Source: an optimization exercise on an open RTL-to-GDS flow (aim: small area and a short achievable clock period). Production flows keep margins and buffers that such runs may drop. Where RTL was checked, it was by simulation tests only, not by an equivalence proof against the original. Some runs may be left out. An edit can pass the tests and still lose a function that they never use. No functional check of the RTL was part of run 2. No activity file was given, so power comes from the tool's default toggle rates.

run_1/wires.png
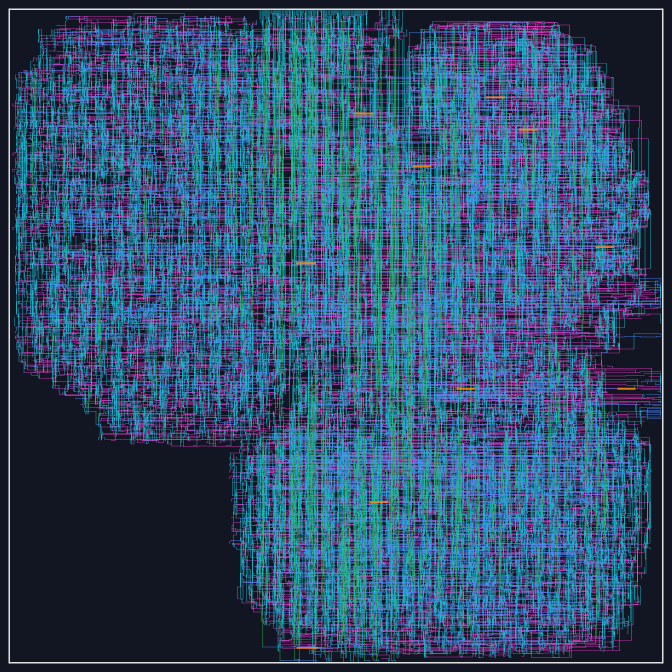
run_1/detail.png
Scale bar: 10 um. Window x 261 to 286, y 152 to 177 um. Cells in grey, sequential cells in the stronger grey; small squares are vias.
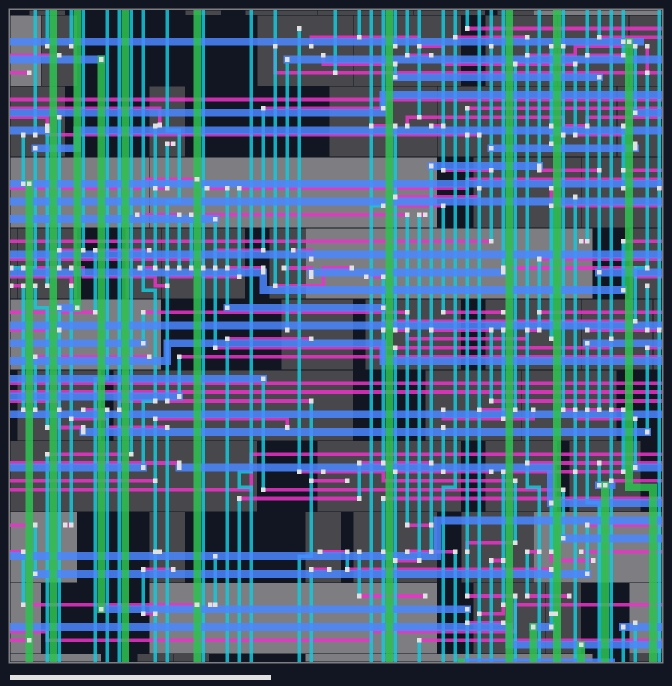
run_1/clk_routes.png
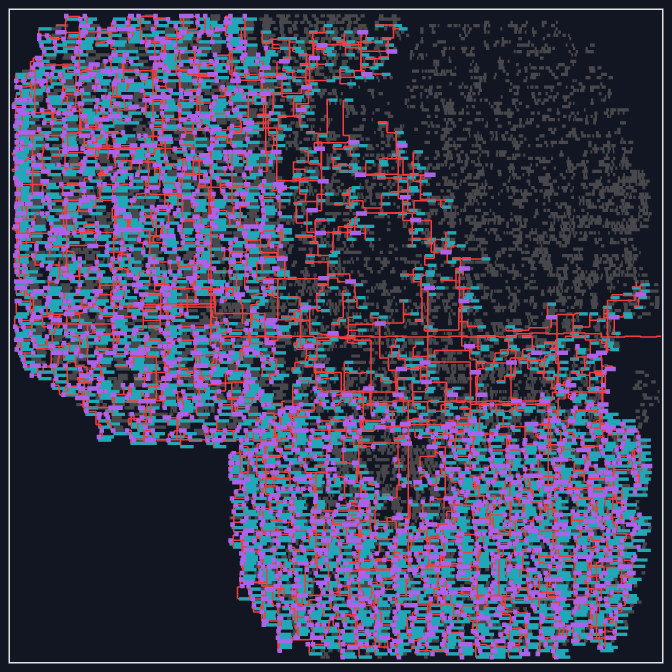
==> design.v <==
`timescale 1ns / 1ps
localparam
	PC_NEXT    = 0,
	PC_JUMP    = 3,
	PC_JR      = 2,
	PC_BRANCH  = 1;
localparam
	EXE_A_RS     = 0,
	EXE_A_NEXT   = 1,
	EXE_A_SA     = 2,
	EXE_A_IR     = 3;
localparam
	EXE_B_RT     = 2,
	EXE_B_IMM    = 0,
	EXE_B_FOUR   = 1,
	EXE_B_IR		 = 3;
localparam
	ID_A_FWD_ALUOUT     = 0,
	ID_A_FWD_MEMIN   = 1,
	ID_A_FWD_MEMOUT   = 2,
	ID_A_FWD_RS = 3;
localparam
	ID_B_FWD_ALUOUT     = 0,
	ID_B_FWD_MEMIN    = 1,
	ID_B_FWD_MEMOUT   = 2,
	ID_B_FWD_RT = 3;
localparam
	EXE_ALU_ADD    = 0,
	EXE_ALU_SUB    = 1,
	EXE_ALU_SLT    = 2,
	EXE_ALU_LUI    = 3,
	EXE_ALU_AND    = 4,
	EXE_ALU_OR     = 5,
	EXE_ALU_XOR    = 6,
	EXE_ALU_NOR    = 7,
	EXE_ALU_SL     = 8,
	EXE_ALU_SR     = 9;
localparam
	WB_ADDR_RD    = 0,
	WB_ADDR_RT    = 1,
	WB_ADDR_LINK  = 2;
localparam
	WB_DATA_ALU   = 0,
	WB_DATA_MEM   = 1;
localparam
	PC_RESET  = 32'h0000_0000;
localparam   
	INST_R          = 6'b000000,   
	R_FUNC_SLL      = 6'b000000,
	R_FUNC_SRL      = 6'b000010,   
	R_FUNC_SRA      = 6'b000011,
	R_FUNC_SLLV     = 6'b000100,
	R_FUNC_SRLV     = 6'b000110,   
	R_FUNC_SRAV     = 6'b000111,
	R_FUNC_JR       = 6'b001000,
	R_FUNC_ADD      = 6'b100000,
	R_FUNC_ADDU     = 6'b100001,
	R_FUNC_SUB      = 6'b100010,
	R_FUNC_SUBU     = 6'b100011,
	R_FUNC_AND      = 6'b100100,
	R_FUNC_OR       = 6'b100101,
	R_FUNC_XOR      = 6'b100110,
	R_FUNC_NOR      = 6'b100111,
	R_FUNC_SLT      = 6'b101010,
	R_FUNC_SLTU     = 6'b101011,
	INST_J          = 6'b000010,
	INST_JAL        = 6'b000011,
	INST_BEQ        = 6'b000100,
	INST_BNE        = 6'b000101,
	INST_ADDI       = 6'b001000,
	INST_ADDIU      = 6'b001001,
	INST_SLTI       = 6'b001010,
	INST_SLTIU      = 6'b001011,
	INST_ANDI       = 6'b001100,
	INST_ORI        = 6'b001101,
	INST_XORI       = 6'b001110,
	INST_LUI        = 6'b001111,
	INST_CP0        = 6'b010000,   
	CP_FUNC_MF     = 4'b0000,
	CP_FUNC_MT     = 4'b0100,
	CP0_CO_ERET     = 6'b011000,
	INST_LW         = 6'b100011,
	INST_SW         = 6'b101011;
localparam
    CP0_EPCR = 2,
    CP0_EHBR = 3,
	 CP0_TCR = 9; 
localparam
    EXE_CP_NONE = 0,
    EXE_CP_STORE = 1,
    EXE_CP0_ERET = 2;
localparam
	GPR_ZERO = 0,
	GPR_AT = 1,
	GPR_V0 = 2,
	GPR_V1 = 3,
	GPR_A0 = 4,
	GPR_A1 = 5,
	GPR_A2 = 6,
	GPR_A3 = 7,
	GPR_T0 = 8,
	GPR_T1 = 9,
	GPR_T2 = 10,
	GPR_T3 = 11,
	GPR_T4 = 12,
	GPR_T5 = 13,
	GPR_T6 = 14,
	GPR_T7 = 15,
	GPR_S0 = 16,
	GPR_S1 = 17,
	GPR_S2 = 18,
	GPR_S3 = 19,
	GPR_S4 = 20,
	GPR_S5 = 21,
	GPR_S6 = 22,
	GPR_S7 = 23,
	GPR_T8 = 24,
	GPR_T9 = 25,
	GPR_K0 = 26,
	GPR_K1 = 27,
	GPR_GP = 28,
	GPR_SP = 29,
	GPR_FP = 30,
	GPR_RA = 31;
 `timescale 1ns / 1ps
module alu (
	input wire [31:0] a, b,   
	input wire [3:0] oper,   
	output reg [31:0] result,   
	input wire sign  
	);
localparam
	PC_NEXT    = 0,
	PC_JUMP    = 3,
	PC_JR      = 2,
	PC_BRANCH  = 1;
localparam
	EXE_A_RS     = 0,
	EXE_A_NEXT   = 1,
	EXE_A_SA     = 2,
	EXE_A_IR     = 3;
localparam
	EXE_B_RT     = 2,
	EXE_B_IMM    = 0,
	EXE_B_FOUR   = 1,
	EXE_B_IR		 = 3;
localparam
	ID_A_FWD_ALUOUT     = 0,
	ID_A_FWD_MEMIN   = 1,
	ID_A_FWD_MEMOUT   = 2,
	ID_A_FWD_RS = 3;
localparam
	ID_B_FWD_ALUOUT     = 0,
	ID_B_FWD_MEMIN    = 1,
	ID_B_FWD_MEMOUT   = 2,
	ID_B_FWD_RT = 3;
localparam
	EXE_ALU_ADD    = 0,
	EXE_ALU_SUB    = 1,
	EXE_ALU_SLT    = 2,
	EXE_ALU_LUI    = 3,
	EXE_ALU_AND    = 4,
	EXE_ALU_OR     = 5,
	EXE_ALU_XOR    = 6,
	EXE_ALU_NOR    = 7,
	EXE_ALU_SL     = 8,
	EXE_ALU_SR     = 9;
localparam
	WB_ADDR_RD    = 0,
	WB_ADDR_RT    = 1,
	WB_ADDR_LINK  = 2;
localparam
	WB_DATA_ALU   = 0,
	WB_DATA_MEM   = 1;
localparam
	PC_RESET  = 32'h0000_0000;
localparam   
	INST_R          = 6'b000000,   
	R_FUNC_SLL      = 6'b000000,
	R_FUNC_SRL      = 6'b000010,   
	R_FUNC_SRA      = 6'b000011,
	R_FUNC_SLLV     = 6'b000100,
	R_FUNC_SRLV     = 6'b000110,   
	R_FUNC_SRAV     = 6'b000111,
	R_FUNC_JR       = 6'b001000,
	R_FUNC_ADD      = 6'b100000,
	R_FUNC_ADDU     = 6'b100001,
	R_FUNC_SUB      = 6'b100010,
	R_FUNC_SUBU     = 6'b100011,
	R_FUNC_AND      = 6'b100100,
	R_FUNC_OR       = 6'b100101,
	R_FUNC_XOR      = 6'b100110,
	R_FUNC_NOR      = 6'b100111,
	R_FUNC_SLT      = 6'b101010,
	R_FUNC_SLTU     = 6'b101011,
	INST_J          = 6'b000010,
	INST_JAL        = 6'b000011,
	INST_BEQ        = 6'b000100,
	INST_BNE        = 6'b000101,
	INST_ADDI       = 6'b001000,
	INST_ADDIU      = 6'b001001,
	INST_SLTI       = 6'b001010,
	INST_SLTIU      = 6'b001011,
	INST_ANDI       = 6'b001100,
	INST_ORI        = 6'b001101,
	INST_XORI       = 6'b001110,
	INST_LUI        = 6'b001111,
	INST_CP0        = 6'b010000,   
	CP_FUNC_MF     = 4'b0000,
	CP_FUNC_MT     = 4'b0100,
	CP0_CO_ERET     = 6'b011000,
	INST_LW         = 6'b100011,
	INST_SW         = 6'b101011;
localparam
    CP0_EPCR = 2,
    CP0_EHBR = 3,
	 CP0_TCR = 9; 
localparam
    EXE_CP_NONE = 0,
    EXE_CP_STORE = 1,
    EXE_CP0_ERET = 2;
localparam
	GPR_ZERO = 0,
	GPR_AT = 1,
	GPR_V0 = 2,
	GPR_V1 = 3,
	GPR_A0 = 4,
	GPR_A1 = 5,
	GPR_A2 = 6,
	GPR_A3 = 7,
	GPR_T0 = 8,
	GPR_T1 = 9,
	GPR_T2 = 10,
	GPR_T3 = 11,
	GPR_T4 = 12,
	GPR_T5 = 13,
	GPR_T6 = 14,
	GPR_T7 = 15,
	GPR_S0 = 16,
	GPR_S1 = 17,
	GPR_S2 = 18,
	GPR_S3 = 19,
	GPR_S4 = 20,
	GPR_S5 = 21,
	GPR_S6 = 22,
	GPR_S7 = 23,
	GPR_T8 = 24,
	GPR_T9 = 25,
	GPR_K0 = 26,
	GPR_K1 = 27,
	GPR_GP = 28,
	GPR_SP = 29,
	GPR_FP = 30,
	GPR_RA = 31;
	always @(*) begin
		result = 0;
		case (oper)
			EXE_ALU_ADD: begin
				result = a + b;
			end
			EXE_ALU_SUB: begin
				result = a - b;
			end
			EXE_ALU_SLT: begin
				if (sign) 
					result = $signed(a) < $signed(b);
				else 
					result = $unsigned(a) < $unsigned(b);
			end
			EXE_ALU_AND: begin
				result = a & b;
			end
			EXE_ALU_OR: begin
				result = a | b;
			end
			EXE_ALU_XOR: begin
				result = a ^ b;
			end
			EXE_ALU_NOR: begin
				result = ~(a | b);
			end
			EXE_ALU_SL: begin
				result = b << a;
			end
			EXE_ALU_SR: begin
				if(sign)
					result = $signed(b) >>> a;  
				else 
					result = $unsigned(b) >> a;  
			end
			EXE_ALU_LUI: begin
				result = {b[15:0], 16'b0};
			end
		endcase
	end
endmodule
 `timescale 1ns / 1ps
module regfile (
	input wire clk,   
	input wire [4:0] addr_a,
	output wire [31:0] data_a,
	input wire [4:0] addr_b,
	output wire [31:0] data_b,
	input wire en_w,
	input wire [4:0] addr_w,
	input wire [31:0] data_w
	);
	reg [31:0] regfile [1:31];   
	always @(negedge clk) begin
		if (en_w && addr_w != 0)
			regfile[addr_w] <= data_w;
	end
	assign data_a = (addr_a == 0) ? 0 : regfile[addr_a];
	assign data_b = (addr_b == 0) ? 0 : regfile[addr_b];
endmodule
`timescale 1ns / 1ps
module cp0(
		input wire clk,  
		input wire [1:0] oper,  
		input wire [4:0] addr_r,  
		output wire [31:0] data_r, 
		input wire [4:0] addr_w,  
		input wire [31:0] data_w,  
		input wire rst,  
		input wire ir_en,  
		input wire ir_in,  
		input wire [31:0] ret_addr,  
		output reg jump_en,  
		output reg [31:0] jump_addr,  
		output reg ir,
		output reg ir_valid,
		output reg ir_wait,
		input wire if_rst,
		input wire if_en
	 );
localparam
	PC_NEXT    = 0,
	PC_JUMP    = 3,
	PC_JR      = 2,
	PC_BRANCH  = 1;
localparam
	EXE_A_RS     = 0,
	EXE_A_NEXT   = 1,
	EXE_A_SA     = 2,
	EXE_A_IR     = 3;
localparam
	EXE_B_RT     = 2,
	EXE_B_IMM    = 0,
	EXE_B_FOUR   = 1,
	EXE_B_IR		 = 3;
localparam
	ID_A_FWD_ALUOUT     = 0,
	ID_A_FWD_MEMIN   = 1,
	ID_A_FWD_MEMOUT   = 2,
	ID_A_FWD_RS = 3;
localparam
	ID_B_FWD_ALUOUT     = 0,
	ID_B_FWD_MEMIN    = 1,
	ID_B_FWD_MEMOUT   = 2,
	ID_B_FWD_RT = 3;
localparam
	EXE_ALU_ADD    = 0,
	EXE_ALU_SUB    = 1,
	EXE_ALU_SLT    = 2,
	EXE_ALU_LUI    = 3,
	EXE_ALU_AND    = 4,
	EXE_ALU_OR     = 5,
	EXE_ALU_XOR    = 6,
	EXE_ALU_NOR    = 7,
	EXE_ALU_SL     = 8,
	EXE_ALU_SR     = 9;
localparam
	WB_ADDR_RD    = 0,
	WB_ADDR_RT    = 1,
	WB_ADDR_LINK  = 2;
localparam
	WB_DATA_ALU   = 0,
	WB_DATA_MEM   = 1;
localparam
	PC_RESET  = 32'h0000_0000;
localparam   
	INST_R          = 6'b000000,   
	R_FUNC_SLL      = 6'b000000,
	R_FUNC_SRL      = 6'b000010,   
	R_FUNC_SRA      = 6'b000011,
	R_FUNC_SLLV     = 6'b000100,
	R_FUNC_SRLV     = 6'b000110,   
	R_FUNC_SRAV     = 6'b000111,
	R_FUNC_JR       = 6'b001000,
	R_FUNC_ADD      = 6'b100000,
	R_FUNC_ADDU     = 6'b100001,
	R_FUNC_SUB      = 6'b100010,
	R_FUNC_SUBU     = 6'b100011,
	R_FUNC_AND      = 6'b100100,
	R_FUNC_OR       = 6'b100101,
	R_FUNC_XOR      = 6'b100110,
	R_FUNC_NOR      = 6'b100111,
	R_FUNC_SLT      = 6'b101010,
	R_FUNC_SLTU     = 6'b101011,
	INST_J          = 6'b000010,
	INST_JAL        = 6'b000011,
	INST_BEQ        = 6'b000100,
	INST_BNE        = 6'b000101,
	INST_ADDI       = 6'b001000,
	INST_ADDIU      = 6'b001001,
	INST_SLTI       = 6'b001010,
	INST_SLTIU      = 6'b001011,
	INST_ANDI       = 6'b001100,
	INST_ORI        = 6'b001101,
	INST_XORI       = 6'b001110,
	INST_LUI        = 6'b001111,
	INST_CP0        = 6'b010000,   
	CP_FUNC_MF     = 4'b0000,
	CP_FUNC_MT     = 4'b0100,
	CP0_CO_ERET     = 6'b011000,
	INST_LW         = 6'b100011,
	INST_SW         = 6'b101011;
localparam
    CP0_EPCR = 2,
    CP0_EHBR = 3,
	 CP0_TCR = 9; 
localparam
    EXE_CP_NONE = 0,
    EXE_CP_STORE = 1,
    EXE_CP0_ERET = 2;
localparam
	GPR_ZERO = 0,
	GPR_AT = 1,
	GPR_V0 = 2,
	GPR_V1 = 3,
	GPR_A0 = 4,
	GPR_A1 = 5,
	GPR_A2 = 6,
	GPR_A3 = 7,
	GPR_T0 = 8,
	GPR_T1 = 9,
	GPR_T2 = 10,
	GPR_T3 = 11,
	GPR_T4 = 12,
	GPR_T5 = 13,
	GPR_T6 = 14,
	GPR_T7 = 15,
	GPR_S0 = 16,
	GPR_S1 = 17,
	GPR_S2 = 18,
	GPR_S3 = 19,
	GPR_S4 = 20,
	GPR_S5 = 21,
	GPR_S6 = 22,
	GPR_S7 = 23,
	GPR_T8 = 24,
	GPR_T9 = 25,
	GPR_K0 = 26,
	GPR_K1 = 27,
	GPR_GP = 28,
	GPR_SP = 29,
	GPR_FP = 30,
	GPR_RA = 31;
	reg [31:0] regs[31:0];
	reg ir_in_prev;
	wire eret;
	assign eret	= (oper ==  EXE_CP0_ERET);
	always @(posedge clk)begin
		if(rst)begin
			ir_valid = 1;
			ir_wait = 0;
			ir_in_prev = 0;
		end
		else begin
			if(eret)
				ir_valid = 1;
			else if (ir)
				ir_valid = 0; 
			if (ir_in && !ir_in_prev)
				ir_wait = 1;
			else if(eret)
				ir_wait = 0;
			ir_in_prev = ir_in;
		end
		ir = ir_en & ir_wait & ir_valid;
	end
	assign data_r = regs[addr_r];
	always @(negedge clk)begin
		if(if_rst)begin
			jump_addr=0;
			jump_en=0;
		end 
		else begin
			if(oper == EXE_CP0_ERET) begin  
				jump_addr = regs[CP0_EPCR];
				jump_en = 1;
			end
			else if (oper == EXE_CP_STORE) begin
				regs[addr_w] = data_w;
			end
			else if (ir) begin  
				jump_addr = regs[CP0_EHBR];
				jump_en = 1;
			end
			else begin
				if(if_en)begin
					jump_en = 0;
					jump_addr = 32'b0;
				end
			end
		end
		if(ir)
			regs[CP0_EPCR]=ret_addr;
		if(rst)begin
			regs[CP0_TCR]=0;
		end
		else begin
			regs[CP0_TCR]=regs[CP0_TCR]+1;
		end
	end
endmodule
 `timescale 1ns / 1ps
module controller ( 
	input wire clk,   
	input wire rst,   
	input wire [31:0] inst,   
	input wire [4:0] regw_addr_exe,   
	input wire wb_wen_exe,   
	input wire [4:0] regw_addr_mem,   
	input wire wb_wen_mem, 	 
	output reg [2:0] pc_src,   
	output reg imm_ext,   
	output reg [1:0] exe_a_src,   
	output reg [1:0] exe_b_src,   
	output reg [3:0] exe_alu_oper,   
	output reg mem_ren,   
	output reg mem_wen,   
	output reg [1:0] wb_addr_src,   
	output reg wb_data_src,   
	output reg wb_wen,   
	output reg unrecognized,   
	output reg if_rst,   
	output reg if_en,   
	input wire if_valid,   
	output reg id_rst,
	output reg id_en,
	input wire id_valid,
	output reg exe_rst,
	output reg exe_en,
	input wire exe_valid,
	output reg mem_rst,
	output reg mem_en,
	input wire mem_valid,
	output reg wb_rst,
	output reg wb_en,
	input wire wb_valid,
	input wire [4:0] regw_addr_wb,
	input wire mem_ren_mem,
	input wire wb_wen_wb,
	output reg [1:0] exe_fwd_a_ctrl,
	output reg [1:0] exe_fwd_b_ctrl,
	input wire rs_rt_equal,
	output reg fwd_m,
	output reg sign, 
	output reg [1:0] oper, 
	input wire jump_en, 
	input wire rom_stall,
	input wire ram_stall,
	output wire rom_cs,
	output reg ram_cs
	);
localparam
	PC_NEXT    = 0,
	PC_JUMP    = 3,
	PC_JR      = 2,
	PC_BRANCH  = 1;
localparam
	EXE_A_RS     = 0,
	EXE_A_NEXT   = 1,
	EXE_A_SA     = 2,
	EXE_A_IR     = 3;
localparam
	EXE_B_RT     = 2,
	EXE_B_IMM    = 0,
	EXE_B_FOUR   = 1,
	EXE_B_IR		 = 3;
localparam
	ID_A_FWD_ALUOUT     = 0,
	ID_A_FWD_MEMIN   = 1,
	ID_A_FWD_MEMOUT   = 2,
	ID_A_FWD_RS = 3;
localparam
	ID_B_FWD_ALUOUT     = 0,
	ID_B_FWD_MEMIN    = 1,
	ID_B_FWD_MEMOUT   = 2,
	ID_B_FWD_RT = 3;
localparam
	EXE_ALU_ADD    = 0,
	EXE_ALU_SUB    = 1,
	EXE_ALU_SLT    = 2,
	EXE_ALU_LUI    = 3,
	EXE_ALU_AND    = 4,
	EXE_ALU_OR     = 5,
	EXE_ALU_XOR    = 6,
	EXE_ALU_NOR    = 7,
	EXE_ALU_SL     = 8,
	EXE_ALU_SR     = 9;
localparam
	WB_ADDR_RD    = 0,
	WB_ADDR_RT    = 1,
	WB_ADDR_LINK  = 2;
localparam
	WB_DATA_ALU   = 0,
	WB_DATA_MEM   = 1;
localparam
	PC_RESET  = 32'h0000_0000;
localparam   
	INST_R          = 6'b000000,   
	R_FUNC_SLL      = 6'b000000,
	R_FUNC_SRL      = 6'b000010,   
	R_FUNC_SRA      = 6'b000011,
	R_FUNC_SLLV     = 6'b000100,
	R_FUNC_SRLV     = 6'b000110,   
	R_FUNC_SRAV     = 6'b000111,
	R_FUNC_JR       = 6'b001000,
	R_FUNC_ADD      = 6'b100000,
	R_FUNC_ADDU     = 6'b100001,
	R_FUNC_SUB      = 6'b100010,
	R_FUNC_SUBU     = 6'b100011,
	R_FUNC_AND      = 6'b100100,
	R_FUNC_OR       = 6'b100101,
	R_FUNC_XOR      = 6'b100110,
	R_FUNC_NOR      = 6'b100111,
	R_FUNC_SLT      = 6'b101010,
	R_FUNC_SLTU     = 6'b101011,
	INST_J          = 6'b000010,
	INST_JAL        = 6'b000011,
	INST_BEQ        = 6'b000100,
	INST_BNE        = 6'b000101,
	INST_ADDI       = 6'b001000,
	INST_ADDIU      = 6'b001001,
	INST_SLTI       = 6'b001010,
	INST_SLTIU      = 6'b001011,
	INST_ANDI       = 6'b001100,
	INST_ORI        = 6'b001101,
	INST_XORI       = 6'b001110,
	INST_LUI        = 6'b001111,
	INST_CP0        = 6'b010000,   
	CP_FUNC_MF     = 4'b0000,
	CP_FUNC_MT     = 4'b0100,
	CP0_CO_ERET     = 6'b011000,
	INST_LW         = 6'b100011,
	INST_SW         = 6'b101011;
localparam
    CP0_EPCR = 2,
    CP0_EHBR = 3,
	 CP0_TCR = 9; 
localparam
    EXE_CP_NONE = 0,
    EXE_CP_STORE = 1,
    EXE_CP0_ERET = 2;
localparam
	GPR_ZERO = 0,
	GPR_AT = 1,
	GPR_V0 = 2,
	GPR_V1 = 3,
	GPR_A0 = 4,
	GPR_A1 = 5,
	GPR_A2 = 6,
	GPR_A3 = 7,
	GPR_T0 = 8,
	GPR_T1 = 9,
	GPR_T2 = 10,
	GPR_T3 = 11,
	GPR_T4 = 12,
	GPR_T5 = 13,
	GPR_T6 = 14,
	GPR_T7 = 15,
	GPR_S0 = 16,
	GPR_S1 = 17,
	GPR_S2 = 18,
	GPR_S3 = 19,
	GPR_S4 = 20,
	GPR_S5 = 21,
	GPR_S6 = 22,
	GPR_S7 = 23,
	GPR_T8 = 24,
	GPR_T9 = 25,
	GPR_K0 = 26,
	GPR_K1 = 27,
	GPR_GP = 28,
	GPR_SP = 29,
	GPR_FP = 30,
	GPR_RA = 31;
	reg rs_used, rt_used; 
	reg is_load, is_store;
	reg is_load_exe;
	reg load_stall;
	always@(posedge clk)begin
		is_load_exe<=is_load;
	end
	assign rom_cs = 1;
	always @(*) begin
		sign=0; 
		is_store=0;
		is_load=0;
		pc_src = PC_NEXT;
		imm_ext = 0;
		exe_a_src = EXE_A_RS;
		exe_b_src = EXE_B_RT;
		exe_alu_oper = EXE_ALU_ADD;
		mem_ren = 0;
		mem_wen = 0;
		wb_addr_src = WB_ADDR_RD;
		wb_data_src = WB_DATA_ALU;
		wb_wen = 0;
		rs_used = 0;
		rt_used = 0;
		unrecognized = 0;
		oper=EXE_CP_NONE; 
		ram_cs = 0;
		case (inst[31:26])
			INST_R: begin
				case (inst[5:0])
					R_FUNC_JR: begin
						pc_src = PC_JR;
						rs_used = 1;
					end
					R_FUNC_ADD: begin
						exe_alu_oper = EXE_ALU_ADD;
						wb_addr_src = WB_ADDR_RD;
						wb_data_src = WB_DATA_ALU;
						wb_wen = 1;
						rs_used = 1;
						rt_used = 1;
					end
					R_FUNC_SUB: begin
						exe_alu_oper = EXE_ALU_SUB;
						wb_addr_src = WB_ADDR_RD;
						wb_data_src = WB_DATA_ALU;
						wb_wen = 1;
						rs_used = 1;
						rt_used = 1;
					end
					R_FUNC_AND: begin
						exe_alu_oper = EXE_ALU_AND;
						wb_addr_src = WB_ADDR_RD;
						wb_data_src = WB_DATA_ALU;
						wb_wen = 1;
						rs_used = 1;
						rt_used = 1;
					end
					R_FUNC_OR: begin
						exe_alu_oper = EXE_ALU_OR;
						wb_addr_src = WB_ADDR_RD;
						wb_data_src = WB_DATA_ALU;
						wb_wen = 1;
						rs_used = 1;
						rt_used = 1;
					end
					R_FUNC_SLT: begin
						exe_alu_oper = EXE_ALU_SLT;
						wb_addr_src = WB_ADDR_RD;
						wb_data_src = WB_DATA_ALU;
						wb_wen = 1;
						rs_used = 1;
						rt_used = 1;
					end
					R_FUNC_ADDU:begin 
						exe_alu_oper = EXE_ALU_ADD; 
                  wb_addr_src = WB_ADDR_RD; 
                  wb_data_src = WB_DATA_ALU; 
                  wb_wen = 1; 
                  rs_used = 1; 
                  rt_used = 1; 
						sign=0; 
					end	
					R_FUNC_SUBU:begin
						exe_alu_oper = EXE_ALU_SUB; 
                  wb_addr_src = WB_ADDR_RD; 
                  wb_data_src = WB_DATA_ALU; 
                  wb_wen = 1; 
                  rs_used = 1; 
                  rt_used = 1; 
						sign=0; 
					end
					R_FUNC_XOR:begin
						exe_alu_oper = EXE_ALU_XOR; 
						wb_addr_src = WB_ADDR_RD; 
						wb_data_src = WB_DATA_ALU; 
						wb_wen = 1; 
						rs_used = 1; 
						rt_used = 1; 
						sign=0; 
					end
					R_FUNC_NOR:begin
						exe_alu_oper = EXE_ALU_NOR; 
						wb_addr_src = WB_ADDR_RD; 
						wb_data_src = WB_DATA_ALU; 
						wb_wen = 1; 
						rs_used = 1; 
						rt_used = 1; 
						sign=0; 
					end
					R_FUNC_SLTU:begin 
						exe_alu_oper = EXE_ALU_SLT; 
                  sign = 0; 
						wb_addr_src = WB_ADDR_RD; 
						wb_data_src = WB_DATA_ALU; 
						wb_wen = 1; 
						rs_used = 1; 
						rt_used = 1; 
					end
					R_FUNC_SLL: begin 
						exe_alu_oper = EXE_ALU_SL; 
                  wb_addr_src = WB_ADDR_RD; 
						wb_data_src = WB_DATA_ALU; 
                  exe_a_src = EXE_A_SA; 
                  wb_wen = 1; 
						rt_used = 1; 
                  sign = 0; 
					end
               R_FUNC_SRL: begin 
						exe_alu_oper = EXE_ALU_SR; 
                  wb_addr_src = WB_ADDR_RD; 
						wb_data_src = WB_DATA_ALU; 
                  exe_a_src = EXE_A_SA; 
                  wb_wen = 1; 
						rt_used = 1; 
                  sign = 0; 
               end
					R_FUNC_SRA: begin 
						exe_alu_oper = EXE_ALU_SR; 
                  wb_addr_src = WB_ADDR_RD; 
						wb_data_src = WB_DATA_ALU; 
                  exe_a_src = EXE_A_SA; 
                  wb_wen = 1; 
						rt_used = 1; 
                  sign = 1; 
                end
                R_FUNC_SLLV: begin 
						exe_alu_oper = EXE_ALU_SL; 
						wb_addr_src = WB_ADDR_RD; 
                  wb_data_src = WB_DATA_ALU; 
                  wb_wen = 1; 
                  rs_used = 1; 
                  rt_used = 1; 
						sign=0; 
					end
					R_FUNC_SRLV: begin 
						exe_alu_oper = EXE_ALU_SR; 
                  wb_addr_src = WB_ADDR_RD; 
                  wb_data_src = WB_DATA_ALU; 
                  wb_wen = 1; 
                  rs_used = 1; 
                  rt_used = 1; 
                  sign = 0; 
               end
               R_FUNC_SRAV: begin 
						exe_alu_oper = EXE_ALU_SR; 
               	wb_addr_src = WB_ADDR_RD; 
               	wb_data_src = WB_DATA_ALU; 
               	wb_wen = 1; 
               	rs_used = 1; 
               	rt_used = 1; 
               	sign = 1; 
					end
					default: begin
						unrecognized = 1;
					end
				endcase
			end
			INST_J: begin
				pc_src = PC_JUMP;
			end
			INST_JAL: begin
				pc_src = PC_JUMP;
				exe_a_src = EXE_A_NEXT;
				exe_b_src = EXE_B_FOUR;
				exe_alu_oper = EXE_ALU_ADD;
				wb_addr_src = WB_ADDR_LINK;
				wb_data_src = WB_DATA_ALU;
				wb_wen = 1;
			end
			INST_BEQ: begin
				pc_src = rs_rt_equal ? PC_BRANCH:PC_NEXT;
				imm_ext = 1;
				rs_used = 1;
				rt_used = 1;
			end
			INST_BNE: begin
				pc_src = rs_rt_equal ? PC_NEXT:PC_BRANCH;
				imm_ext = 1;
				rs_used = 1;
				rt_used = 1;
			end
			INST_ADDI: begin
				imm_ext = 1;
				exe_b_src = EXE_B_IMM;
				exe_alu_oper = EXE_ALU_ADD;
				wb_addr_src = WB_ADDR_RT;
				wb_data_src = WB_DATA_ALU;
				wb_wen = 1;
				rs_used = 1;
			end
			INST_ANDI: begin
				imm_ext = 0; 
				exe_b_src = EXE_B_IMM;
				exe_alu_oper =EXE_ALU_AND;
				wb_addr_src = WB_ADDR_RT;
				wb_data_src = WB_DATA_ALU;
				wb_wen = 1;
				rs_used = 1;
			end
			INST_ORI: begin
				imm_ext = 0; 
				exe_b_src = EXE_B_IMM;
				exe_alu_oper = EXE_ALU_OR;
				wb_addr_src = WB_ADDR_RT;
				wb_data_src = WB_DATA_ALU;
				wb_wen = 1;
				rs_used = 1;
			end
			INST_LW: begin
				imm_ext = 1;
				exe_b_src = EXE_B_IMM;
				exe_alu_oper = EXE_ALU_ADD;
				mem_ren = 1;
				wb_addr_src = WB_ADDR_RT;
				wb_data_src = WB_DATA_MEM;
				wb_wen = 1;
				rs_used = 1;
				is_load = 1; 
				ram_cs = 1;
			end
			INST_SW: begin
				imm_ext = 1;
				exe_b_src = EXE_B_IMM;
				exe_alu_oper = EXE_ALU_ADD;
				mem_wen = 1;
				rs_used = 1;
				rt_used = 1;
				is_store = 1;
				ram_cs = 1;
			end
			INST_ADDIU:begin
				imm_ext = 1; 
				exe_b_src = EXE_B_IMM; 
				exe_alu_oper = EXE_ALU_ADD; 
				wb_addr_src = WB_ADDR_RT; 
				wb_data_src = WB_DATA_ALU; 
				wb_wen = 1; 
				rs_used = 1; 
				sign=0; 
			end
			INST_XORI: begin
				imm_ext = 0; 
				exe_b_src = EXE_B_IMM; 
				exe_alu_oper = EXE_ALU_XOR; 
				wb_addr_src = WB_ADDR_RT; 
				wb_data_src = WB_DATA_ALU; 
				wb_wen = 1; 
				rs_used = 1; 
				sign=0; 
			end
         	INST_SLTI: begin
				imm_ext = 1; 
				exe_b_src = EXE_B_IMM; 
				exe_alu_oper = EXE_ALU_SLT; 
				wb_addr_src = WB_ADDR_RT; 
				wb_data_src = WB_DATA_ALU; 
				wb_wen = 1; 
				rs_used = 1; 
            	sign = 1; 
			end
        	INST_SLTIU: begin
				imm_ext = 1; 
				exe_b_src = EXE_B_IMM; 
				exe_alu_oper = EXE_ALU_SLT; 
				wb_addr_src = WB_ADDR_RT; 
				wb_data_src = WB_DATA_ALU; 
				wb_wen = 1; 
				rs_used = 1; 
            	sign = 0; 
			end
			INST_LUI: begin
				exe_b_src = EXE_B_IMM; 
				exe_alu_oper = EXE_ALU_LUI; 
				wb_wen = 1; 
				rt_used = 1; 
            	wb_wen = 1; 
            	wb_addr_src =  WB_ADDR_RT; 
            	wb_data_src = WB_DATA_ALU; 
			end
			INST_CP0: begin
				if(inst[25]) begin
					if(inst[5:0] == CP0_CO_ERET) begin
						oper = EXE_CP0_ERET;
					end
				end
				else begin
					case(inst[24:21])
						CP_FUNC_MT: begin  
							oper = EXE_CP_STORE;
						end
						CP_FUNC_MF:begin  
							exe_a_src = EXE_A_IR;
							exe_b_src = EXE_B_IR;
							exe_alu_oper =  EXE_ALU_ADD;
							wb_addr_src = WB_ADDR_RT;
							wb_data_src = WB_DATA_ALU;
							wb_wen = 1;
						end
					endcase
				end
			end
			default: begin
				unrecognized = 1;
			end
		endcase
	end
	reg branch_stall;
	wire [4:0] addr_rs, addr_rt;
	assign
		addr_rs = inst[25:21],
		addr_rt = inst[20:16];
	always @(*) begin 
		exe_fwd_a_ctrl = ID_A_FWD_RS;
		exe_fwd_b_ctrl = ID_B_FWD_RT;
		fwd_m = 1'b0;
		load_stall = 1'b0;
		if (wb_wen_mem && regw_addr_mem != 0) begin
			if (regw_addr_mem == addr_rs)
				exe_fwd_a_ctrl = ID_A_FWD_MEMIN;
			if(regw_addr_mem == addr_rt)
				exe_fwd_b_ctrl = ID_B_FWD_MEMIN;
			if(regw_addr_mem == addr_rs && mem_ren_mem)
				exe_fwd_a_ctrl = ID_A_FWD_MEMOUT;
			if(regw_addr_mem == addr_rt && mem_ren_mem)
				exe_fwd_b_ctrl = ID_B_FWD_MEMOUT;
		end
		if(wb_wen_exe && regw_addr_exe != 0) begin
			if(regw_addr_exe == addr_rs)
				exe_fwd_a_ctrl = ID_A_FWD_ALUOUT;
			if(regw_addr_exe == addr_rt)
				exe_fwd_b_ctrl = ID_B_FWD_ALUOUT;
		end	
		if (rt_used && regw_addr_exe == addr_rt && wb_wen_exe && is_load_exe && is_store) begin
			fwd_m = 1;
		end	
		if((rs_used && regw_addr_exe == addr_rs && wb_wen_exe && is_load_exe)
			|| (rt_used && regw_addr_exe == addr_rt && wb_wen_exe && is_load_exe && ~is_store)) begin
				load_stall = 1;
			end
	end
	always @(*) begin
		if_rst = 0;
		if_en = 1;
		id_rst = 0;
		id_en = 1;
		exe_rst = 0;
		exe_en = 1;
		mem_rst = 0;
		mem_en = 1;
		wb_rst = 0;
		wb_en = 1;
		if (rst) begin
			if_rst = 1;
			id_rst = 1;
			exe_rst = 1;
			mem_rst = 1;
			wb_rst = 1;
		end
		else if(rom_stall) begin
			if_en = 0;
			id_en = 0;
			exe_rst = 1;
		end
		else if (ram_stall) begin
			if_en = 0;
			id_en = 0;
			exe_en = 0;
			mem_en = 0;
			wb_rst = 1;
		end
		else if (load_stall) begin
			if_en = 0;
			id_en = 0;
			exe_rst = 1;
		end	
		else if(jump_en)begin
			id_rst = 1; 
		end
	end
endmodule
 `timescale 1ns / 1ps
module datapath (
	input wire clk,   
	output reg [31:0] inst_data_id,   
	output reg [4:0] regw_addr_exe,   
	output reg wb_wen_exe,   
	output reg [4:0] regw_addr_mem,   
	output reg wb_wen_mem, 	 
	input wire [2:0] pc_src_ctrl,   
	input wire imm_ext_ctrl,   
	input wire [1:0] exe_a_src_ctrl,   
	input wire [1:0] exe_b_src_ctrl,   
	input wire [1:0] exe_fwd_a_ctrl, 
	input wire [1:0] exe_fwd_b_ctrl, 
	input wire [3:0] exe_alu_oper_ctrl,   
	input wire mem_ren_ctrl,   
	input wire mem_wen_ctrl,   
	input wire [1:0] wb_addr_src_ctrl,   
	input wire wb_data_src_ctrl,   
	input wire wb_wen_ctrl,   
	input wire if_rst,   
	input wire if_en,   
	output reg if_valid,   
	output reg inst_ren,   
	output reg [31:0] inst_addr,   
	input wire [31:0] inst_data,   
	input wire id_rst,
	input wire id_en,
	output reg id_valid,
	input wire exe_rst,
	input wire exe_en,
	output reg exe_valid,
	input wire mem_rst,
	input wire mem_en,
	output reg mem_valid,
	output wire mem_ren,   
	output wire mem_wen,   
	output wire [31:0] mem_addr,   
	output wire [31:0] mem_dout,   
	input wire [31:0] mem_din,   
	input wire wb_rst,
	input wire wb_en,
	output reg wb_valid,
	output reg wb_wen_wb,
	output reg [4:0] regw_addr_wb,
	output reg mem_ren_mem, 
	output wire rs_rt_equal,
	input wire fwd_m,
	input wire alu_sign, 
	output wire [4:0] addr_r,
	input wire [31:0] data_r, 
	output wire [4:0] addr_w,
	output wire [31:0] data_w, 
	output wire ir_en,
	output wire [31:0] ret_addr, 
	input wire jump_en,  
	input wire [31:0] jump_addr  
	);
localparam
	PC_NEXT    = 0,
	PC_JUMP    = 3,
	PC_JR      = 2,
	PC_BRANCH  = 1;
localparam
	EXE_A_RS     = 0,
	EXE_A_NEXT   = 1,
	EXE_A_SA     = 2,
	EXE_A_IR     = 3;
localparam
	EXE_B_RT     = 2,
	EXE_B_IMM    = 0,
	EXE_B_FOUR   = 1,
	EXE_B_IR		 = 3;
localparam
	ID_A_FWD_ALUOUT     = 0,
	ID_A_FWD_MEMIN   = 1,
	ID_A_FWD_MEMOUT   = 2,
	ID_A_FWD_RS = 3;
localparam
	ID_B_FWD_ALUOUT     = 0,
	ID_B_FWD_MEMIN    = 1,
	ID_B_FWD_MEMOUT   = 2,
	ID_B_FWD_RT = 3;
localparam
	EXE_ALU_ADD    = 0,
	EXE_ALU_SUB    = 1,
	EXE_ALU_SLT    = 2,
	EXE_ALU_LUI    = 3,
	EXE_ALU_AND    = 4,
	EXE_ALU_OR     = 5,
	EXE_ALU_XOR    = 6,
	EXE_ALU_NOR    = 7,
	EXE_ALU_SL     = 8,
	EXE_ALU_SR     = 9;
localparam
	WB_ADDR_RD    = 0,
	WB_ADDR_RT    = 1,
	WB_ADDR_LINK  = 2;
localparam
	WB_DATA_ALU   = 0,
	WB_DATA_MEM   = 1;
localparam
	PC_RESET  = 32'h0000_0000;
localparam   
	INST_R          = 6'b000000,   
	R_FUNC_SLL      = 6'b000000,
	R_FUNC_SRL      = 6'b000010,   
	R_FUNC_SRA      = 6'b000011,
	R_FUNC_SLLV     = 6'b000100,
	R_FUNC_SRLV     = 6'b000110,   
	R_FUNC_SRAV     = 6'b000111,
	R_FUNC_JR       = 6'b001000,
	R_FUNC_ADD      = 6'b100000,
	R_FUNC_ADDU     = 6'b100001,
	R_FUNC_SUB      = 6'b100010,
	R_FUNC_SUBU     = 6'b100011,
	R_FUNC_AND      = 6'b100100,
	R_FUNC_OR       = 6'b100101,
	R_FUNC_XOR      = 6'b100110,
	R_FUNC_NOR      = 6'b100111,
	R_FUNC_SLT      = 6'b101010,
	R_FUNC_SLTU     = 6'b101011,
	INST_J          = 6'b000010,
	INST_JAL        = 6'b000011,
	INST_BEQ        = 6'b000100,
	INST_BNE        = 6'b000101,
	INST_ADDI       = 6'b001000,
	INST_ADDIU      = 6'b001001,
	INST_SLTI       = 6'b001010,
	INST_SLTIU      = 6'b001011,
	INST_ANDI       = 6'b001100,
	INST_ORI        = 6'b001101,
	INST_XORI       = 6'b001110,
	INST_LUI        = 6'b001111,
	INST_CP0        = 6'b010000,   
	CP_FUNC_MF     = 4'b0000,
	CP_FUNC_MT     = 4'b0100,
	CP0_CO_ERET     = 6'b011000,
	INST_LW         = 6'b100011,
	INST_SW         = 6'b101011;
localparam
    CP0_EPCR = 2,
    CP0_EHBR = 3,
	 CP0_TCR = 9; 
localparam
    EXE_CP_NONE = 0,
    EXE_CP_STORE = 1,
    EXE_CP0_ERET = 2;
localparam
	GPR_ZERO = 0,
	GPR_AT = 1,
	GPR_V0 = 2,
	GPR_V1 = 3,
	GPR_A0 = 4,
	GPR_A1 = 5,
	GPR_A2 = 6,
	GPR_A3 = 7,
	GPR_T0 = 8,
	GPR_T1 = 9,
	GPR_T2 = 10,
	GPR_T3 = 11,
	GPR_T4 = 12,
	GPR_T5 = 13,
	GPR_T6 = 14,
	GPR_T7 = 15,
	GPR_S0 = 16,
	GPR_S1 = 17,
	GPR_S2 = 18,
	GPR_S3 = 19,
	GPR_S4 = 20,
	GPR_S5 = 21,
	GPR_S6 = 22,
	GPR_S7 = 23,
	GPR_T8 = 24,
	GPR_T9 = 25,
	GPR_K0 = 26,
	GPR_K1 = 27,
	GPR_GP = 28,
	GPR_SP = 29,
	GPR_FP = 30,
	GPR_RA = 31;
	reg [1:0] exe_a_src_exe, exe_b_src_exe;
	reg [3:0] exe_alu_oper_exe;
	reg mem_ren_exe;  
	reg mem_wen_exe, mem_wen_mem;
	reg wb_data_src_exe, wb_data_src_mem, wb_data_src_wb;
	wire [31:0] inst_addr_next;
	reg [31:0] inst_addr_id;
	reg [31:0] inst_addr_next_id;
	reg [4:0] regw_addr_id;
	wire [4:0] addr_rs, addr_rt, addr_rd;
	wire [31:0] data_rs, data_rt, data_imm;
	reg [31:0] fwda_id,fwdb_id; 
	reg [31:0] inst_addr_exe;
	reg [31:0] inst_addr_next_exe;
	reg [31:0] inst_data_exe;
	reg [31:0] data_rs_exe, data_rt_exe, data_imm_exe;
	reg [31:0] opa_exe, opb_exe;
	wire [31:0] alu_out_exe;
	reg [31:0] fwda_exe,fwdb_exe; 
	reg exe_fwd_m_exe;
	reg alu_sign_exe;
	reg [31:0] cp0_data_r_exe;  
	reg [31:0] inst_addr_mem;
	reg [31:0] inst_data_mem;
	reg [4:0] data_rs_mem;
	reg [31:0] data_rt_mem;
	reg [31:0] alu_out_mem;
	reg [31:0] branch_target_mem;
	reg mem_fwd_m_mem; 
	reg [31:0] alu_out_wb;
	reg [31:0] mem_din_wb;
	reg [31:0] regw_data_wb; 
	assign
		inst_addr_next = inst_addr + 4;
	always @(*) begin
		if_valid = ~if_rst & if_en;
		inst_ren = ~if_rst;
	end
	always @(posedge clk) begin
		if (if_rst) begin
			inst_addr <= 0;
		end
		else if (if_en) begin
			if(jump_en) begin
				inst_addr <= jump_addr;
			end
			else begin
				case(pc_src_ctrl)
					PC_NEXT: inst_addr<=inst_addr_next; 
					PC_JR: inst_addr<=fwda_id; 
					PC_BRANCH: inst_addr<=inst_addr_next_id[31:0]+{data_imm[29:0], 2'b0}; 
					PC_JUMP: inst_addr<={inst_addr_id[31:28],inst_data_id[25:0],2'b0}; 
				endcase
			end
		end 
	end
	assign ret_addr = pc_src_ctrl ? inst_addr_id : inst_addr; 
	always @(posedge clk) begin
		if (id_rst) begin
			id_valid <= 0;
			inst_addr_id <= 0;
			inst_data_id <= 0;
			inst_addr_next_id <= 0;
		end
		else if (id_en) begin
			id_valid <= if_valid;
			inst_addr_id <= inst_addr;
			inst_data_id <= inst_data;
			inst_addr_next_id <= inst_addr_next;
		end
	end
	assign
		addr_rs = inst_data_id[25:21],
		addr_rt = inst_data_id[20:16],
		addr_rd = inst_data_id[15:11],
		data_imm = imm_ext_ctrl ? {{16{inst_data_id[15]}}, inst_data_id[15:0]} : {16'b0, inst_data_id[15:0]};
	always @(*) begin
		fwda_id = data_rs_exe;
		fwdb_id = data_rt_exe;
		case (exe_fwd_a_ctrl)
			ID_A_FWD_ALUOUT: fwda_id = alu_out_exe; 
			ID_A_FWD_MEMIN: fwda_id = alu_out_mem; 
			ID_A_FWD_MEMOUT: fwda_id = mem_din; 
			ID_A_FWD_RS: fwda_id = data_rs; 
		endcase
		case (exe_fwd_b_ctrl)
			ID_B_FWD_ALUOUT:fwdb_id = alu_out_exe; 
			ID_B_FWD_MEMIN: fwdb_id = alu_out_mem; 
			ID_B_FWD_MEMOUT: fwdb_id = mem_din; 
			ID_B_FWD_RT: fwdb_id = data_rt; 
		endcase
	end
	assign rs_rt_equal = (fwda_id == fwdb_id); 
	always @(*) begin
		regw_addr_id = inst_data_id[15:11];
		case (wb_addr_src_ctrl)
			WB_ADDR_RD: regw_addr_id = addr_rd;
			WB_ADDR_RT: regw_addr_id = addr_rt;
			WB_ADDR_LINK: regw_addr_id = GPR_RA;
		endcase
	end
	assign 
		data_w = fwdb_id, 
		addr_w = inst_data_id[15:11], 
		addr_r = inst_data_id[15:11],
		ir_en = 1;
	regfile REGFILE (
		.clk(clk),
		.addr_a(addr_rs),
		.data_a(data_rs),
		.addr_b(addr_rt),
		.data_b(data_rt),
		.en_w(wb_wen_wb),
		.addr_w(regw_addr_wb),
		.data_w(regw_data_wb)
		);
	always @(posedge clk) begin
		if (exe_rst) begin
			exe_valid <= 0;
			inst_addr_exe <= 0;
			inst_data_exe <= 0;
			inst_addr_next_exe <= 0;
			regw_addr_exe <= 0;
			exe_a_src_exe <= 0;
			exe_b_src_exe <= 0;
			data_rs_exe <= 0;
			data_rt_exe <= 0;
			data_imm_exe <= 0;
			exe_alu_oper_exe <= 0;
			mem_ren_exe <= 0;
			mem_wen_exe <= 0;
			wb_data_src_exe <= 0;
			wb_wen_exe <= 0;
			fwda_exe <= 0;
			fwdb_exe <= 0;
			exe_fwd_m_exe<=0;
			alu_sign_exe<=0;
			cp0_data_r_exe <= 0;
		end
		else if (exe_en) begin
			exe_valid <= id_valid;
			inst_addr_exe <= inst_addr_id;
			inst_data_exe <= inst_data_id;
			inst_addr_next_exe <= inst_addr_next_id;
			regw_addr_exe <= regw_addr_id;
			exe_a_src_exe <= exe_a_src_ctrl;
			exe_b_src_exe <= exe_b_src_ctrl;
			data_rs_exe <= data_rs;
			data_rt_exe <= data_rt;
			data_imm_exe <= data_imm;
			exe_alu_oper_exe <= exe_alu_oper_ctrl;
			mem_ren_exe <= mem_ren_ctrl;
			mem_wen_exe <= mem_wen_ctrl;
			wb_data_src_exe <= wb_data_src_ctrl;
			wb_wen_exe <= wb_wen_ctrl;
			fwda_exe <= fwda_id;
			fwdb_exe <= fwdb_id;
			exe_fwd_m_exe<=fwd_m;
			alu_sign_exe<=alu_sign;
			cp0_data_r_exe <= data_r;
		end
	end
	always @(*) begin  
		opa_exe = fwda_exe;
		opb_exe = fwdb_exe;
		case (exe_a_src_exe) 
			EXE_A_RS: opa_exe = fwda_exe;
			EXE_A_NEXT: opa_exe = inst_addr_next_exe;
			EXE_A_SA: opa_exe={27'b0, inst_data_exe[10:6]}; 
			EXE_A_IR: opa_exe = cp0_data_r_exe; 
			default:;
		endcase
		case (exe_b_src_exe) 
			EXE_B_IMM: opb_exe = data_imm_exe;
			EXE_B_FOUR: opb_exe = 3'h4;  
			EXE_B_RT: opb_exe = fwdb_exe;
			EXE_B_IR: opb_exe = 0; 
		endcase
	end
	alu ALU (
		.a(opa_exe),
		.b(opb_exe),
		.oper(exe_alu_oper_exe),
		.result(alu_out_exe),
		.sign(alu_sign_exe)
		);
	always @(posedge clk) begin
		if (mem_rst) begin
			mem_valid <= 0;
			inst_addr_mem <= 0;
			inst_data_mem <= 0;
			regw_addr_mem <= 0;
			data_rs_mem <= 0;
			data_rt_mem <= 0;
			alu_out_mem <= 0;
			mem_ren_mem <= 0;
			mem_wen_mem <= 0;
			wb_data_src_mem <= 0;
			wb_wen_mem <= 0;
			mem_fwd_m_mem<=0;
		end
		else if (mem_en) begin
			mem_valid <= exe_valid;
			inst_addr_mem <= inst_addr_exe;
			inst_data_mem <= inst_data_exe;
			regw_addr_mem <= regw_addr_exe;
			data_rs_mem <= fwda_exe; 
			data_rt_mem <= fwdb_exe;
			alu_out_mem <= alu_out_exe;
			mem_ren_mem <= mem_ren_exe;
			mem_wen_mem <= mem_wen_exe;
			wb_data_src_mem <= wb_data_src_exe;
			wb_wen_mem <= wb_wen_exe;
			mem_fwd_m_mem<=exe_fwd_m_exe;
		end
	end
	assign
		mem_ren = mem_ren_mem,
		mem_wen = mem_wen_mem,
		mem_addr = alu_out_mem,
		mem_dout = mem_fwd_m_mem?data_rt_mem:regw_data_wb;
	always @(posedge clk) begin
		if (wb_rst) begin
			wb_valid <= 0;
			wb_wen_wb <= 0;
			wb_data_src_wb <= 0;
			regw_addr_wb <= 0;
			alu_out_wb <= 0;
			mem_din_wb <= 0;
		end
		else if (wb_en) begin
			wb_valid <= mem_valid;
			wb_wen_wb <= wb_wen_mem;
			wb_data_src_wb <= wb_data_src_mem;
			regw_addr_wb <= regw_addr_mem;
			alu_out_wb <= alu_out_mem;
			mem_din_wb <= mem_din;
		end
	end
	always @(*) begin
		regw_data_wb = alu_out_wb;
		case (wb_data_src_wb)
			WB_DATA_ALU: regw_data_wb = alu_out_wb;
			WB_DATA_MEM: regw_data_wb = mem_din_wb;
		endcase
	end
endmodule
 `timescale 1ns / 1ps
module mips_core (
	input wire clk,   
	input wire rst,   
	output wire inst_ren,   
	output wire [31:0] inst_addr,   
	input wire [31:0] inst_data,   
	output wire mem_ren,   
	output wire mem_wen,   
	output wire [31:0] mem_addr,   
	output wire [31:0] mem_dout,   
	input wire [31:0] mem_din,   
	input wire interrupter,
	output wire ir,
	output wire ir_en,
	output wire ir_valid,
	output wire ir_wait,
	output wire jump_en,
	input wire ram_stall,
	input wire rom_stall,
	output wire rom_cs,
	output wire ram_cs
	);
	wire [31:0] inst_data_ctrl;
	wire [2:0] pc_src_ctrl;
	wire imm_ext_ctrl;
	wire [1:0] exe_a_src_ctrl, exe_b_src_ctrl;
	wire [3:0] exe_alu_oper_ctrl;
	wire mem_ren_ctrl;
	wire mem_wen_ctrl;
	wire [1:0] wb_addr_src_ctrl;
	wire wb_data_src_ctrl;
	wire wb_wen_ctrl;
	wire [4:0] regw_addr_exe, regw_addr_mem;
	wire wb_wen_exe, wb_wen_mem;
	wire if_rst, if_en, if_valid;
	wire id_rst, id_en, id_valid;
	wire exe_rst, exe_en, exe_valid;
	wire mem_rst, mem_en, mem_valid;
	wire wb_rst, wb_en, wb_valid;
	wire is_load_exe,is_load;
	wire [1:0] exe_fwd_a_ctrl;
	wire [1:0] exe_fwd_b_ctrl;
	wire [4:0] regw_addr_wb;
	wire mem_ren_mem;
	wire wb_wen_wb;
	wire rs_rt_equal, fwd_m; 
	wire sign;
	wire [1:0] oper;
	wire [4:0] addr_r;
	wire [31:0] data_r;
	wire [4:0] addr_w;
	wire [31:0] data_w;
	wire [31:0] ret_addr;
	wire [31:0] jump_addr;
	controller CONTROLLER (
		.clk(clk),
		.rst(rst),
		.inst(inst_data_ctrl),
		.regw_addr_exe(regw_addr_exe),
		.wb_wen_exe(wb_wen_exe),
		.regw_addr_mem(regw_addr_mem),
		.wb_wen_mem(wb_wen_mem),
		.pc_src(pc_src_ctrl),
		.imm_ext(imm_ext_ctrl),
		.exe_a_src(exe_a_src_ctrl),
		.exe_b_src(exe_b_src_ctrl),
		.exe_alu_oper(exe_alu_oper_ctrl),
		.mem_ren(mem_ren_ctrl),
		.mem_wen(mem_wen_ctrl),
		.wb_addr_src(wb_addr_src_ctrl),
		.wb_data_src(wb_data_src_ctrl),
		.wb_wen(wb_wen_ctrl),
		.unrecognized(),
		.if_rst(if_rst),
		.if_en(if_en),
		.if_valid(if_valid),
		.id_rst(id_rst),
		.id_en(id_en),
		.id_valid(id_valid),
		.exe_rst(exe_rst),
		.exe_en(exe_en),
		.exe_valid(exe_valid),
		.mem_rst(mem_rst),
		.mem_en(mem_en),
		.mem_valid(mem_valid),
		.wb_rst(wb_rst),
		.wb_en(wb_en),
		.wb_valid(wb_valid),
		.regw_addr_wb(regw_addr_wb),
		.wb_wen_wb(wb_wen_wb),
		.mem_ren_mem(mem_ren_mem),
		.exe_fwd_a_ctrl(exe_fwd_a_ctrl),
		.exe_fwd_b_ctrl(exe_fwd_b_ctrl),
		.rs_rt_equal(rs_rt_equal),
		.fwd_m(fwd_m),
		.sign(sign),
		.oper(oper),
		.jump_en(jump_en),
		.ram_stall(ram_stall),
		.rom_stall(rom_stall),
		.ram_cs(ram_cs),
		.rom_cs(rom_cs)
	);
	datapath DATAPATH (
		.clk(clk),
		.inst_data_id(inst_data_ctrl),
		.regw_addr_exe(regw_addr_exe),
		.wb_wen_exe(wb_wen_exe),
		.regw_addr_mem(regw_addr_mem),
		.wb_wen_mem(wb_wen_mem),
		.pc_src_ctrl(pc_src_ctrl),
		.imm_ext_ctrl(imm_ext_ctrl),
		.exe_a_src_ctrl(exe_a_src_ctrl),
		.exe_b_src_ctrl(exe_b_src_ctrl),
		.exe_fwd_a_ctrl(exe_fwd_a_ctrl),
		.exe_fwd_b_ctrl(exe_fwd_b_ctrl),
		.exe_alu_oper_ctrl(exe_alu_oper_ctrl),
		.mem_ren_ctrl(mem_ren_ctrl),
		.mem_wen_ctrl(mem_wen_ctrl),
		.wb_addr_src_ctrl(wb_addr_src_ctrl),
		.wb_data_src_ctrl(wb_data_src_ctrl),
		.wb_wen_ctrl(wb_wen_ctrl),
		.if_rst(if_rst),
		.if_en(if_en),
		.if_valid(if_valid),
		.inst_ren(inst_ren),
		.inst_addr(inst_addr),
		.inst_data(inst_data),
		.id_rst(id_rst),
		.id_en(id_en),
		.id_valid(id_valid),
		.exe_rst(exe_rst),
		.exe_en(exe_en),
		.exe_valid(exe_valid),
		.mem_rst(mem_rst),
		.mem_en(mem_en),
		.mem_valid(mem_valid),
		.mem_ren(mem_ren),
		.mem_wen(mem_wen),
		.mem_addr(mem_addr),
		.mem_dout(mem_dout),
		.mem_din(mem_din),
		.wb_rst(wb_rst),
		.wb_en(wb_en),
		.wb_valid(wb_valid),
		.regw_addr_wb(regw_addr_wb),
		.mem_ren_mem(mem_ren_mem),
		.wb_wen_wb(wb_wen_wb),
		.rs_rt_equal(rs_rt_equal),
		.fwd_m(fwd_m),
		.alu_sign(sign),
		.addr_r(addr_r),
		.data_r(data_r),
		.addr_w(addr_w),
		.data_w(data_w),
		.ir_en(ir_en),
		.ret_addr(ret_addr),
		.jump_en(jump_en),
		.jump_addr(jump_addr)
	);
	cp0 CP0(
		 .clk(clk), 
		 .oper(oper),  
		 .addr_r(addr_r),  
		 .data_r(data_r),  
		 .addr_w(addr_w),  
		 .data_w(data_w),  
		 .rst(rst), 
		 .ir_en(ir_en),  
		 .ir_in(interrupter),  
		 .ret_addr(ret_addr), 
		 .jump_en(jump_en), 
		 .jump_addr(jump_addr), 
		 .ir(ir),
		 .ir_valid(ir_valid),
		 .ir_wait(ir_wait),
		 .if_rst(if_rst),
		 .if_en(if_en)
	);
endmodule
==> run.sh <==
#!/bin/bash
# synth_recipe.tcl (not shown) runs the flow's synth.tcl, then flattens the netlist and writes it again
# the make line also repeats each setting of config.mk as NAME=value (left out here)
make -C /OpenROAD-flow-scripts/flow DESIGN_CONFIG=/design/flow/config.mk WORK_HOME=/design/flow/orfs CLKGATE_MAP_FILE= SYNTH_SCRIPT=/design/flow/synth_recipe.tcl finish
==> config.mk <==
export PLATFORM = sky130hd
export DESIGN_NAME = mips_core
export DESIGN_NICKNAME = mips_core
export VERILOG_FILES = /design/flow/design.v
export SDC_FILE = /design/flow/constraint.sdc
export NUM_CORES = 4
export LEC_CHECK = 0
export CAP_MARGIN = 20
export CORE_MARGIN = 2
export CORE_UTILIZATION = 40
export SLEW_MARGIN = 20
==> constraint.sdc <==
create_clock -name core_clock -period 20.0 [get_ports {clk}]
set_input_delay 4.0000 -clock core_clock [delete_from_list [all_inputs] [get_ports {clk}]]
set_output_delay 4.0000 -clock core_clock [all_outputs]
set_load 0.01 [all_outputs]
==> run_summary.xml, run 1 <==
<?xml version="1.0" encoding="UTF-8"?>
<metrics>
  <group name="run_status">
    <metric name="status" unit="">timing/DRC/antenna clean</metric>
  </group>
  <group name="setup_path">
    <metric name="critical_path.startpoint_type" unit="">flip-flop</metric>
    <metric name="worstPathBufferInverterCount" unit="">4</metric>
    <metric name="rrSetupSlack" unit="ns">0.81</metric>
    <metric name="critPathSlowestCell" unit="">sky130_fd_sc_hd__a211oi_1</metric>
    <metric name="worst-r2r-cell-count" unit="">24</metric>
    <metric name="critical-path-top-delay-family" unit="">compound AO/OA/AOI/OAI gates</metric>
    <metric name="r2r-start" unit="">DATAPATH.exe_a_src_exe[0]</metric>
    <metric name="critical_path_class" unit="">reg2reg</metric>
    <metric name="crit_chain" unit="">buf_4, mux2_2, inv_2, a211oi_1, o32ai_1, nor2_1, a21oi_1, o21ai_0, a211oi_1, o21ai_0, a31o_2, mux2i_1, a2111oi_0, nand4_1, nor4_1, buf_4, and2_1, o31ai_1, nor2_1, ha_4, buf_12, mux2_2, nand2_1, o21ai_0</metric>
    <metric name="cp-endpoint" unit="">CP0.regs[2][28]</metric>
    <metric name="critical_path_required" unit="ns">10.57</metric>
    <metric name="crit_start" unit="">DATAPATH.exe_a_src_exe[0]</metric>
    <metric name="cp_data_arrival_time" unit="ns">9.76</metric>
    <metric name="path_depth" unit="">24</metric>
    <metric name="critical-path-max-stage-delay" unit="ns">1.04</metric>
    <metric name="rr_endpoint" unit="">CP0.regs[2][28]</metric>
    <metric name="biggest_fanout_along_the_worst_timing_path" unit="">33</metric>
    <metric name="worst_path_most_repeated_cell" unit="">sky130_fd_sc_hd__o21ai_0</metric>
    <metric name="crit_path_end_kind" unit="">flip-flop</metric>
  </group>
  <group name="synthesis">
    <metric name="library_cell_with_the_highest_instance_count_after_synthesis" unit="">sky130_fd_sc_hd__edfxtp_1</metric>
    <metric name="synth-async-reset-ratio" unit="%">0</metric>
    <metric name="synthesis.instances" unit="">8623</metric>
    <metric name="postSynth.topFlopCell" unit="">sky130_fd_sc_hd__edfxtp_1</metric>
    <metric name="postSynthRegisterBits" unit="">2496</metric>
    <metric name="synthTopCellsByArea" unit="">sky130_fd_sc_hd__edfxtp_1 (50%), sky130_fd_sc_hd__mux4_2 (11%), sky130_fd_sc_hd__dfxtp_1 (8.7%), sky130_fd_sc_hd__a22o_1 (2.7%), sky130_fd_sc_hd__mux2i_1 (2.3%)</metric>
    <metric name="synth_warn" unit="">6</metric>
    <metric name="seq_area_frac_synth" unit="%">59.1</metric>
    <metric name="postSynthAreaPerCell" unit="um2">13.7</metric>
    <metric name="syn_area" unit="um2">118000</metric>
    <metric name="synth_cell_types" unit="">119</metric>
    <metric name="synth.cells.most_frequent" unit="">sky130_fd_sc_hd__edfxtp_1 (1984), sky130_fd_sc_hd__mux4_2 (591), sky130_fd_sc_hd__nand2_1 (574), sky130_fd_sc_hd__nor2_1 (524), sky130_fd_sc_hd__dfxtp_1 (512)</metric>
    <metric name="synthDominantAreaCellType" unit="">sky130_fd_sc_hd__edfxtp_1</metric>
    <metric name="synth_top_area_share" unit="%">50.4</metric>
    <metric name="synth-edff-count" unit="">1984</metric>
  </group>
  <group name="cells_and_area">
    <metric name="layout.non_clock_buffers" unit="">528</metric>
    <metric name="multi_input_comb_area" unit="um2">45800</metric>
    <metric name="num-nonclk-inverters" unit="">153</metric>
    <metric name="layout.buffer.nonclock.area_share" unit="%">3.18</metric>
    <metric name="fraction_of_standard_cell_area_in_multi_input_logic" unit="%">32.0</metric>
    <metric name="finalNetCount" unit="">11000</metric>
    <metric name="multi_input_comb_cells" unit="">5287</metric>
    <metric name="seqAreaFraction" unit="%">48.8</metric>
    <metric name="n_antenna_cell" unit="">15</metric>
    <metric name="number_of_flip_flops_and_latches" unit="">2496</metric>
    <metric name="final_layout_size_suffix_gt1_share" unit="%">16.1</metric>
    <metric name="sequential_cell_area" unit="um2">69900</metric>
    <metric name="layout_common_cells" unit="">sky130_fd_sc_hd__inv_1 (2233), sky130_fd_sc_hd__edfxtp_1 (1984), sky130_fd_sc_hd__mux4_2 (591)</metric>
    <metric name="final_layout_clock_buffer_total" unit="">318</metric>
    <metric name="layout.cell_area.non_filler" unit="um2">143000</metric>
    <metric name="largest_register_ffs" unit="">1024</metric>
    <metric name="layout.cells.most_common" unit="">sky130_fd_sc_hd__inv_1</metric>
    <metric name="fillers" unit="">26000</metric>
    <metric name="area_growth_syn_to_layout" unit="%">21.2</metric>
    <metric name="layout.core_utilization" unit="%">48.7</metric>
    <metric name="clock_cell_area_share" unit="%">12.2</metric>
    <metric name="largest_cell_class" unit="">flip-flops and latches</metric>
  </group>
  <group name="hold_path">
    <metric name="timing.hold.worst.class" unit="">reg2reg</metric>
    <metric name="hold_path.startpoint" unit="">DATAPATH.wb_data_src_exe</metric>
    <metric name="holdPathEnd" unit="">DATAPATH.wb_data_src_mem</metric>
    <metric name="worstHoldPathCells" unit="">2</metric>
  </group>
  <group name="timing">
    <metric name="max_slew_headroom" unit="%">11.9</metric>
    <metric name="hold-worst-slack" unit="ns">0.451</metric>
    <metric name="final.setup.tns" unit="ns">0</metric>
    <metric name="setup-violations-final" unit="">0</metric>
    <metric name="timing.clock.skew" unit="ns">0.0946</metric>
    <metric name="max_slew_vio_count" unit="">0</metric>
    <metric name="rsz_0062_raised_after_global_routing" unit="">false</metric>
    <metric name="tightestPinTransition" unit="ns">1.31</metric>
    <metric name="timing.final.hold_violations" unit="">0</metric>
  </group>
  <group name="placed_design">
    <metric name="globalplace.congestion" unit="">1.01</metric>
    <metric name="number_of_i_o_port_buffers" unit="">172</metric>
    <metric name="dp.final_hpwl" unit="um">330000</metric>
    <metric name="placed_area" unit="um2">126000</metric>
  </group>
  <group name="global_routing">
    <metric name="grt_antenna_before_repair" unit="">28</metric>
    <metric name="grt_use_total" unit="%">33.7</metric>
    <metric name="groute.layer.met2.usage" unit="%">49.8</metric>
    <metric name="gr-usage-met3" unit="%">9.17</metric>
    <metric name="busiest_layer" unit="">met2</metric>
    <metric name="grt_max_degree" unit="">128</metric>
    <metric name="grt_pass1_vias" unit="">94100</metric>
    <metric name="met1_grt_util" unit="%">43.6</metric>
    <metric name="wire_length_of_the_first_global_routing_pass" unit="um">711000</metric>
    <metric name="gr_overflow_total" unit="">0</metric>
  </group>
  <group name="pwr">
    <metric name="vdd.ir_drop.worst" unit="mV">0.0862</metric>
    <metric name="p_leak" unit="nW">54.8</metric>
    <metric name="power.density" unit="nW/um2">98.4</metric>
  </group>
  <group name="clock_network">
    <metric name="cts_setup_buffers" unit="">0</metric>
    <metric name="clk-insertion-delay-late" unit="ns">0.95</metric>
    <metric name="cts_tree" unit="">yes</metric>
    <metric name="htree_levels" unit="">5</metric>
    <metric name="cts_root_buffer" unit="">sky130_fd_sc_hd__clkbuf_16</metric>
    <metric name="cts_buffers" unit="">289</metric>
    <metric name="cts.repair.resized" unit="">0</metric>
    <metric name="clock_sink_count" unit="">2496</metric>
    <metric name="clockBufferDepth" unit="">4</metric>
    <metric name="path_clk_slew" unit="ns">0.07</metric>
    <metric name="cts-hold-fix-buffers" unit="">0</metric>
  </group>
  <group name="drt">
    <metric name="detail_route.wirelength" unit="um">518000</metric>
    <metric name="initialDrtViolationCount" unit="">14200</metric>
    <metric name="highest-signal-layer" unit="">met5</metric>
    <metric name="vias_per_cell" unit="">6.33</metric>
    <metric name="met3WireLength" unit="um">58500</metric>
    <metric name="drtAntennaViolNets" unit="">0</metric>
    <metric name="wl_met1" unit="um">195000</metric>
    <metric name="wl_per_cell" unit="um">34.6</metric>
    <metric name="detail_route.drc_violations" unit="">0</metric>
    <metric name="dr_total_vias" unit="">94700</metric>
    <metric name="dr_wl_met2" unit="um">228000</metric>
    <metric name="drt-pass1-iter-count" unit="">9</metric>
  </group>
  <group name="floorplan">
    <metric name="floorplan.die.height" unit="um">548</metric>
    <metric name="start_util" unit="%">40.2</metric>
    <metric name="fp.coreArea" unit="um2">294000</metric>
    <metric name="fp-row-count" unit="">199</metric>
    <metric name="die_area" unit="um2">300000</metric>
    <metric name="ioPinCount" unit="">175</metric>
    <metric name="num_tap_cells" unit="">3919</metric>
    <metric name="dieWidth" unit="um">548</metric>
  </group>
  <group name="job">
    <metric name="max_cap_violations" unit="">0</metric>
  </group>
</metrics>
About wires.png:
metal 4 -> green  # wire length 36.0 mm
metal 3 -> blue  # wire length 58.5 mm
metal 5 -> orange  # wire length 143 um
metal 2 -> cyan  # wire length 228 mm
metal 1 -> magenta  # wire length 195 mm

About detail.png:
metal 2 -> cyan
metal 3 -> blue
metal 4 -> green
metal 1 -> magenta
netlist names of flops here include = CP0.regs (4)
cells with their middle in the window = 39
sequential cells in the window = 4
most frequent = buf_4 (11), inv_1 (6)

About clk_routes.png:
clock drivers -> purple  # count 2338
clock wires -> red  # length 40.2 mm
flip-flops -> cyan  # count 2496
flops lie = widely spread
routed clock nets = 2339

==> run 1: metrics by stage <==
step / std cells / power (W) / setup WS [ns]
finish: 15000 / 0.0141 / 0.808
global route: 15000 / 0.0147 / 0.689
CTS: 15000 / 0.0142 / 1.16
detailed placement: 12400 / 0.00760 / 0.696
global placement: 12400 / 0.00760 / 0.813
floorplan: 8624 / 0.00706 / 1.50
==> run 1: worst register-to-register path, delay by kind of cell, from the launching register on <==
family                   cells  cell delay, ns
AO/OA/AOI/OAI               10            4.19
adder cells (fa/ha/maj)      1            0.22
buffers and inverters        4            1.46
flip-flops                   1            0.65
multiplexers                 3            1.07
AND/OR/NAND/NOR              6            1.29
==> run 1: report_power, final <==
part / internal [W] / leakage, nW / switching [W] / total, W
clock: 0.00380 / 15.8 / 0.00333 / 0.00713
sequential: 0.00572 / 22.0 / 0.0000821 / 0.00580
combinational: 0.000364 / 17.0 / 0.000803 / 0.00117
total: 0.00988 / 54.8 / 0.00421 / 0.0141
==> run 1: cells by family after synthesis <==
logic type	after synthesis	share of synthesized area (%)
flops	2496	59.1
compound gates	2191	13.4
simple gates	1803	7.20
mux	999	14.9
buf+inv	841	2.88
xor+xnor	156	1.16
fa+ha+maj	136	1.46
other cells	1	0.00317
run_1/routing.png
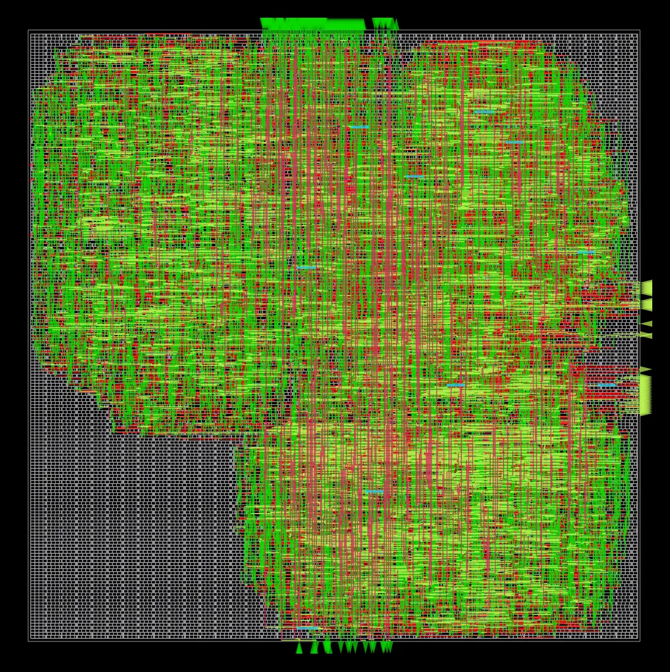

## Run 2: files that changed since run 1, shown whole
removed: run.sh
==> design.v <==
module alu (
	input wire [31:0] a,
	input wire [31:0] b,
	input wire [3:0] oper,
	input wire sign,
	output reg [31:0] result
	);
	wire sub = (oper == 4'd1) | (oper == 4'd2);
	wire [32:0] sum = {1'b0, a} + {1'b0, b ^ {32{sub}}} + {32'b0, sub};
	wire lt = sign ? ((a[31] ^ b[31]) ? a[31] : sum[31]) : ~sum[32];
	wire left = (oper == 4'd8);
	wire [31:0] b_rev;
	wire [31:0] sr;
	wire [31:0] sr_rev;
	genvar i;
	generate
		for (i = 0; i < 32; i = i + 1) begin : g_rev
			assign b_rev[i] = b[31 - i];
			assign sr_rev[i] = sr[31 - i];
		end
	endgenerate
	wire [31:0] sin = left ? b_rev : b;
	wire fill = sign & b[31];
	wire big = |a[31:5];
	wire [32:0] sx = $signed({fill, sin}) >>> a[4:0];
	assign sr = big ? {32{fill}} : sx[31:0];
	always @(*) begin
		case (oper)
			4'd0, 4'd1: result = sum[31:0];
			4'd2: result = {31'b0, lt};
			4'd4: result = a & b;
			4'd5: result = a | b;
			4'd6: result = a ^ b;
			4'd7: result = ~(a | b);
			4'd8: result = sr_rev;
			4'd9: result = sr;
			default: result = 32'b0;
		endcase
	end
endmodule
module regfile (
	input wire clk,
	input wire [4:0] addr_a,
	output wire [31:0] data_a,
	input wire [4:0] addr_b,
	output wire [31:0] data_b,
	input wire en_w,
	input wire [4:0] addr_w,
	input wire [31:0] data_w
	);
	reg [31:0] regs [1:31];
	always @(posedge clk) begin
		if (en_w && addr_w != 0)
			regs[addr_w] <= data_w;
	end
	wire [31:0] dec_a = 32'b1 << addr_a;
	wire [31:0] dec_b = 32'b1 << addr_b;
	reg [31:0] ra, rb;
	integer i;
	always @(*) begin
		ra = 32'b0;
		rb = 32'b0;
		for (i = 1; i < 32; i = i + 1) begin
			ra = ra | ({32{dec_a[i]}} & regs[i]);
			rb = rb | ({32{dec_b[i]}} & regs[i]);
		end
	end
	assign data_a = ra;
	assign data_b = rb;
endmodule
module mips_core (
	input wire clk,   
	input wire rst,   
	output wire inst_ren,
	output wire [31:0] inst_addr,
	input wire [31:0] inst_data,
	output wire mem_ren,
	output wire mem_wen,
	output wire [31:0] mem_addr,
	output wire [31:0] mem_dout,
	input wire [31:0] mem_din,
	input wire interrupter,
	output wire ir,
	output wire ir_en,
	output wire ir_valid,
	output wire ir_wait,
	output wire jump_en,
	input wire ram_stall,
	input wire rom_stall,
	output wire rom_cs,
	output wire ram_cs
	);
	localparam [3:0]
		OP_ADD = 4'd0, OP_SUB = 4'd1, OP_SLT = 4'd2, OP_ZERO = 4'd3,
		OP_AND = 4'd4, OP_OR = 4'd5, OP_XOR = 4'd6, OP_NOR = 4'd7,
		OP_SL = 4'd8, OP_SR = 4'd9;
	reg [31:0] pc;
	reg [31:0] id_pc, id_ir;
	reg [31:0] ex_a, ex_b;
	reg [3:0] ex_op;
	reg ex_sign;
	reg [4:0] ex_rd;
	reg ex_wen, ex_ld, ex_st, ex_fm, ex_fmz;
	reg ld_prev;   
	reg [31:0] mem_alu, mem_sd;
	reg [4:0] mem_rd;
	reg mem_wen_r, mem_ld, mem_st, mem_fm;
	reg [31:0] wb_data;
	reg [4:0] wb_rd;
	reg wb_wen;
	reg ir_valid_r, ir_wait_r, ir_prev;
	reg je_q;
	reg [31:0] cp0 [0:31];
	wire [5:0] op = id_ir[31:26];
	wire [5:0] fn = id_ir[5:0];
	wire [4:0] rs = id_ir[25:21];
	wire [4:0] rt = id_ir[20:16];
	wire [4:0] rd = id_ir[15:11];
	wire op_r = (op == 6'h00);
	wire r_jr = op_r & (fn == 6'h08);
	wire r_add = op_r & ((fn == 6'h20) | (fn == 6'h21));
	wire r_sub = op_r & ((fn == 6'h22) | (fn == 6'h23));
	wire r_and = op_r & (fn == 6'h24);
	wire r_or = op_r & (fn == 6'h25);
	wire r_xor = op_r & (fn == 6'h26);
	wire r_nor = op_r & (fn == 6'h27);
	wire r_slt = op_r & ((fn == 6'h2a) | (fn == 6'h2b));
	wire r_sll = op_r & (fn == 6'h00);
	wire r_srl = op_r & (fn == 6'h02);
	wire r_sra = op_r & (fn == 6'h03);
	wire r_sllv = op_r & (fn == 6'h04);
	wire r_srlv = op_r & (fn == 6'h06);
	wire r_srav = op_r & (fn == 6'h07);
	wire r_alu = r_add | r_sub | r_and | r_or | r_xor | r_nor | r_slt;
	wire r_sh = r_sll | r_srl | r_sra;
	wire r_shv = r_sllv | r_srlv | r_srav;
	wire i_j = (op == 6'h02);
	wire i_jal = (op == 6'h03);
	wire i_beq = (op == 6'h04);
	wire i_bne = (op == 6'h05);
	wire i_addi = (op == 6'h08) | (op == 6'h09);
	wire i_slti = (op == 6'h0a);
	wire i_sltiu = (op == 6'h0b);
	wire i_andi = (op == 6'h0c);
	wire i_ori = (op == 6'h0d);
	wire i_xori = (op == 6'h0e);
	wire i_lui = (op == 6'h0f);
	wire i_lw = (op == 6'h23);
	wire i_sw = (op == 6'h2b);
	wire i_cp0 = (op == 6'h10);
	wire c_eret = i_cp0 & id_ir[25] & (fn == 6'b011000);
	wire c_mt = i_cp0 & ~id_ir[25] & (id_ir[24:21] == 4'b0100);
	wire c_mf = i_cp0 & ~id_ir[25] & (id_ir[24:21] == 4'b0000);
	wire i_imm = (op[5:3] == 3'b001);   
	wire wen_id = r_alu | r_sh | r_shv | i_jal | i_imm | i_lw | c_mf;
	wire [4:0] rd_id = i_jal ? 5'd31 : (i_imm | i_lw | c_mf) ? rt : rd;
	wire rs_used = r_jr | r_alu | r_shv | i_beq | i_bne | (i_imm & ~i_lui) | i_lw | i_sw;
	wire rt_used = r_alu | r_sh | r_shv | i_beq | i_bne | i_lui | i_sw;
	wire imm_ext = i_beq | i_bne | i_addi | i_slti | i_sltiu | i_lw | i_sw;
	wire sign_id = r_sra | r_srav | i_slti;
	reg [3:0] op_id;
	always @(*) begin
		op_id = OP_ADD;
		if (r_sub) op_id = OP_SUB;
		if (r_slt | i_slti | i_sltiu) op_id = OP_SLT;
		if (r_and | i_andi) op_id = OP_AND;
		if (r_or | i_ori) op_id = OP_OR;
		if (r_xor | i_xori) op_id = OP_XOR;
		if (r_nor) op_id = OP_NOR;
		if (r_sll | r_sllv | i_lui) op_id = OP_SL;
		if (r_srl | r_sra | r_srlv | r_srav) op_id = OP_SR;
	end
	wire [31:0] imm = {{16{imm_ext & id_ir[15]}}, id_ir[15:0]};
	wire [31:0] rf_a, rf_b;   
	regfile REGFILE (
		.clk(clk),
		.addr_a(rs),
		.data_a(rf_a),
		.addr_b(rt),
		.data_b(rf_b),
		.en_w(wb_wen),
		.addr_w(wb_rd),
		.data_w(wb_data)
		);
	wire [31:0] alu_out;
	wire ex_ok = ex_wen & (ex_rd != 5'd0);
	wire mem_ok = mem_wen_r & (mem_rd != 5'd0);
	wire wb_ok = wb_wen & (wb_rd != 5'd0);
	wire ex_hit_a = ex_ok & (ex_rd == rs);
	wire ex_hit_b = ex_ok & (ex_rd == rt);
	wire mem_hit_a = mem_ok & (mem_rd == rs);
	wire mem_hit_b = mem_ok & (mem_rd == rt);
	wire wb_hit_a = wb_ok & (wb_rd == rs);
	wire wb_hit_b = wb_ok & (wb_rd == rt);
	wire [31:0] mem_fwd = mem_ld ? mem_din : mem_alu;
	wire [31:0] em_a = ex_hit_a ? alu_out : mem_fwd;
	wire [31:0] em_b = ex_hit_b ? alu_out : mem_fwd;
	wire em_sel_a = ex_hit_a | mem_hit_a;
	wire em_sel_b = ex_hit_b | mem_hit_b;
	wire [31:0] fwda_s = em_sel_a ? em_a : rf_a;
	wire [31:0] fwdb_s = em_sel_b ? em_b : rf_b;
	wire [31:0] fwda = (wb_hit_a & ~em_sel_a) ? wb_data : fwda_s;
	wire [31:0] fwdb = (wb_hit_b & ~em_sel_b) ? wb_data : fwdb_s;
	wire eq = (fwda == fwdb);
	wire eq_s = (fwda_s == fwdb_s);
	wire ex_load = ld_prev & ex_wen;
	wire load_stall = ex_load & ((rs_used & (ex_rd == rs)) | (rt_used & ~i_sw & (ex_rd == rt)));
	wire fwd_m = i_sw & ex_load & (ex_rd == rt);
	wire go = ~rom_stall & ~ram_stall & ~load_stall;   
	wire exe_clr = rst | rom_stall | (~ram_stall & load_stall);
	wire exe_hold = ~rst & ~rom_stall & ram_stall;
	wire wb_clr = rst | (~rom_stall & ram_stall);
	wire ir_q = ir_wait_r & ir_valid_r;
	wire [31:0] data_w = fwdb_s;
	wire st_ok = c_mt & ~rst;
	wire je_go = c_eret | (~c_mt & ir_q);
	assign jump_en = ~rst & (c_eret | (~c_mt & (ir_q | (je_q & ~go))));
	wire [31:0] ja = c_eret ? cp0[2] : cp0[3];
	wire take_s = (i_beq & eq_s) | (i_bne & ~eq_s);
	wire pcs_s = r_jr | i_j | i_jal | take_s;
	wire [31:0] ret_addr = pcs_s ? id_pc : pc;
	wire [31:0] cnt_inc = ((st_ok & (rd == 5'd9)) ? data_w : cp0[9]) + 32'd1;
	wire [31:0] rd_dec = 32'b1 << rd;
	reg [31:0] cp0_rd;
	integer ci;
	always @(*) begin
		cp0_rd = ({32{rd_dec[9]}} & cnt_inc) | ({32{rd_dec[2] & ir_q}} & pc) | ({32{rd_dec[2] & ~ir_q}} & cp0[2]);
		for (ci = 0; ci < 32; ci = ci + 1)
			if (ci != 9 && ci != 2)
				cp0_rd = cp0_rd | ({32{rd_dec[ci]}} & cp0[ci]);
	end
	always @(posedge clk) begin
		if (rst) begin
			ir_valid_r <= 1'b1;
			ir_wait_r <= 1'b0;
			ir_prev <= 1'b0;
		end
		else begin
			if (c_eret)
				ir_valid_r <= 1'b1;
			else if (ir_q)
				ir_valid_r <= 1'b0;
			if (interrupter & ~ir_prev)
				ir_wait_r <= 1'b1;
			else if (c_eret)
				ir_wait_r <= 1'b0;
			ir_prev <= interrupter;
		end
	end
	always @(posedge clk) begin
		je_q <= jump_en;
	end
	genvar k;
	generate
		for (k = 0; k < 32; k = k + 1) begin : g_cp0
			if (k == 9) begin : g_cnt
				always @(posedge clk)
					cp0[k] <= rst ? 32'b0 : cnt_inc;
			end
			else if (k == 2) begin : g_epc
				always @(posedge clk)
					if (ir_q)
						cp0[k] <= ret_addr;
					else if (st_ok & (rd == k))
						cp0[k] <= data_w;
			end
			else begin : g_reg
				always @(posedge clk)
					if (st_ok & (rd == k))
						cp0[k] <= data_w;
			end
		end
	endgenerate
	wire take = (i_beq & eq) | (i_bne & ~eq);
	wire [31:0] pc4 = pc + 32'd4;
	wire [31:0] btgt = {id_pc[31:2] + imm[29:0] + 30'd1, id_pc[1:0]};
	wire [31:0] jtgt = {id_pc[31:28], id_ir[25:0], 2'b00};
	wire [31:0] pc_sel = je_go ? ja : r_jr ? fwda : (i_j | i_jal) ? jtgt : take ? btgt : pc4;
	always @(posedge clk) begin
		if (rst)
			pc <= 32'b0;
		else if (go)
			pc <= pc_sel;
	end
	always @(posedge clk) begin
		if (rst | (go & je_go))
			id_ir <= 32'b0;
		else if (go)
			id_ir <= inst_data;
		if (go)
			id_pc <= pc;
		ld_prev <= i_lw;
	end
	wire [31:0] a_id = c_mf ? cp0_rd : i_jal ? id_pc : (r_sh | i_lui) ? {27'b0, i_lui ? 5'd16 : id_ir[10:6]} : fwda;
	wire [31:0] b_id = c_mf ? 32'b0 : i_jal ? 32'd8 : (i_imm | i_lw | i_sw) ? imm : fwdb;
	always @(posedge clk) begin
		if (exe_clr) begin
			ex_op <= OP_ZERO;
			ex_wen <= 1'b0;
			ex_ld <= 1'b0;
			ex_st <= 1'b0;
			ex_fm <= 1'b0;
			ex_fmz <= 1'b0;
		end
		else if (~exe_hold) begin
			ex_op <= op_id;
			ex_wen <= wen_id;
			ex_ld <= i_lw;
			ex_st <= i_sw;
			ex_fm <= fwd_m;
			ex_fmz <= fwd_m & (rt == 5'd0);
		end
		if (~exe_clr & ~exe_hold) begin
			ex_a <= a_id;
			ex_b <= b_id;
			ex_sign <= sign_id;
			ex_rd <= rd_id;
		end
	end
	alu ALU (
		.a(ex_a),
		.b(ex_b),
		.oper(ex_op),
		.sign(ex_sign),
		.result(alu_out)
		);
	always @(posedge clk) begin
		if (rst) begin
			mem_alu <= 32'b0;
			mem_wen_r <= 1'b0;
			mem_ld <= 1'b0;
			mem_st <= 1'b0;
			mem_fm <= 1'b0;
		end
		else if (~exe_hold) begin
			mem_alu <= alu_out;
			mem_wen_r <= ex_wen;
			mem_ld <= ex_ld;
			mem_st <= ex_st;
			mem_fm <= ex_fm;
		end
		if (~rst & ~exe_hold) begin
			mem_rd <= ex_rd;
			mem_sd <= ex_fmz ? 32'b0 : mem_alu;
		end
	end
	always @(posedge clk) begin
		if (wb_clr) begin
			wb_wen <= 1'b0;
			wb_data <= 32'b0;
		end
		else begin
			wb_wen <= mem_wen_r;
			wb_data <= mem_ld ? mem_din : mem_alu;
		end
		wb_rd <= mem_rd;
	end
	assign inst_ren = ~rst;
	assign inst_addr = pc;
	assign mem_ren = mem_ld;
	assign mem_wen = mem_st;
	assign mem_addr = mem_alu;
	assign mem_dout = mem_fm ? mem_sd : wb_data;
	assign ir = ir_q;
	assign ir_en = 1'b1;
	assign ir_valid = ir_valid_r;
	assign ir_wait = ir_wait_r;
	assign rom_cs = 1'b1;
	assign ram_cs = i_lw | i_sw;
endmodule
==> flow/run.sh <==
#!/bin/bash
# Layout flow: the standard ORFS flow (standard.sh, unchanged synthesis,
# floorplan, power grid, placement, CTS and routing) with two settings added:
#  - the input and output port buffers are sky130_fd_sc_hd__buf_2 cells
#    (the default pick is a slow delay buffer);
#  - timing repair aims for a setup slack margin, so that paths are made
#    faster than the clock period strictly needs.
# The full make output goes to standard_flow.log; ORFS keeps each step's log
# under orfs/logs/.
set -uo pipefail
export BUFFER_PORTS_ARGS="-buffer_cell sky130_fd_sc_hd__buf_2"
export SETUP_SLACK_MARGIN=11.3
bash standard.sh > standard_flow.log 2>&1
status=$?
tail -20 standard_flow.log
exit $status
==> standard.sh <==
#!/bin/bash
# synth_recipe.tcl (not shown) runs the flow's synth.tcl, then flattens the netlist and writes it again
# the make line also repeats each setting of config.mk as NAME=value (left out here)
make -C /OpenROAD-flow-scripts/flow DESIGN_CONFIG=/design/flow/config.mk WORK_HOME=/design/flow/orfs CLKGATE_MAP_FILE= SYNTH_SCRIPT=/design/flow/synth_recipe.tcl "${@:-finish}"
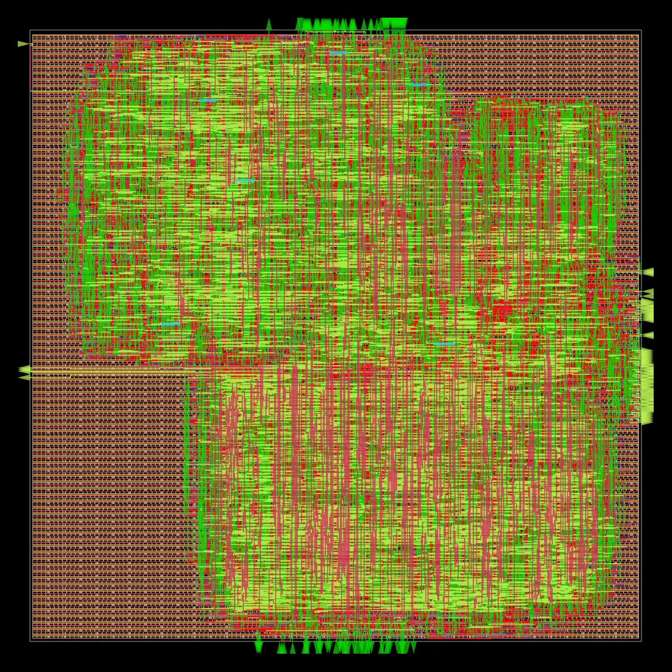
run_2/routing.png
highest routed layer: met5
DRT met1 WL: 185000 um
routed length on met2: 212000 um
wire length reported by the detailed router: 529000 um

==> run 2 against run 1 <==
Compared with the run above: register-to-register slack gained 11 ns; clock skew grew 0.036 ns; routed wire length grew 2.1%; sequential share of layout area grew 6.5 points; clock power shrank 37%; synthesized cell count shrank 0.96%; non-clock buffer count grew 35; critical endpoint is now jump_en; largest power group is now sequential cells.
==> run_summary.xml, run 2 <==
<?xml version="1.0" encoding="UTF-8"?>
<metrics>
  <group name="clock_network">
    <metric name="cts_buffers" unit="">240</metric>
    <metric name="cts_tree" unit="">yes</metric>
    <metric name="path_clk_slew" unit="ns">0.06</metric>
    <metric name="clockBufferDepth" unit="">4</metric>
    <metric name="cts.repair.resized" unit="">18</metric>
    <metric name="clock_sink_count" unit="">2307</metric>
    <metric name="cts_root_buffer" unit="">sky130_fd_sc_hd__clkbuf_16</metric>
    <metric name="cts_setup_buffers" unit="">4</metric>
    <metric name="cts-hold-fix-buffers" unit="">0</metric>
    <metric name="htree_levels" unit="">4</metric>
  </group>
  <group name="synthesis">
    <metric name="synth-edff-count" unit="">2123</metric>
    <metric name="postSynthAreaPerCell" unit="um2">12.5</metric>
    <metric name="postSynthRegisterBits" unit="">2307</metric>
    <metric name="library_cell_with_the_highest_instance_count_after_synthesis" unit="">sky130_fd_sc_hd__edfxtp_1</metric>
    <metric name="post_synth_mux_area_share" unit="%">3.26</metric>
    <metric name="synthDominantAreaCellType" unit="">sky130_fd_sc_hd__edfxtp_1</metric>
    <metric name="synth_top_area_share" unit="%">59.7</metric>
    <metric name="seq_area_frac_synth" unit="%">63.1</metric>
    <metric name="postSynth.topFlopCell" unit="">sky130_fd_sc_hd__edfxtp_1</metric>
    <metric name="main_combinational_cell_family_by_area_after_synthesis" unit="">compound AO/OA/AOI/OAI gates</metric>
    <metric name="syn_area" unit="um2">107000</metric>
    <metric name="synth-async-reset-ratio" unit="%">0</metric>
    <metric name="post_synth_xor_area_fraction" unit="%">2.25</metric>
    <metric name="synth_warn" unit="">4</metric>
    <metric name="synthTopCellsByArea" unit="">sky130_fd_sc_hd__edfxtp_1 (60%), sky130_fd_sc_hd__a22oi_1 (7.2%), sky130_fd_sc_hd__dfxtp_1 (3.4%), sky130_fd_sc_hd__nand2_1 (2.4%), sky130_fd_sc_hd__a21oi_1 (2.0%)</metric>
  </group>
  <group name="timing">
    <metric name="max_slew_vio_count" unit="">0</metric>
    <metric name="final.setup.tns" unit="ns">0</metric>
    <metric name="rsz_0062_raised_after_global_routing" unit="">true</metric>
    <metric name="setup-violations-final" unit="">0</metric>
    <metric name="hold-worst-slack" unit="ns">0.447</metric>
    <metric name="timing.clock.skew" unit="ns">0.130</metric>
    <metric name="tightestPinTransition" unit="ns">1.33</metric>
  </group>
  <group name="drt">
    <metric name="drt-pass1-iter-count" unit="">12</metric>
    <metric name="met3WireLength" unit="um">86800</metric>
    <metric name="dr_total_vias" unit="">90200</metric>
    <metric name="vias_per_cell" unit="">7.23</metric>
    <metric name="drtAntennaViolNets" unit="">0</metric>
    <metric name="wl_per_cell" unit="um">42.4</metric>
  </group>
  <group name="pwr">
    <metric name="pwr-share-clk" unit="%">41.0</metric>
    <metric name="sw_frac_of_total" unit="%">25.4</metric>
    <metric name="vdd.ir_drop.worst" unit="mV">0.0843</metric>
    <metric name="total_power" unit="W">0.0110</metric>
    <metric name="seq_power_share" unit="%">49.2</metric>
    <metric name="p_leak" unit="nW">41.1</metric>
    <metric name="p_int" unit="W">0.00819</metric>
    <metric name="pwr-share-comb" unit="%">9.7</metric>
  </group>
  <group name="floorplan">
    <metric name="floorplan.die.height" unit="um">521</metric>
    <metric name="fp.coreArea" unit="um2">265000</metric>
    <metric name="fp-row-count" unit="">189</metric>
    <metric name="die_area" unit="um2">271000</metric>
    <metric name="dieWidth" unit="um">521</metric>
    <metric name="ioPinCount" unit="">175</metric>
    <metric name="start_util" unit="%">40.3</metric>
  </group>
  <group name="placed_design">
    <metric name="dp.final_hpwl" unit="um">323000</metric>
    <metric name="place_ws" unit="ns">10.59</metric>
    <metric name="number_of_i_o_port_buffers" unit="">172</metric>
    <metric name="placed_cells" unit="">12000</metric>
    <metric name="placed_area" unit="um2">114000</metric>
  </group>
  <group name="hold_path">
    <metric name="worstHoldPathCells" unit="">2</metric>
    <metric name="timing.hold.worst.class" unit="">reg2reg</metric>
    <metric name="hold_path.startpoint" unit="">ex_fm</metric>
  </group>
  <group name="global_routing">
    <metric name="grt_pass1_vias" unit="">82800</metric>
    <metric name="met1_grt_util" unit="%">48.7</metric>
    <metric name="wire_length_of_the_first_global_routing_pass" unit="um">708000</metric>
    <metric name="groute.layer.met2.usage" unit="%">52.4</metric>
    <metric name="grt_antenna_before_repair" unit="">22</metric>
    <metric name="busiest_layer" unit="">met2</metric>
    <metric name="gr-usage-met3" unit="%">14.1</metric>
    <metric name="gr_overflow_total" unit="">0</metric>
  </group>
  <group name="setup_path">
    <metric name="critical_path.startpoint_type" unit="">input port</metric>
    <metric name="worst-r2r-cell-count" unit="">24</metric>
    <metric name="critical_path_required" unit="ns">16.00</metric>
    <metric name="rr_endpoint" unit="">pc[16]</metric>
    <metric name="critPathSlowestCell" unit="">sky130_fd_sc_hd__or3_4</metric>
    <metric name="cp_data_arrival_time" unit="ns">5.11</metric>
    <metric name="critical_path_class" unit="">in2out</metric>
    <metric name="crit_start" unit="">rom_stall</metric>
    <metric name="critical-path-max-stage-delay" unit="ns">0.48</metric>
    <metric name="biggest_fanout_along_the_worst_timing_path" unit="">2</metric>
    <metric name="cp-endpoint" unit="">jump_en</metric>
    <metric name="crit_path_end_kind" unit="">primary output</metric>
    <metric name="rrSetupSlack" unit="ns">11.34</metric>
    <metric name="r2r-start" unit="">ex_op[2]</metric>
  </group>
  <group name="cells_and_area">
    <metric name="area_growth_syn_to_layout" unit="%">14.2</metric>
    <metric name="layout.core_utilization" unit="%">46.0</metric>
    <metric name="finalNetCount" unit="">8933</metric>
    <metric name="layout_common_cells" unit="">sky130_fd_sc_hd__edfxtp_1 (2123), sky130_fd_sc_hd__a22oi_1 (1025), sky130_fd_sc_hd__nand2_1 (688)</metric>
    <metric name="layout.cells.most_common" unit="">sky130_fd_sc_hd__edfxtp_1</metric>
    <metric name="post_layout_nonfiller_instances" unit="">12500</metric>
    <metric name="layout.cell_area.non_filler" unit="um2">122000</metric>
    <metric name="final_layout_size_suffix_gt1_share" unit="%">14.3</metric>
  </group>
  <group name="run_status">
    <metric name="status" unit="">timing/DRC/antenna clean</metric>
  </group>
  <group name="job">
    <metric name="max_cap_violations" unit="">0</metric>
  </group>
</metrics>
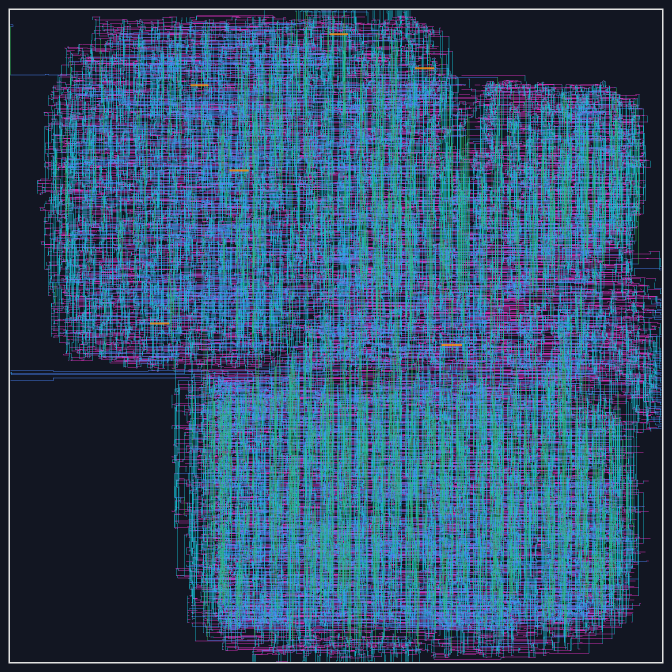
run_2/wires.png
metal 4 -> green  # wire length 45.7 mm
metal 5 -> orange  # wire length 81.9 um
metal 2 -> cyan  # wire length 212 mm
metal 1 -> magenta  # wire length 185 mm
metal 3 -> blue  # wire length 86.8 mm

run 2: changes by cell type in the layout (fill, tap and decap cells not counted), moves of 171 or more:
cell                              delta
sky130_fd_sc_hd__a22o_1            -197
sky130_fd_sc_hd__a22oi_1           +986
sky130_fd_sc_hd__clkdlybuf4s50_1   -171
sky130_fd_sc_hd__dfxtp_1           -316
sky130_fd_sc_hd__inv_1            -2134
sky130_fd_sc_hd__mux4_2            -555
sky130_fd_sc_hd__o21ai_0           -181
run 2: layout make-up:
cell class	instances	area, um2
timing repair buffer	563	3920
inverter	107	407
multi-input combinational	5517	38100
fill	23700	143000
tap	3533	4420
clock inverter	129	1210
antenna	12	30.0
clock buffer	308	6540
sequential	2307	67400
run 2: power groups by stage:
stage          Sequential (W)  Clock [W]  Combinational [W]
2_1_floorplan         0.00548          0           0.000538
3_3_place_gp          0.00551          0           0.000994
3_5_place_dp          0.00551          0            0.00100
4_1_cts               0.00541    0.00449            0.00101
5_1_grt               0.00541    0.00467            0.00109
6_report              0.00541    0.00451            0.00107
run 2: critical path: cells and delay by family:
kind / cells / cell delay, ns
AND/OR/NAND/NOR: 2 / 0.54
buffers and inverters: 3 / 0.40
AO/OA/AOI/OAI: 1 / 0.16
run_2/clk_routes.png
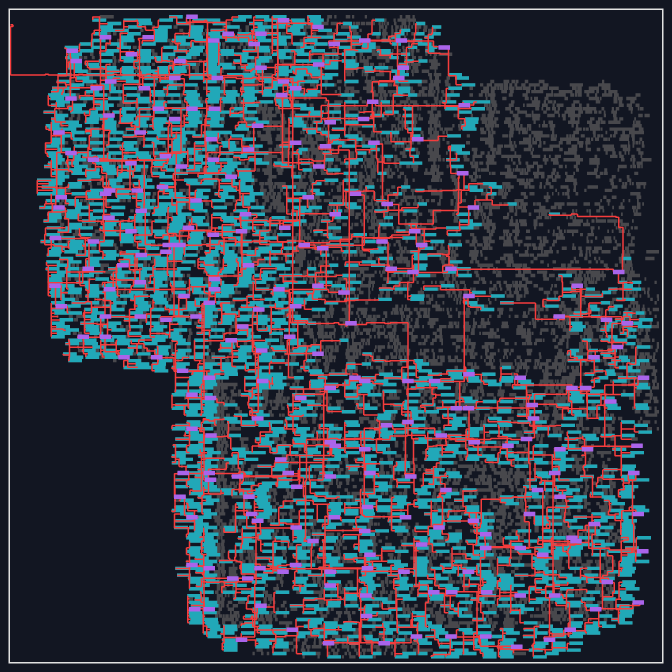

==> run 2 -> run 3 <==
--- a/design.v
+++ b/design.v
@@ -112,2 +112,3 @@
 	reg je_q;
+	reg [31:0] ja_q;
 	reg [31:0] cp0 [0:31];
@@ -199,6 +200,6 @@
 	wire em_sel_b = ex_hit_b | mem_hit_b;
+	wire [31:0] fwda = em_sel_a ? em_a : (wb_hit_a ? wb_data : rf_a);
+	wire [31:0] fwdb = em_sel_b ? em_b : (wb_hit_b ? wb_data : rf_b);
 	wire [31:0] fwda_s = em_sel_a ? em_a : rf_a;
 	wire [31:0] fwdb_s = em_sel_b ? em_b : rf_b;
-	wire [31:0] fwda = (wb_hit_a & ~em_sel_a) ? wb_data : fwda_s;
-	wire [31:0] fwdb = (wb_hit_b & ~em_sel_b) ? wb_data : fwdb_s;
 	wire eq = (fwda == fwdb);
@@ -215,5 +216,5 @@
 	wire st_ok = c_mt & ~rst;
-	wire je_go = c_eret | (~c_mt & ir_q);
-	assign jump_en = ~rst & (c_eret | (~c_mt & (ir_q | (je_q & ~go))));
-	wire [31:0] ja = c_eret ? cp0[2] : cp0[3];
+	wire je_go = c_eret | (c_mt ? je_q : ir_q);
+	assign jump_en = ~rst & (c_eret | (c_mt ? je_q : (ir_q | (je_q & ~go))));
+	wire [31:0] ja = c_eret ? cp0[2] : (~c_mt & ir_q) ? cp0[3] : ja_q;
 	wire take_s = (i_beq & eq_s) | (i_bne & ~eq_s);
@@ -251,2 +252,3 @@
 		je_q <= jump_en;
+		ja_q <= ja;
 	end
==> run.sh (new file) <==
#!/bin/bash
# synth_recipe.tcl (not shown) runs the flow's synth.tcl, then flattens the netlist and writes it again
# the make line also repeats each setting of config.mk as NAME=value (left out here)
make -C /OpenROAD-flow-scripts/flow DESIGN_CONFIG=/design/flow/config.mk WORK_HOME=/design/flow/orfs CLKGATE_MAP_FILE= SYNTH_SCRIPT=/design/flow/synth_recipe.tcl finish
removed: flow/run.sh
removed: standard.sh
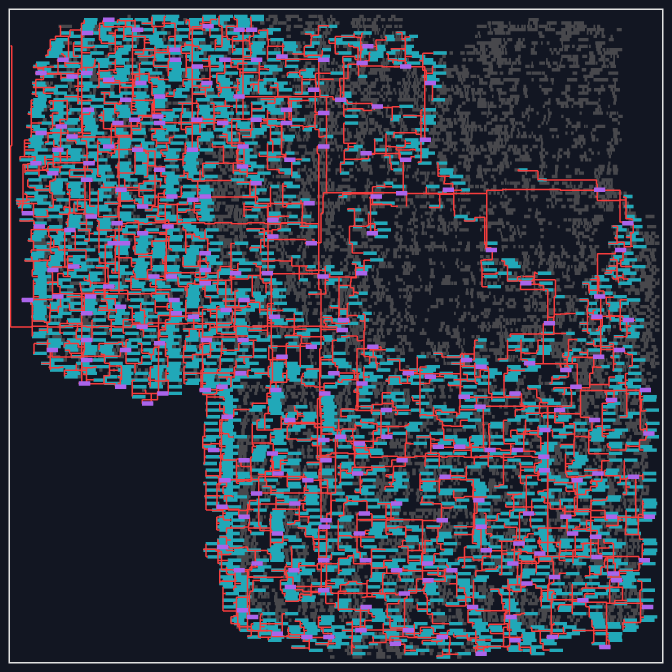
run_3/clk_routes.png
flip-flops -> cyan  # count 2339
clock drivers -> purple  # count 243
clock wires -> red  # length 28.5 mm
flops lie = widely spread
routed clock nets = 244

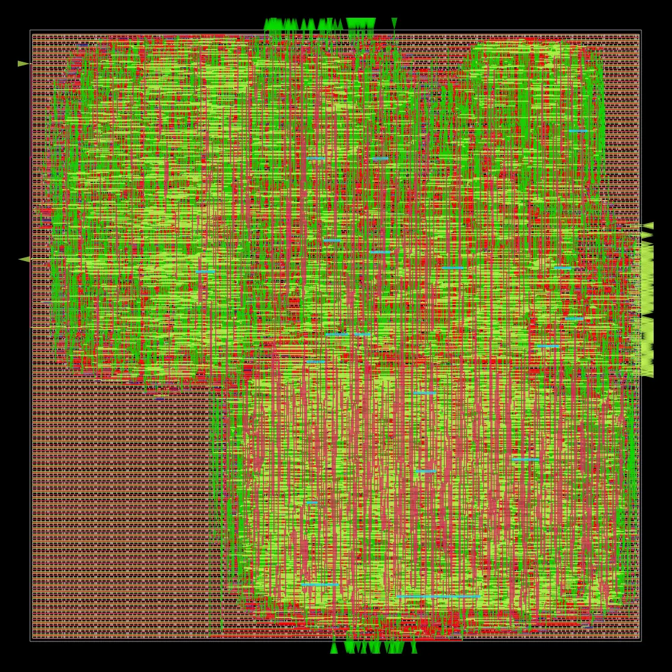
run_3/routing.png
DRT met1 WL: 201000 um
routed wire length per instance: 42.5 um

==> run 3 against run 2 <==
Compared with the run above: non-clock buffer count up 65; utilization up 0.22 points; final cell count up 7.0%; sequential share of layout area down 2.0 points; via count up 7.0%; setup slack worse by 1.1 ns; register-to-register slack worse by 0.23 ns; fmax down 10%; sequential cell count up 32; area after synthesis up 4.2%; global-route usage up 0.96 points; clock skew down 0.019 ns; critical endpoint unchanged; largest cell class unchanged.
==> run_summary.xml, run 3 <==
<?xml version="1.0" encoding="UTF-8"?>
<metrics>
  <group name="run_status">
    <metric name="status" unit="">timing/DRC/antenna clean</metric>
  </group>
  <group name="pwr">
    <metric name="seq_power_share" unit="%">48.6</metric>
    <metric name="largestPowerGroup" unit="">sequential cells</metric>
    <metric name="p_int" unit="W">0.00833</metric>
    <metric name="power.density" unit="nW/um2">88.4</metric>
    <metric name="p_clk" unit="W">0.00458</metric>
    <metric name="pwr-share-comb" unit="%">11.0</metric>
    <metric name="power_combinational" unit="W">0.00124</metric>
    <metric name="total_power" unit="W">0.0113</metric>
    <metric name="netSwitchingPower" unit="W">0.00297</metric>
    <metric name="pwr-share-clk" unit="%">40.5</metric>
    <metric name="seq_cell_power" unit="W">0.00549</metric>
    <metric name="p_leak" unit="nW">43.8</metric>
    <metric name="vdd.ir_drop.worst" unit="mV">0.0891</metric>
    <metric name="sw_frac_of_total" unit="%">26.3</metric>
  </group>
  <group name="synthesis">
    <metric name="synth-edff-count" unit="">2123</metric>
    <metric name="synth-async-reset-ratio" unit="%">0</metric>
    <metric name="postSynthAreaPerCell" unit="um2">12.0</metric>
    <metric name="synthesis.instances" unit="">9269</metric>
    <metric name="syn_area" unit="um2">111000</metric>
    <metric name="synthDominantAreaCellType" unit="">sky130_fd_sc_hd__edfxtp_1</metric>
    <metric name="synth_warn" unit="">4</metric>
    <metric name="postSynthRegisterBits" unit="">2339</metric>
    <metric name="seq_area_frac_synth" unit="%">61.2</metric>
    <metric name="synth_top_area_share" unit="%">57.3</metric>
    <metric name="postSynth.topFlopCell" unit="">sky130_fd_sc_hd__edfxtp_1</metric>
    <metric name="synthTopCellsByArea" unit="">sky130_fd_sc_hd__edfxtp_1 (57%), sky130_fd_sc_hd__a22oi_1 (5.6%), sky130_fd_sc_hd__dfxtp_1 (3.9%), sky130_fd_sc_hd__nand3_1 (2.9%), sky130_fd_sc_hd__clkbuf_1 (2.0%)</metric>
    <metric name="library_cell_with_the_highest_instance_count_after_synthesis" unit="">sky130_fd_sc_hd__edfxtp_1</metric>
    <metric name="synth.cells.most_frequent" unit="">sky130_fd_sc_hd__edfxtp_1 (2123), sky130_fd_sc_hd__a22oi_1 (835), sky130_fd_sc_hd__nand3_1 (648), sky130_fd_sc_hd__clkbuf_1 (596), sky130_fd_sc_hd__nand2_1 (584)</metric>
    <metric name="synth_cell_types" unit="">96</metric>
  </group>
  <group name="drt">
    <metric name="drt-pass1-iter-count" unit="">9</metric>
    <metric name="drtAntennaViolNets" unit="">0</metric>
    <metric name="detail_route.drc_violations" unit="">0</metric>
    <metric name="initialDrtViolationCount" unit="">19600</metric>
    <metric name="dr_total_vias" unit="">96500</metric>
    <metric name="detail_route.wirelength" unit="um">568000</metric>
    <metric name="vias_per_cell" unit="">7.23</metric>
  </group>
  <group name="timing">
    <metric name="hold-worst-slack" unit="ns">0.459</metric>
    <metric name="max_slew_vio_count" unit="">0</metric>
    <metric name="tightestPinTransition" unit="ns">1.32</metric>
    <metric name="achievable-frequency" unit="MHz">98.4</metric>
    <metric name="rsz_0062_raised_after_global_routing" unit="">false</metric>
    <metric name="post-route-period-util" unit="%">50.8</metric>
    <metric name="final.setup.worst_slack" unit="ns">9.84</metric>
    <metric name="setup-violations-final" unit="">0</metric>
    <metric name="max_slew_headroom" unit="%">10.9</metric>
    <metric name="min_period" unit="ns">10.16</metric>
    <metric name="timing.clock.skew" unit="ns">0.111</metric>
    <metric name="timing.final.hold_violations" unit="">0</metric>
    <metric name="final.setup.tns" unit="ns">0</metric>
  </group>
  <group name="global_routing">
    <metric name="wire_length_of_the_first_global_routing_pass" unit="um">762000</metric>
    <metric name="grt_use_total" unit="%">38.7</metric>
    <metric name="grt_pass1_vias" unit="">89200</metric>
    <metric name="grt_max_degree" unit="">70</metric>
    <metric name="grt_antenna_before_repair" unit="">53</metric>
    <metric name="gr_overflow_total" unit="">0</metric>
  </group>
  <group name="clock_network">
    <metric name="htree_levels" unit="">4</metric>
    <metric name="cts_tree" unit="">yes</metric>
    <metric name="cts_root_buffer" unit="">sky130_fd_sc_hd__clkbuf_16</metric>
    <metric name="clk-insertion-delay-late" unit="ns">0.99</metric>
    <metric name="path_clk_slew" unit="ns">0.06</metric>
    <metric name="cts_buffers" unit="">243</metric>
    <metric name="clockBufferDepth" unit="">4</metric>
    <metric name="cts.repair.resized" unit="">0</metric>
    <metric name="clock_sink_count" unit="">2339</metric>
    <metric name="cts-hold-fix-buffers" unit="">0</metric>
    <metric name="cts_setup_buffers" unit="">0</metric>
  </group>
  <group name="placed_design">
    <metric name="place_ws" unit="ns">9.85</metric>
    <metric name="number_of_i_o_port_buffers" unit="">172</metric>
    <metric name="globalplace.congestion" unit="">1.03</metric>
    <metric name="placed_area" unit="um2">120000</metric>
    <metric name="placed_cells" unit="">12900</metric>
    <metric name="dp.final_hpwl" unit="um">353000</metric>
  </group>
  <group name="setup_path">
    <metric name="worst-r2r-cell-count" unit="">22</metric>
    <metric name="critical_path.startpoint_type" unit="">input port</metric>
    <metric name="cp-endpoint" unit="">jump_en</metric>
    <metric name="rrSetupSlack" unit="ns">11.11</metric>
    <metric name="r2r-start" unit="">ex_op[3]</metric>
    <metric name="biggest_fanout_along_the_worst_timing_path" unit="">35</metric>
    <metric name="rr_endpoint" unit="">cp0[2][3]</metric>
    <metric name="crit_start" unit="">ram_stall</metric>
    <metric name="critical_path_class" unit="">in2out</metric>
    <metric name="critical_path_required" unit="ns">16.00</metric>
    <metric name="cp_data_arrival_time" unit="ns">6.16</metric>
    <metric name="critPathSlowestCell" unit="">sky130_fd_sc_hd__clkdlybuf4s50_1</metric>
    <metric name="critical-path-max-stage-delay" unit="ns">0.59</metric>
    <metric name="crit_chain" unit="">clkdlybuf4s50_1, nor2_1, nand2_4, a21oi_1, nor2_1, clkdlybuf4s50_1</metric>
    <metric name="crit_path_end_kind" unit="">primary output</metric>
    <metric name="critical-path-top-delay-family" unit="">buffers and inverters</metric>
    <metric name="path_depth" unit="">6</metric>
    <metric name="worstPathBufferInverterCount" unit="">2</metric>
  </group>
  <group name="cells_and_area">
    <metric name="layout.core_utilization" unit="%">46.2</metric>
    <metric name="layout.cells.most_common" unit="">sky130_fd_sc_hd__edfxtp_1</metric>
    <metric name="largest_register_ffs" unit="">1024</metric>
    <metric name="layout_common_cells" unit="">sky130_fd_sc_hd__edfxtp_1 (2123), sky130_fd_sc_hd__a22oi_1 (833), sky130_fd_sc_hd__nand3_1 (645)</metric>
    <metric name="area_growth_syn_to_layout" unit="%">14.9</metric>
    <metric name="layout.cell_area.non_filler" unit="um2">128000</metric>
    <metric name="post_layout_nonfiller_instances" unit="">13400</metric>
    <metric name="final_layout_size_suffix_gt1_share" unit="%">13.2</metric>
    <metric name="finalNetCount" unit="">9636</metric>
  </group>
  <group name="floorplan">
    <metric name="ioPinCount" unit="">175</metric>
    <metric name="dieWidth" unit="um">531</metric>
    <metric name="start_util" unit="%">40.2</metric>
    <metric name="die_area" unit="um2">282000</metric>
    <metric name="floorplan.die.height" unit="um">531</metric>
    <metric name="fp.coreArea" unit="um2">277000</metric>
    <metric name="fp-row-count" unit="">193</metric>
  </group>
  <group name="hold_path">
    <metric name="holdPathEnd" unit="">ex_fm</metric>
    <metric name="worstHoldPathCells" unit="">2</metric>
    <metric name="hold_path.startpoint" unit="">ex_fm</metric>
    <metric name="timing.hold.worst.class" unit="">reg2reg</metric>
  </group>
  <group name="job">
    <metric name="max_cap_violations" unit="">0</metric>
  </group>
</metrics>
run 3: worst min-delay path: stages, from the launching register on:
cell                      delay (ns)
sky130_fd_sc_hd__dfxtp_1        0.32
sky130_fd_sc_hd__nand2_1        0.06
sky130_fd_sc_hd__nand2_1        0.04
run 3: metal layers:
metal,vias to the layer above,part of all wire [%],track usage (%)
li1,37000,-,-
met1,47700,35,50.3
met2,9510,40,53.9
met3,2262,16,13.8
met4,38,8.7,25.8
met5,-,0.061,0.152
run 3: cells by family (layout without fill, tap and decap cells):
logic type / Yosys count / in the layout / synth area share, %
xor gates and xnor gates: 245 / 245 / 1.93
DFF: 2339 / 2339 / 61.2
adders and majority gates: 129 / 129 / 1.46
other: 1 / 23 / 0.00337
buffers and inverters: 820 / 1175 / 2.81
and+or+nand+nor: 3031 / 3031 / 13.8
AOI/OAI and AO/OA: 2365 / 2365 / 15.2
muxes: 339 / 339 / 3.69
run 3: final cells by class:
type                    count  area (um2)
clock inverters           123        1310
well taps                3705        4640
multi-input cells        6111       41600
clock buffers             309        6540
inverters                 115         433
diodes                     21        52.6
fillers                 24900      149000
repair buffers            628        5210
flip-flops and latches   2339       68100
run_3/detail.png
Scale bar: 10 um. Window x 253 to 278, y 147 to 172 um. Cells in grey, sequential cells in the stronger grey; small squares are vias.
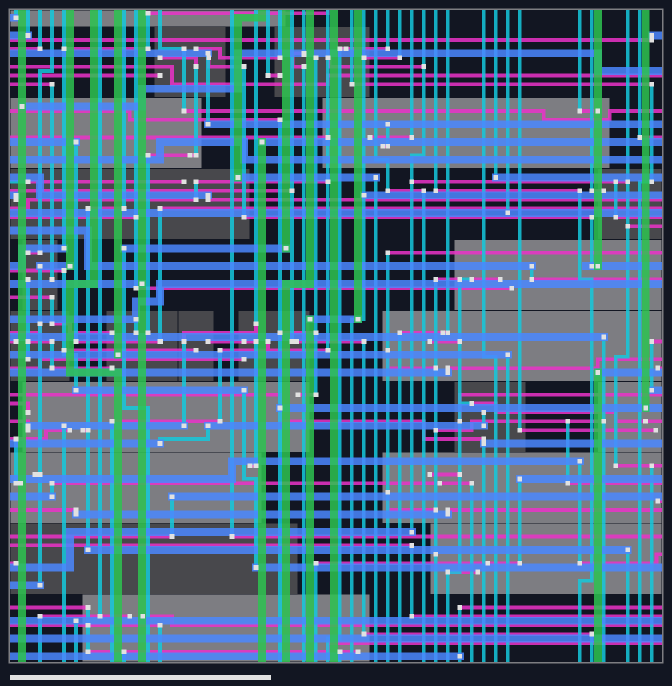

==> run 3 -> run 4 <==
--- a/design.v
+++ b/design.v
@@ -2,13 +2,23 @@
 	input wire [31:0] a,
-	input wire [31:0] b,
+	input wire [31:0] b,   
 	input wire [3:0] oper,
 	input wire sign,
+	input wire sub,        
 	output reg [31:0] result
 	);
-	wire sub = (oper == 4'd1) | (oper == 4'd2);
-	wire [32:0] sum = {1'b0, a} + {1'b0, b ^ {32{sub}}} + {32'b0, sub};
-	wire lt = sign ? ((a[31] ^ b[31]) ? a[31] : sum[31]) : ~sum[32];
-	wire left = (oper == 4'd8);
-	wire [31:0] b_rev;
-	wire [31:0] sr;
+	wire [31:0] sum;
+	wire cout;
+	add_bk #(.N(32)) ADD (
+		.a(a),
+		.b(b),
+		.cin(sub),
+		.sum(sum),
+		.cout(cout)
+		);
+	wire b31 = b[31] ^ sub;   
+	wire lt = sign ? ((a[31] ^ b31) ? a[31] : sum[31]) : ~cout;
+	wire fill = sign & b[31];
+	wire big = |a[31:5];
+	wire [32:0] sx = $signed({fill, b}) >>> a[4:0];
+	wire [31:0] sr = big ? {32{fill}} : sx[31:0];
 	wire [31:0] sr_rev;
@@ -17,3 +27,2 @@
 		for (i = 0; i < 32; i = i + 1) begin : g_rev
-			assign b_rev[i] = b[31 - i];
 			assign sr_rev[i] = sr[31 - i];
@@ -21,10 +30,5 @@
 	endgenerate
-	wire [31:0] sin = left ? b_rev : b;
-	wire fill = sign & b[31];
-	wire big = |a[31:5];
-	wire [32:0] sx = $signed({fill, sin}) >>> a[4:0];
-	assign sr = big ? {32{fill}} : sx[31:0];
 	always @(*) begin
 		case (oper)
-			4'd0, 4'd1: result = sum[31:0];
+			4'd0, 4'd1: result = sum;
 			4'd2: result = {31'b0, lt};
@@ -40,2 +44,46 @@
 endmodule
+module add_bk #(parameter N = 32, parameter L = 5) (
+	input wire [N-1:0] a,
+	input wire [N-1:0] b,
+	input wire cin,
+	output wire [N-1:0] sum,
+	output wire cout
+	);
+	wire [N-1:0] p0 = a ^ b;
+	wire [N-1:0] g0 = a & b;
+	wire [N-1:0] g [0:2*L];
+	wire [N-1:0] p [0:2*L];
+	assign g[0] = {g0[N-1:1], g0[0] | (p0[0] & cin)};
+	assign p[0] = p0;
+	genvar l, i;
+	generate
+		for (l = 0; l < L; l = l + 1) begin : g_up
+			for (i = 0; i < N; i = i + 1) begin : g_b
+				if (((i + 1) % (2 << l)) == 0) begin : g_n
+					assign g[l + 1][i] = g[l][i] | (p[l][i] & g[l][i - (1 << l)]);
+					assign p[l + 1][i] = p[l][i] & p[l][i - (1 << l)];
+				end
+				else begin : g_k
+					assign g[l + 1][i] = g[l][i];
+					assign p[l + 1][i] = p[l][i];
+				end
+			end
+		end
+		for (l = 0; l < L; l = l + 1) begin : g_dn
+			for (i = 0; i < N; i = i + 1) begin : g_b
+				if ((i >= 3 * (1 << (L - 1 - l)) - 1) && (((i + 1) % (2 << (L - 1 - l))) == (1 << (L - 1 - l)))) begin : g_n
+					assign g[L + l + 1][i] = g[L + l][i] | (p[L + l][i] & g[L + l][i - (1 << (L - 1 - l))]);
+					assign p[L + l + 1][i] = p[L + l][i] & p[L + l][i - (1 << (L - 1 - l))];
+				end
+				else begin : g_k
+					assign g[L + l + 1][i] = g[L + l][i];
+					assign p[L + l + 1][i] = p[L + l][i];
+				end
+			end
+		end
+	endgenerate
+	wire [N:0] c = {g[2 * L], cin};
+	assign sum = p0 ^ c[N-1:0];
+	assign cout = c[N];
+endmodule
 module regfile (
@@ -100,3 +148,3 @@
 	reg [3:0] ex_op;
-	reg ex_sign;
+	reg ex_sign, ex_sub;
 	reg [4:0] ex_rd;
@@ -112,3 +160,2 @@
 	reg je_q;
-	reg [31:0] ja_q;
 	reg [31:0] cp0 [0:31];
@@ -200,6 +247,6 @@
 	wire em_sel_b = ex_hit_b | mem_hit_b;
-	wire [31:0] fwda = em_sel_a ? em_a : (wb_hit_a ? wb_data : rf_a);
-	wire [31:0] fwdb = em_sel_b ? em_b : (wb_hit_b ? wb_data : rf_b);
 	wire [31:0] fwda_s = em_sel_a ? em_a : rf_a;
 	wire [31:0] fwdb_s = em_sel_b ? em_b : rf_b;
+	wire [31:0] fwda = (wb_hit_a & ~em_sel_a) ? wb_data : fwda_s;
+	wire [31:0] fwdb = (wb_hit_b & ~em_sel_b) ? wb_data : fwdb_s;
 	wire eq = (fwda == fwdb);
@@ -216,5 +263,7 @@
 	wire st_ok = c_mt & ~rst;
-	wire je_go = c_eret | (c_mt ? je_q : ir_q);
-	assign jump_en = ~rst & (c_eret | (c_mt ? je_q : (ir_q | (je_q & ~go))));
-	wire [31:0] ja = c_eret ? cp0[2] : (~c_mt & ir_q) ? cp0[3] : ja_q;
+	wire je_go = c_eret | (~c_mt & ir_q);
+	wire je_keep = ~c_eret & ~c_mt & je_q;
+	wire je_reg = je_go | (je_keep & load_stall);
+	assign jump_en = ~rst & (je_reg | (je_keep & (rom_stall | ram_stall)));
+	wire [31:0] ja = c_eret ? cp0[2] : cp0[3];
 	wire take_s = (i_beq & eq_s) | (i_bne & ~eq_s);
@@ -222,3 +271,10 @@
 	wire [31:0] ret_addr = pcs_s ? id_pc : pc;
-	wire [31:0] cnt_inc = ((st_ok & (rd == 5'd9)) ? data_w : cp0[9]) + 32'd1;
+	wire [31:0] cnt_inc;
+	add_bk #(.N(32)) CNT_INC (
+		.a((st_ok & (rd == 5'd9)) ? data_w : cp0[9]),
+		.b(32'd0),
+		.cin(1'b1),
+		.sum(cnt_inc),
+		.cout()
+		);
 	wire [31:0] rd_dec = 32'b1 << rd;
@@ -252,3 +308,2 @@
 		je_q <= jump_en;
-		ja_q <= ja;
 	end
@@ -276,4 +331,25 @@
 	wire take = (i_beq & eq) | (i_bne & ~eq);
-	wire [31:0] pc4 = pc + 32'd4;
-	wire [31:0] btgt = {id_pc[31:2] + imm[29:0] + 30'd1, id_pc[1:0]};
+	wire [30:0] pc_c;
+	wire [31:0] pc4;
+	assign pc4[1:0] = pc[1:0];
+	assign pc4[2] = ~pc[2];
+	assign pc_c[2] = pc[2];
+	genvar pi;
+	generate
+		for (pi = 3; pi < 32; pi = pi + 1) begin : g_pc4
+			assign pc4[pi] = pc[pi] ^ pc_c[pi - 1];
+			if (pi < 31) begin : g_c
+				assign pc_c[pi] = pc[pi] & pc_c[pi - 1];
+			end
+		end
+	endgenerate
+	wire [29:0] btgt_hi;
+	add_bk #(.N(30)) BR_ADD (
+		.a(id_pc[31:2]),
+		.b(imm[29:0]),
+		.cin(1'b1),
+		.sum(btgt_hi),
+		.cout()
+		);
+	wire [31:0] btgt = {btgt_hi, id_pc[1:0]};
 	wire [31:0] jtgt = {id_pc[31:28], id_ir[25:0], 2'b00};
@@ -296,3 +372,13 @@
 	wire [31:0] a_id = c_mf ? cp0_rd : i_jal ? id_pc : (r_sh | i_lui) ? {27'b0, i_lui ? 5'd16 : id_ir[10:6]} : fwda;
-	wire [31:0] b_id = c_mf ? 32'b0 : i_jal ? 32'd8 : (i_imm | i_lw | i_sw) ? imm : fwdb;
+	wire [31:0] b_op = c_mf ? 32'b0 : i_jal ? 32'd8 : (i_imm | i_lw | i_sw) ? imm : fwdb;
+	wire sub_id = r_sub | r_slt | i_slti | i_sltiu;
+	wire left_id = r_sll | r_sllv | i_lui;
+	wire [31:0] b_rev;
+	genvar bi;
+	generate
+		for (bi = 0; bi < 32; bi = bi + 1) begin : g_brev
+			assign b_rev[bi] = b_op[31 - bi];
+		end
+	endgenerate
+	wire [31:0] b_id = sub_id ? ~b_op : left_id ? b_rev : b_op;
 	always @(posedge clk) begin
@@ -318,2 +404,3 @@
 			ex_sign <= sign_id;
+			ex_sub <= sub_id;
 			ex_rd <= rd_id;
@@ -326,2 +413,3 @@
 		.sign(ex_sign),
+		.sub(ex_sub),
 		.result(alu_out)
==> flow/run.sh (new file) <==
#!/bin/bash
# Layout flow: the standard ORFS flow (standard.sh: the standard synthesis,
# floorplan, power grid, placement, CTS and routing), with these settings added:
#  - the input and output port buffers are sky130_fd_sc_hd__buf_2 cells
#    (the default pick is a slow delay buffer);
#  - timing repair aims for a setup slack margin, so that paths are made
#    faster than the 20 ns clock strictly needs;
#  - CTS uses small clock buffers and no dummy loads.
# The full make output goes to standard_flow.log; ORFS keeps each step's log
# under orfs/logs/.
set -uo pipefail
export BUFFER_PORTS_ARGS="-buffer_cell sky130_fd_sc_hd__buf_2"
export SETUP_SLACK_MARGIN=11.5
export CTS_ARGS="-sink_clustering_enable -repair_clock_nets -dont_use_dummy_load -buf_list {sky130_fd_sc_hd__clkbuf_4 sky130_fd_sc_hd__clkbuf_8}"
bash standard.sh > standard_flow.log 2>&1
status=$?
tail -20 standard_flow.log
exit $status
==> standard.sh (new file) <==
#!/bin/bash
# synth_recipe.tcl (not shown) runs the flow's synth.tcl, then flattens the netlist and writes it again
# the make line also repeats each setting of config.mk as NAME=value (left out here)
make -C /OpenROAD-flow-scripts/flow DESIGN_CONFIG=/design/flow/config.mk WORK_HOME=/design/flow/orfs CLKGATE_MAP_FILE= SYNTH_SCRIPT=/design/flow/synth_recipe.tcl "${@:-finish}"
--- a/config.mk
+++ b/config.mk
@@ -9,3 +9,3 @@
 export CORE_MARGIN = 2
-export CORE_UTILIZATION = 40
+export CORE_UTILIZATION = 50
 export SLEW_MARGIN = 20
removed: run.sh
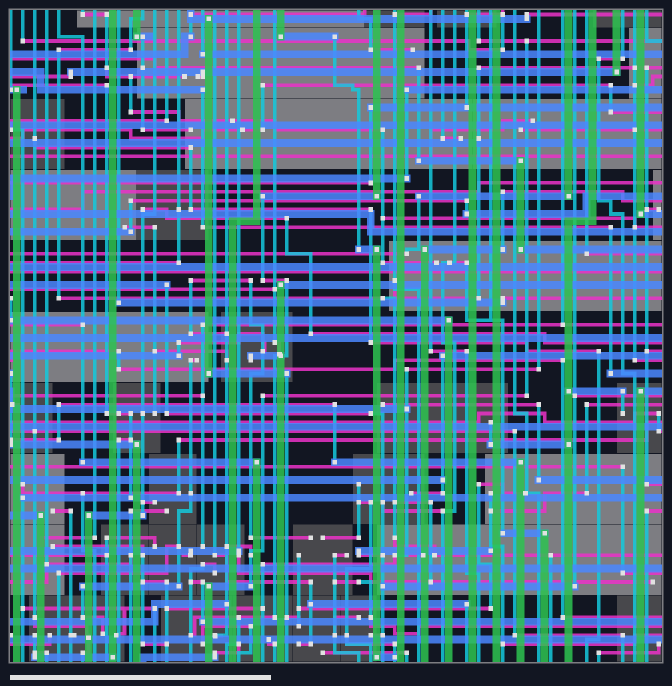
run_4/detail.png
Scale bar: 10 um. Window x 221 to 246, y 128 to 153 um. Cells in grey, sequential cells in the stronger grey; small squares are vias.
metal 4 -> green
metal 2 -> cyan
metal 3 -> blue
metal 1 -> magenta
most frequent = edfxtp_1 (6), nand3_1 (5)
cells with their middle in the window = 24
netlist names of flops here include = REGFILE.regs (6), id_ir (1)
sequential cells in the window = 7

==> run 4 against run 3 <==
Compared with the run above: critical path depth fell by 1; fmax grew 14%; non-clock buffer count is 7 higher.
==> run_summary.xml, run 4 <==
<?xml version="1.0" encoding="UTF-8"?>
<metrics>
  <group name="setup_path">
    <metric name="critPathSlowestCell" unit="">sky130_fd_sc_hd__or3_4</metric>
    <metric name="crit_start" unit="">rom_stall</metric>
    <metric name="r2r-start" unit="">id_ir[16]</metric>
    <metric name="rrSetupSlack" unit="ns">11.23</metric>
    <metric name="critical-path-max-stage-delay" unit="ns">0.44</metric>
    <metric name="path_depth" unit="">5</metric>
    <metric name="crit_path_end_kind" unit="">primary output</metric>
    <metric name="worst-r2r-cell-count" unit="">24</metric>
    <metric name="critical_path_class" unit="">in2out</metric>
    <metric name="biggest_fanout_along_the_worst_timing_path" unit="">3</metric>
    <metric name="crit_chain" unit="">buf_8, or3_4, nand3_4, a21oi_4, buf_6</metric>
  </group>
  <group name="cells_and_area">
    <metric name="seqAreaFraction" unit="%">56.3</metric>
    <metric name="layout.buffer.nonclock.area_share" unit="%">3.85</metric>
    <metric name="layout.core_utilization" unit="%">56.0</metric>
    <metric name="multi_input_comb_area" unit="um2">38200</metric>
    <metric name="final_layout_size_suffix_gt1_share" unit="%">17.1</metric>
    <metric name="sequential_cell_area" unit="um2">67500</metric>
    <metric name="final_layout_clock_buffer_total" unit="">387</metric>
    <metric name="fraction_of_standard_cell_area_in_multi_input_logic" unit="%">31.9</metric>
    <metric name="largest_cell_class" unit="">flip-flops and latches</metric>
    <metric name="layout.cell_area.non_filler" unit="um2">120000</metric>
    <metric name="multi_input_comb_cells" unit="">5393</metric>
    <metric name="fillers" unit="">17600</metric>
    <metric name="n_antenna_cell" unit="">71</metric>
  </group>
  <group name="pwr">
    <metric name="vdd.ir_drop.worst" unit="mV">0.0784</metric>
    <metric name="total_power" unit="W">0.00994</metric>
    <metric name="pwr-share-clk" unit="%">35.1</metric>
    <metric name="seq_power_share" unit="%">54.5</metric>
    <metric name="netSwitchingPower" unit="W">0.00263</metric>
    <metric name="pwr-share-comb" unit="%">10.4</metric>
  </group>
  <group name="drt">
    <metric name="wl_per_cell" unit="um">46.6</metric>
    <metric name="drt-pass1-iter-count" unit="">11</metric>
    <metric name="highest-signal-layer" unit="">met5</metric>
    <metric name="detail_route.drc_violations" unit="">0</metric>
    <metric name="dr_wl_met2" unit="um">214000</metric>
    <metric name="drtAntennaViolNets" unit="">0</metric>
    <metric name="initialDrtViolationCount" unit="">21100</metric>
  </group>
  <group name="placed_design">
    <metric name="dp.final_hpwl" unit="um">340000</metric>
    <metric name="placed_area" unit="um2">114000</metric>
    <metric name="globalplace.congestion" unit="">1.06</metric>
    <metric name="place_ws" unit="ns">9.51</metric>
    <metric name="placed_cells" unit="">11300</metric>
  </group>
  <group name="floorplan">
    <metric name="fp.coreArea" unit="um2">214000</metric>
    <metric name="floorplan.die.height" unit="um">467</metric>
    <metric name="fp-row-count" unit="">170</metric>
    <metric name="dieWidth" unit="um">467</metric>
    <metric name="die_area" unit="um2">218000</metric>
    <metric name="start_util" unit="%">50.2</metric>
  </group>
  <group name="synthesis">
    <metric name="synth_warn" unit="">6</metric>
    <metric name="postSynthAreaPerCell" unit="um2">12.7</metric>
    <metric name="synthesis.instances" unit="">8474</metric>
    <metric name="synth_top_area_share" unit="%">59.4</metric>
    <metric name="post_synth_fa_ha_maj_area_fraction" unit="%">2.18</metric>
    <metric name="postSynthRegisterBits" unit="">2308</metric>
    <metric name="postSynth.topFlopCell" unit="">sky130_fd_sc_hd__edfxtp_1</metric>
    <metric name="synth.cells.most_frequent" unit="">sky130_fd_sc_hd__edfxtp_1 (2124), sky130_fd_sc_hd__a22oi_1 (782), sky130_fd_sc_hd__nand2_1 (535), sky130_fd_sc_hd__clkbuf_1 (501), sky130_fd_sc_hd__nand3_1 (462)</metric>
    <metric name="post_synth_xor_area_fraction" unit="%">1.08</metric>
    <metric name="main_combinational_cell_family_by_area_after_synthesis" unit="">compound AO/OA/AOI/OAI gates</metric>
    <metric name="synthTopCellsByArea" unit="">sky130_fd_sc_hd__edfxtp_1 (59%), sky130_fd_sc_hd__a22oi_1 (5.5%), sky130_fd_sc_hd__dfxtp_1 (3.4%), sky130_fd_sc_hd__and3_1 (2.7%), sky130_fd_sc_hd__nand3_1 (2.2%)</metric>
  </group>
  <group name="clock_network">
    <metric name="cts.repair.resized" unit="">45</metric>
    <metric name="htree_levels" unit="">5</metric>
    <metric name="clk-insertion-delay-late" unit="ns">1.17</metric>
    <metric name="cts_buffers" unit="">387</metric>
    <metric name="clock_sink_count" unit="">2308</metric>
  </group>
  <group name="hold_path">
    <metric name="hold_path.startpoint" unit="">mem_rd[1]</metric>
    <metric name="timing.hold.worst.class" unit="">reg2reg</metric>
  </group>
  <group name="job">
    <metric name="max_cap_violations" unit="">0</metric>
  </group>
  <group name="timing">
    <metric name="min_period" unit="ns">8.89</metric>
    <metric name="tightestPinTransition" unit="ns">1.35</metric>
    <metric name="final.setup.worst_slack" unit="ns">11.11</metric>
  </group>
  <group name="global_routing">
    <metric name="grt_max_degree" unit="">101</metric>
    <metric name="met1_grt_util" unit="%">64.0</metric>
    <metric name="busiest_layer" unit="">met2</metric>
    <metric name="grt_antenna_before_repair" unit="">64</metric>
    <metric name="groute.layer.met2.usage" unit="%">64.9</metric>
  </group>
  <group name="run_status">
    <metric name="status" unit="">timing/DRC/antenna clean</metric>
  </group>
</metrics>
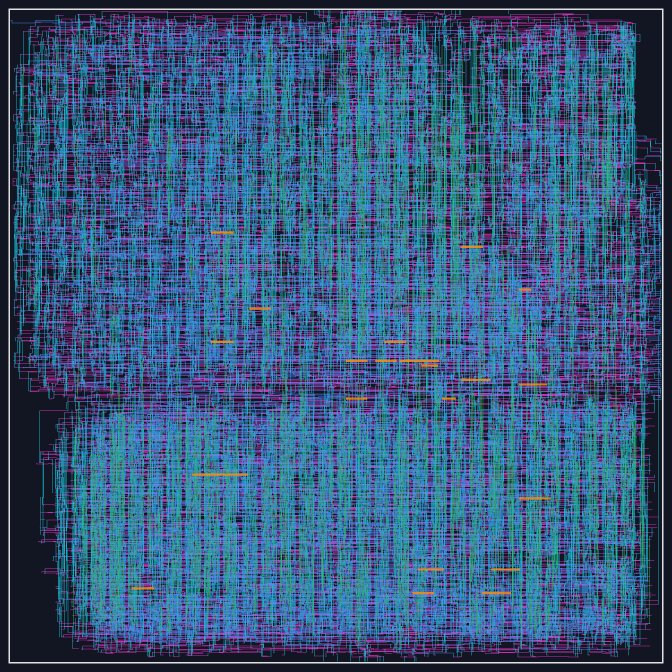
run_4/wires.png
metal 3 -> blue  # wire length 101 mm
metal 5 -> orange  # wire length 347 um
metal 4 -> green  # wire length 44.3 mm
metal 1 -> magenta  # wire length 189 mm
metal 2 -> cyan  # wire length 214 mm

## run 4: changes by cell type in the layout (fill, tap and decap cells not counted), moves of 50 or more
cell                              change
sky130_fd_sc_hd__a21oi_1             -83
sky130_fd_sc_hd__a22oi_1             -52
sky130_fd_sc_hd__and3_1             +106
sky130_fd_sc_hd__buf_2              +165
sky130_fd_sc_hd__clkbuf_1            -52
sky130_fd_sc_hd__clkbuf_16          -249
sky130_fd_sc_hd__clkbuf_8           +379
sky130_fd_sc_hd__clkdlybuf4s50_1    -171
sky130_fd_sc_hd__diode_2             +50
sky130_fd_sc_hd__mux2i_1            -102
sky130_fd_sc_hd__nand3_1            -186
sky130_fd_sc_hd__nor2_1             -187
sky130_fd_sc_hd__xnor2_1             -77
## run 4: power by group through the flow
| stage | sequential [W] | combinational (W) | clock, W |
|---|---|---|---|
| CTS | 0.00541 | 0.000958 | 0.00346 |
| global route | 0.00541 | 0.00103 | 0.00364 |
| floorplan | 0.00548 | 0.000478 | 0 |
| global placement | 0.00550 | 0.000935 | 0 |
| detailed placement | 0.00550 | 0.000942 | 0 |
| finish | 0.00541 | 0.00103 | 0.00349 |

-- afterwards: timing with drivers on the ports --
Ports are ideal in the flow. The routed layouts listed here were re-timed in OpenROAD.
Step 1 sets driving cells, clkbuf_16 on the clock port and buf_2 on the other inputs (assumed; they add their load-dependent delay and slew).
Step 2 moves the port delays by t, midway between the first and last clock arrival at a register: inputs arrive t later, outputs are due t later. That takes back most of the time a late clock gives input paths.
Slacks: ideal / step 1 / step 2; pairs: ideal / step 1.
| run | t, ns | setup slack, ns | worst setup path at the end | worst slew at a driven data input, ns |
|---|---|---|---|---|
| run 2 | 1.042 | 10.891 / 10.839 / 10.816 | input to register | 0.09 |
| run 3 | 1.032 | 9.839 / 9.812 / 9.812 | input to output | 0.09 |
| run 4 | 1.205 | 11.107 / 11.035 / 10.539 | input to register | 0.08 |
After both steps every run listed still meets setup and hold. The setup slack of run 4, which loses most, moves by -0.072 ns with the drivers and by -0.568 ns with both steps.
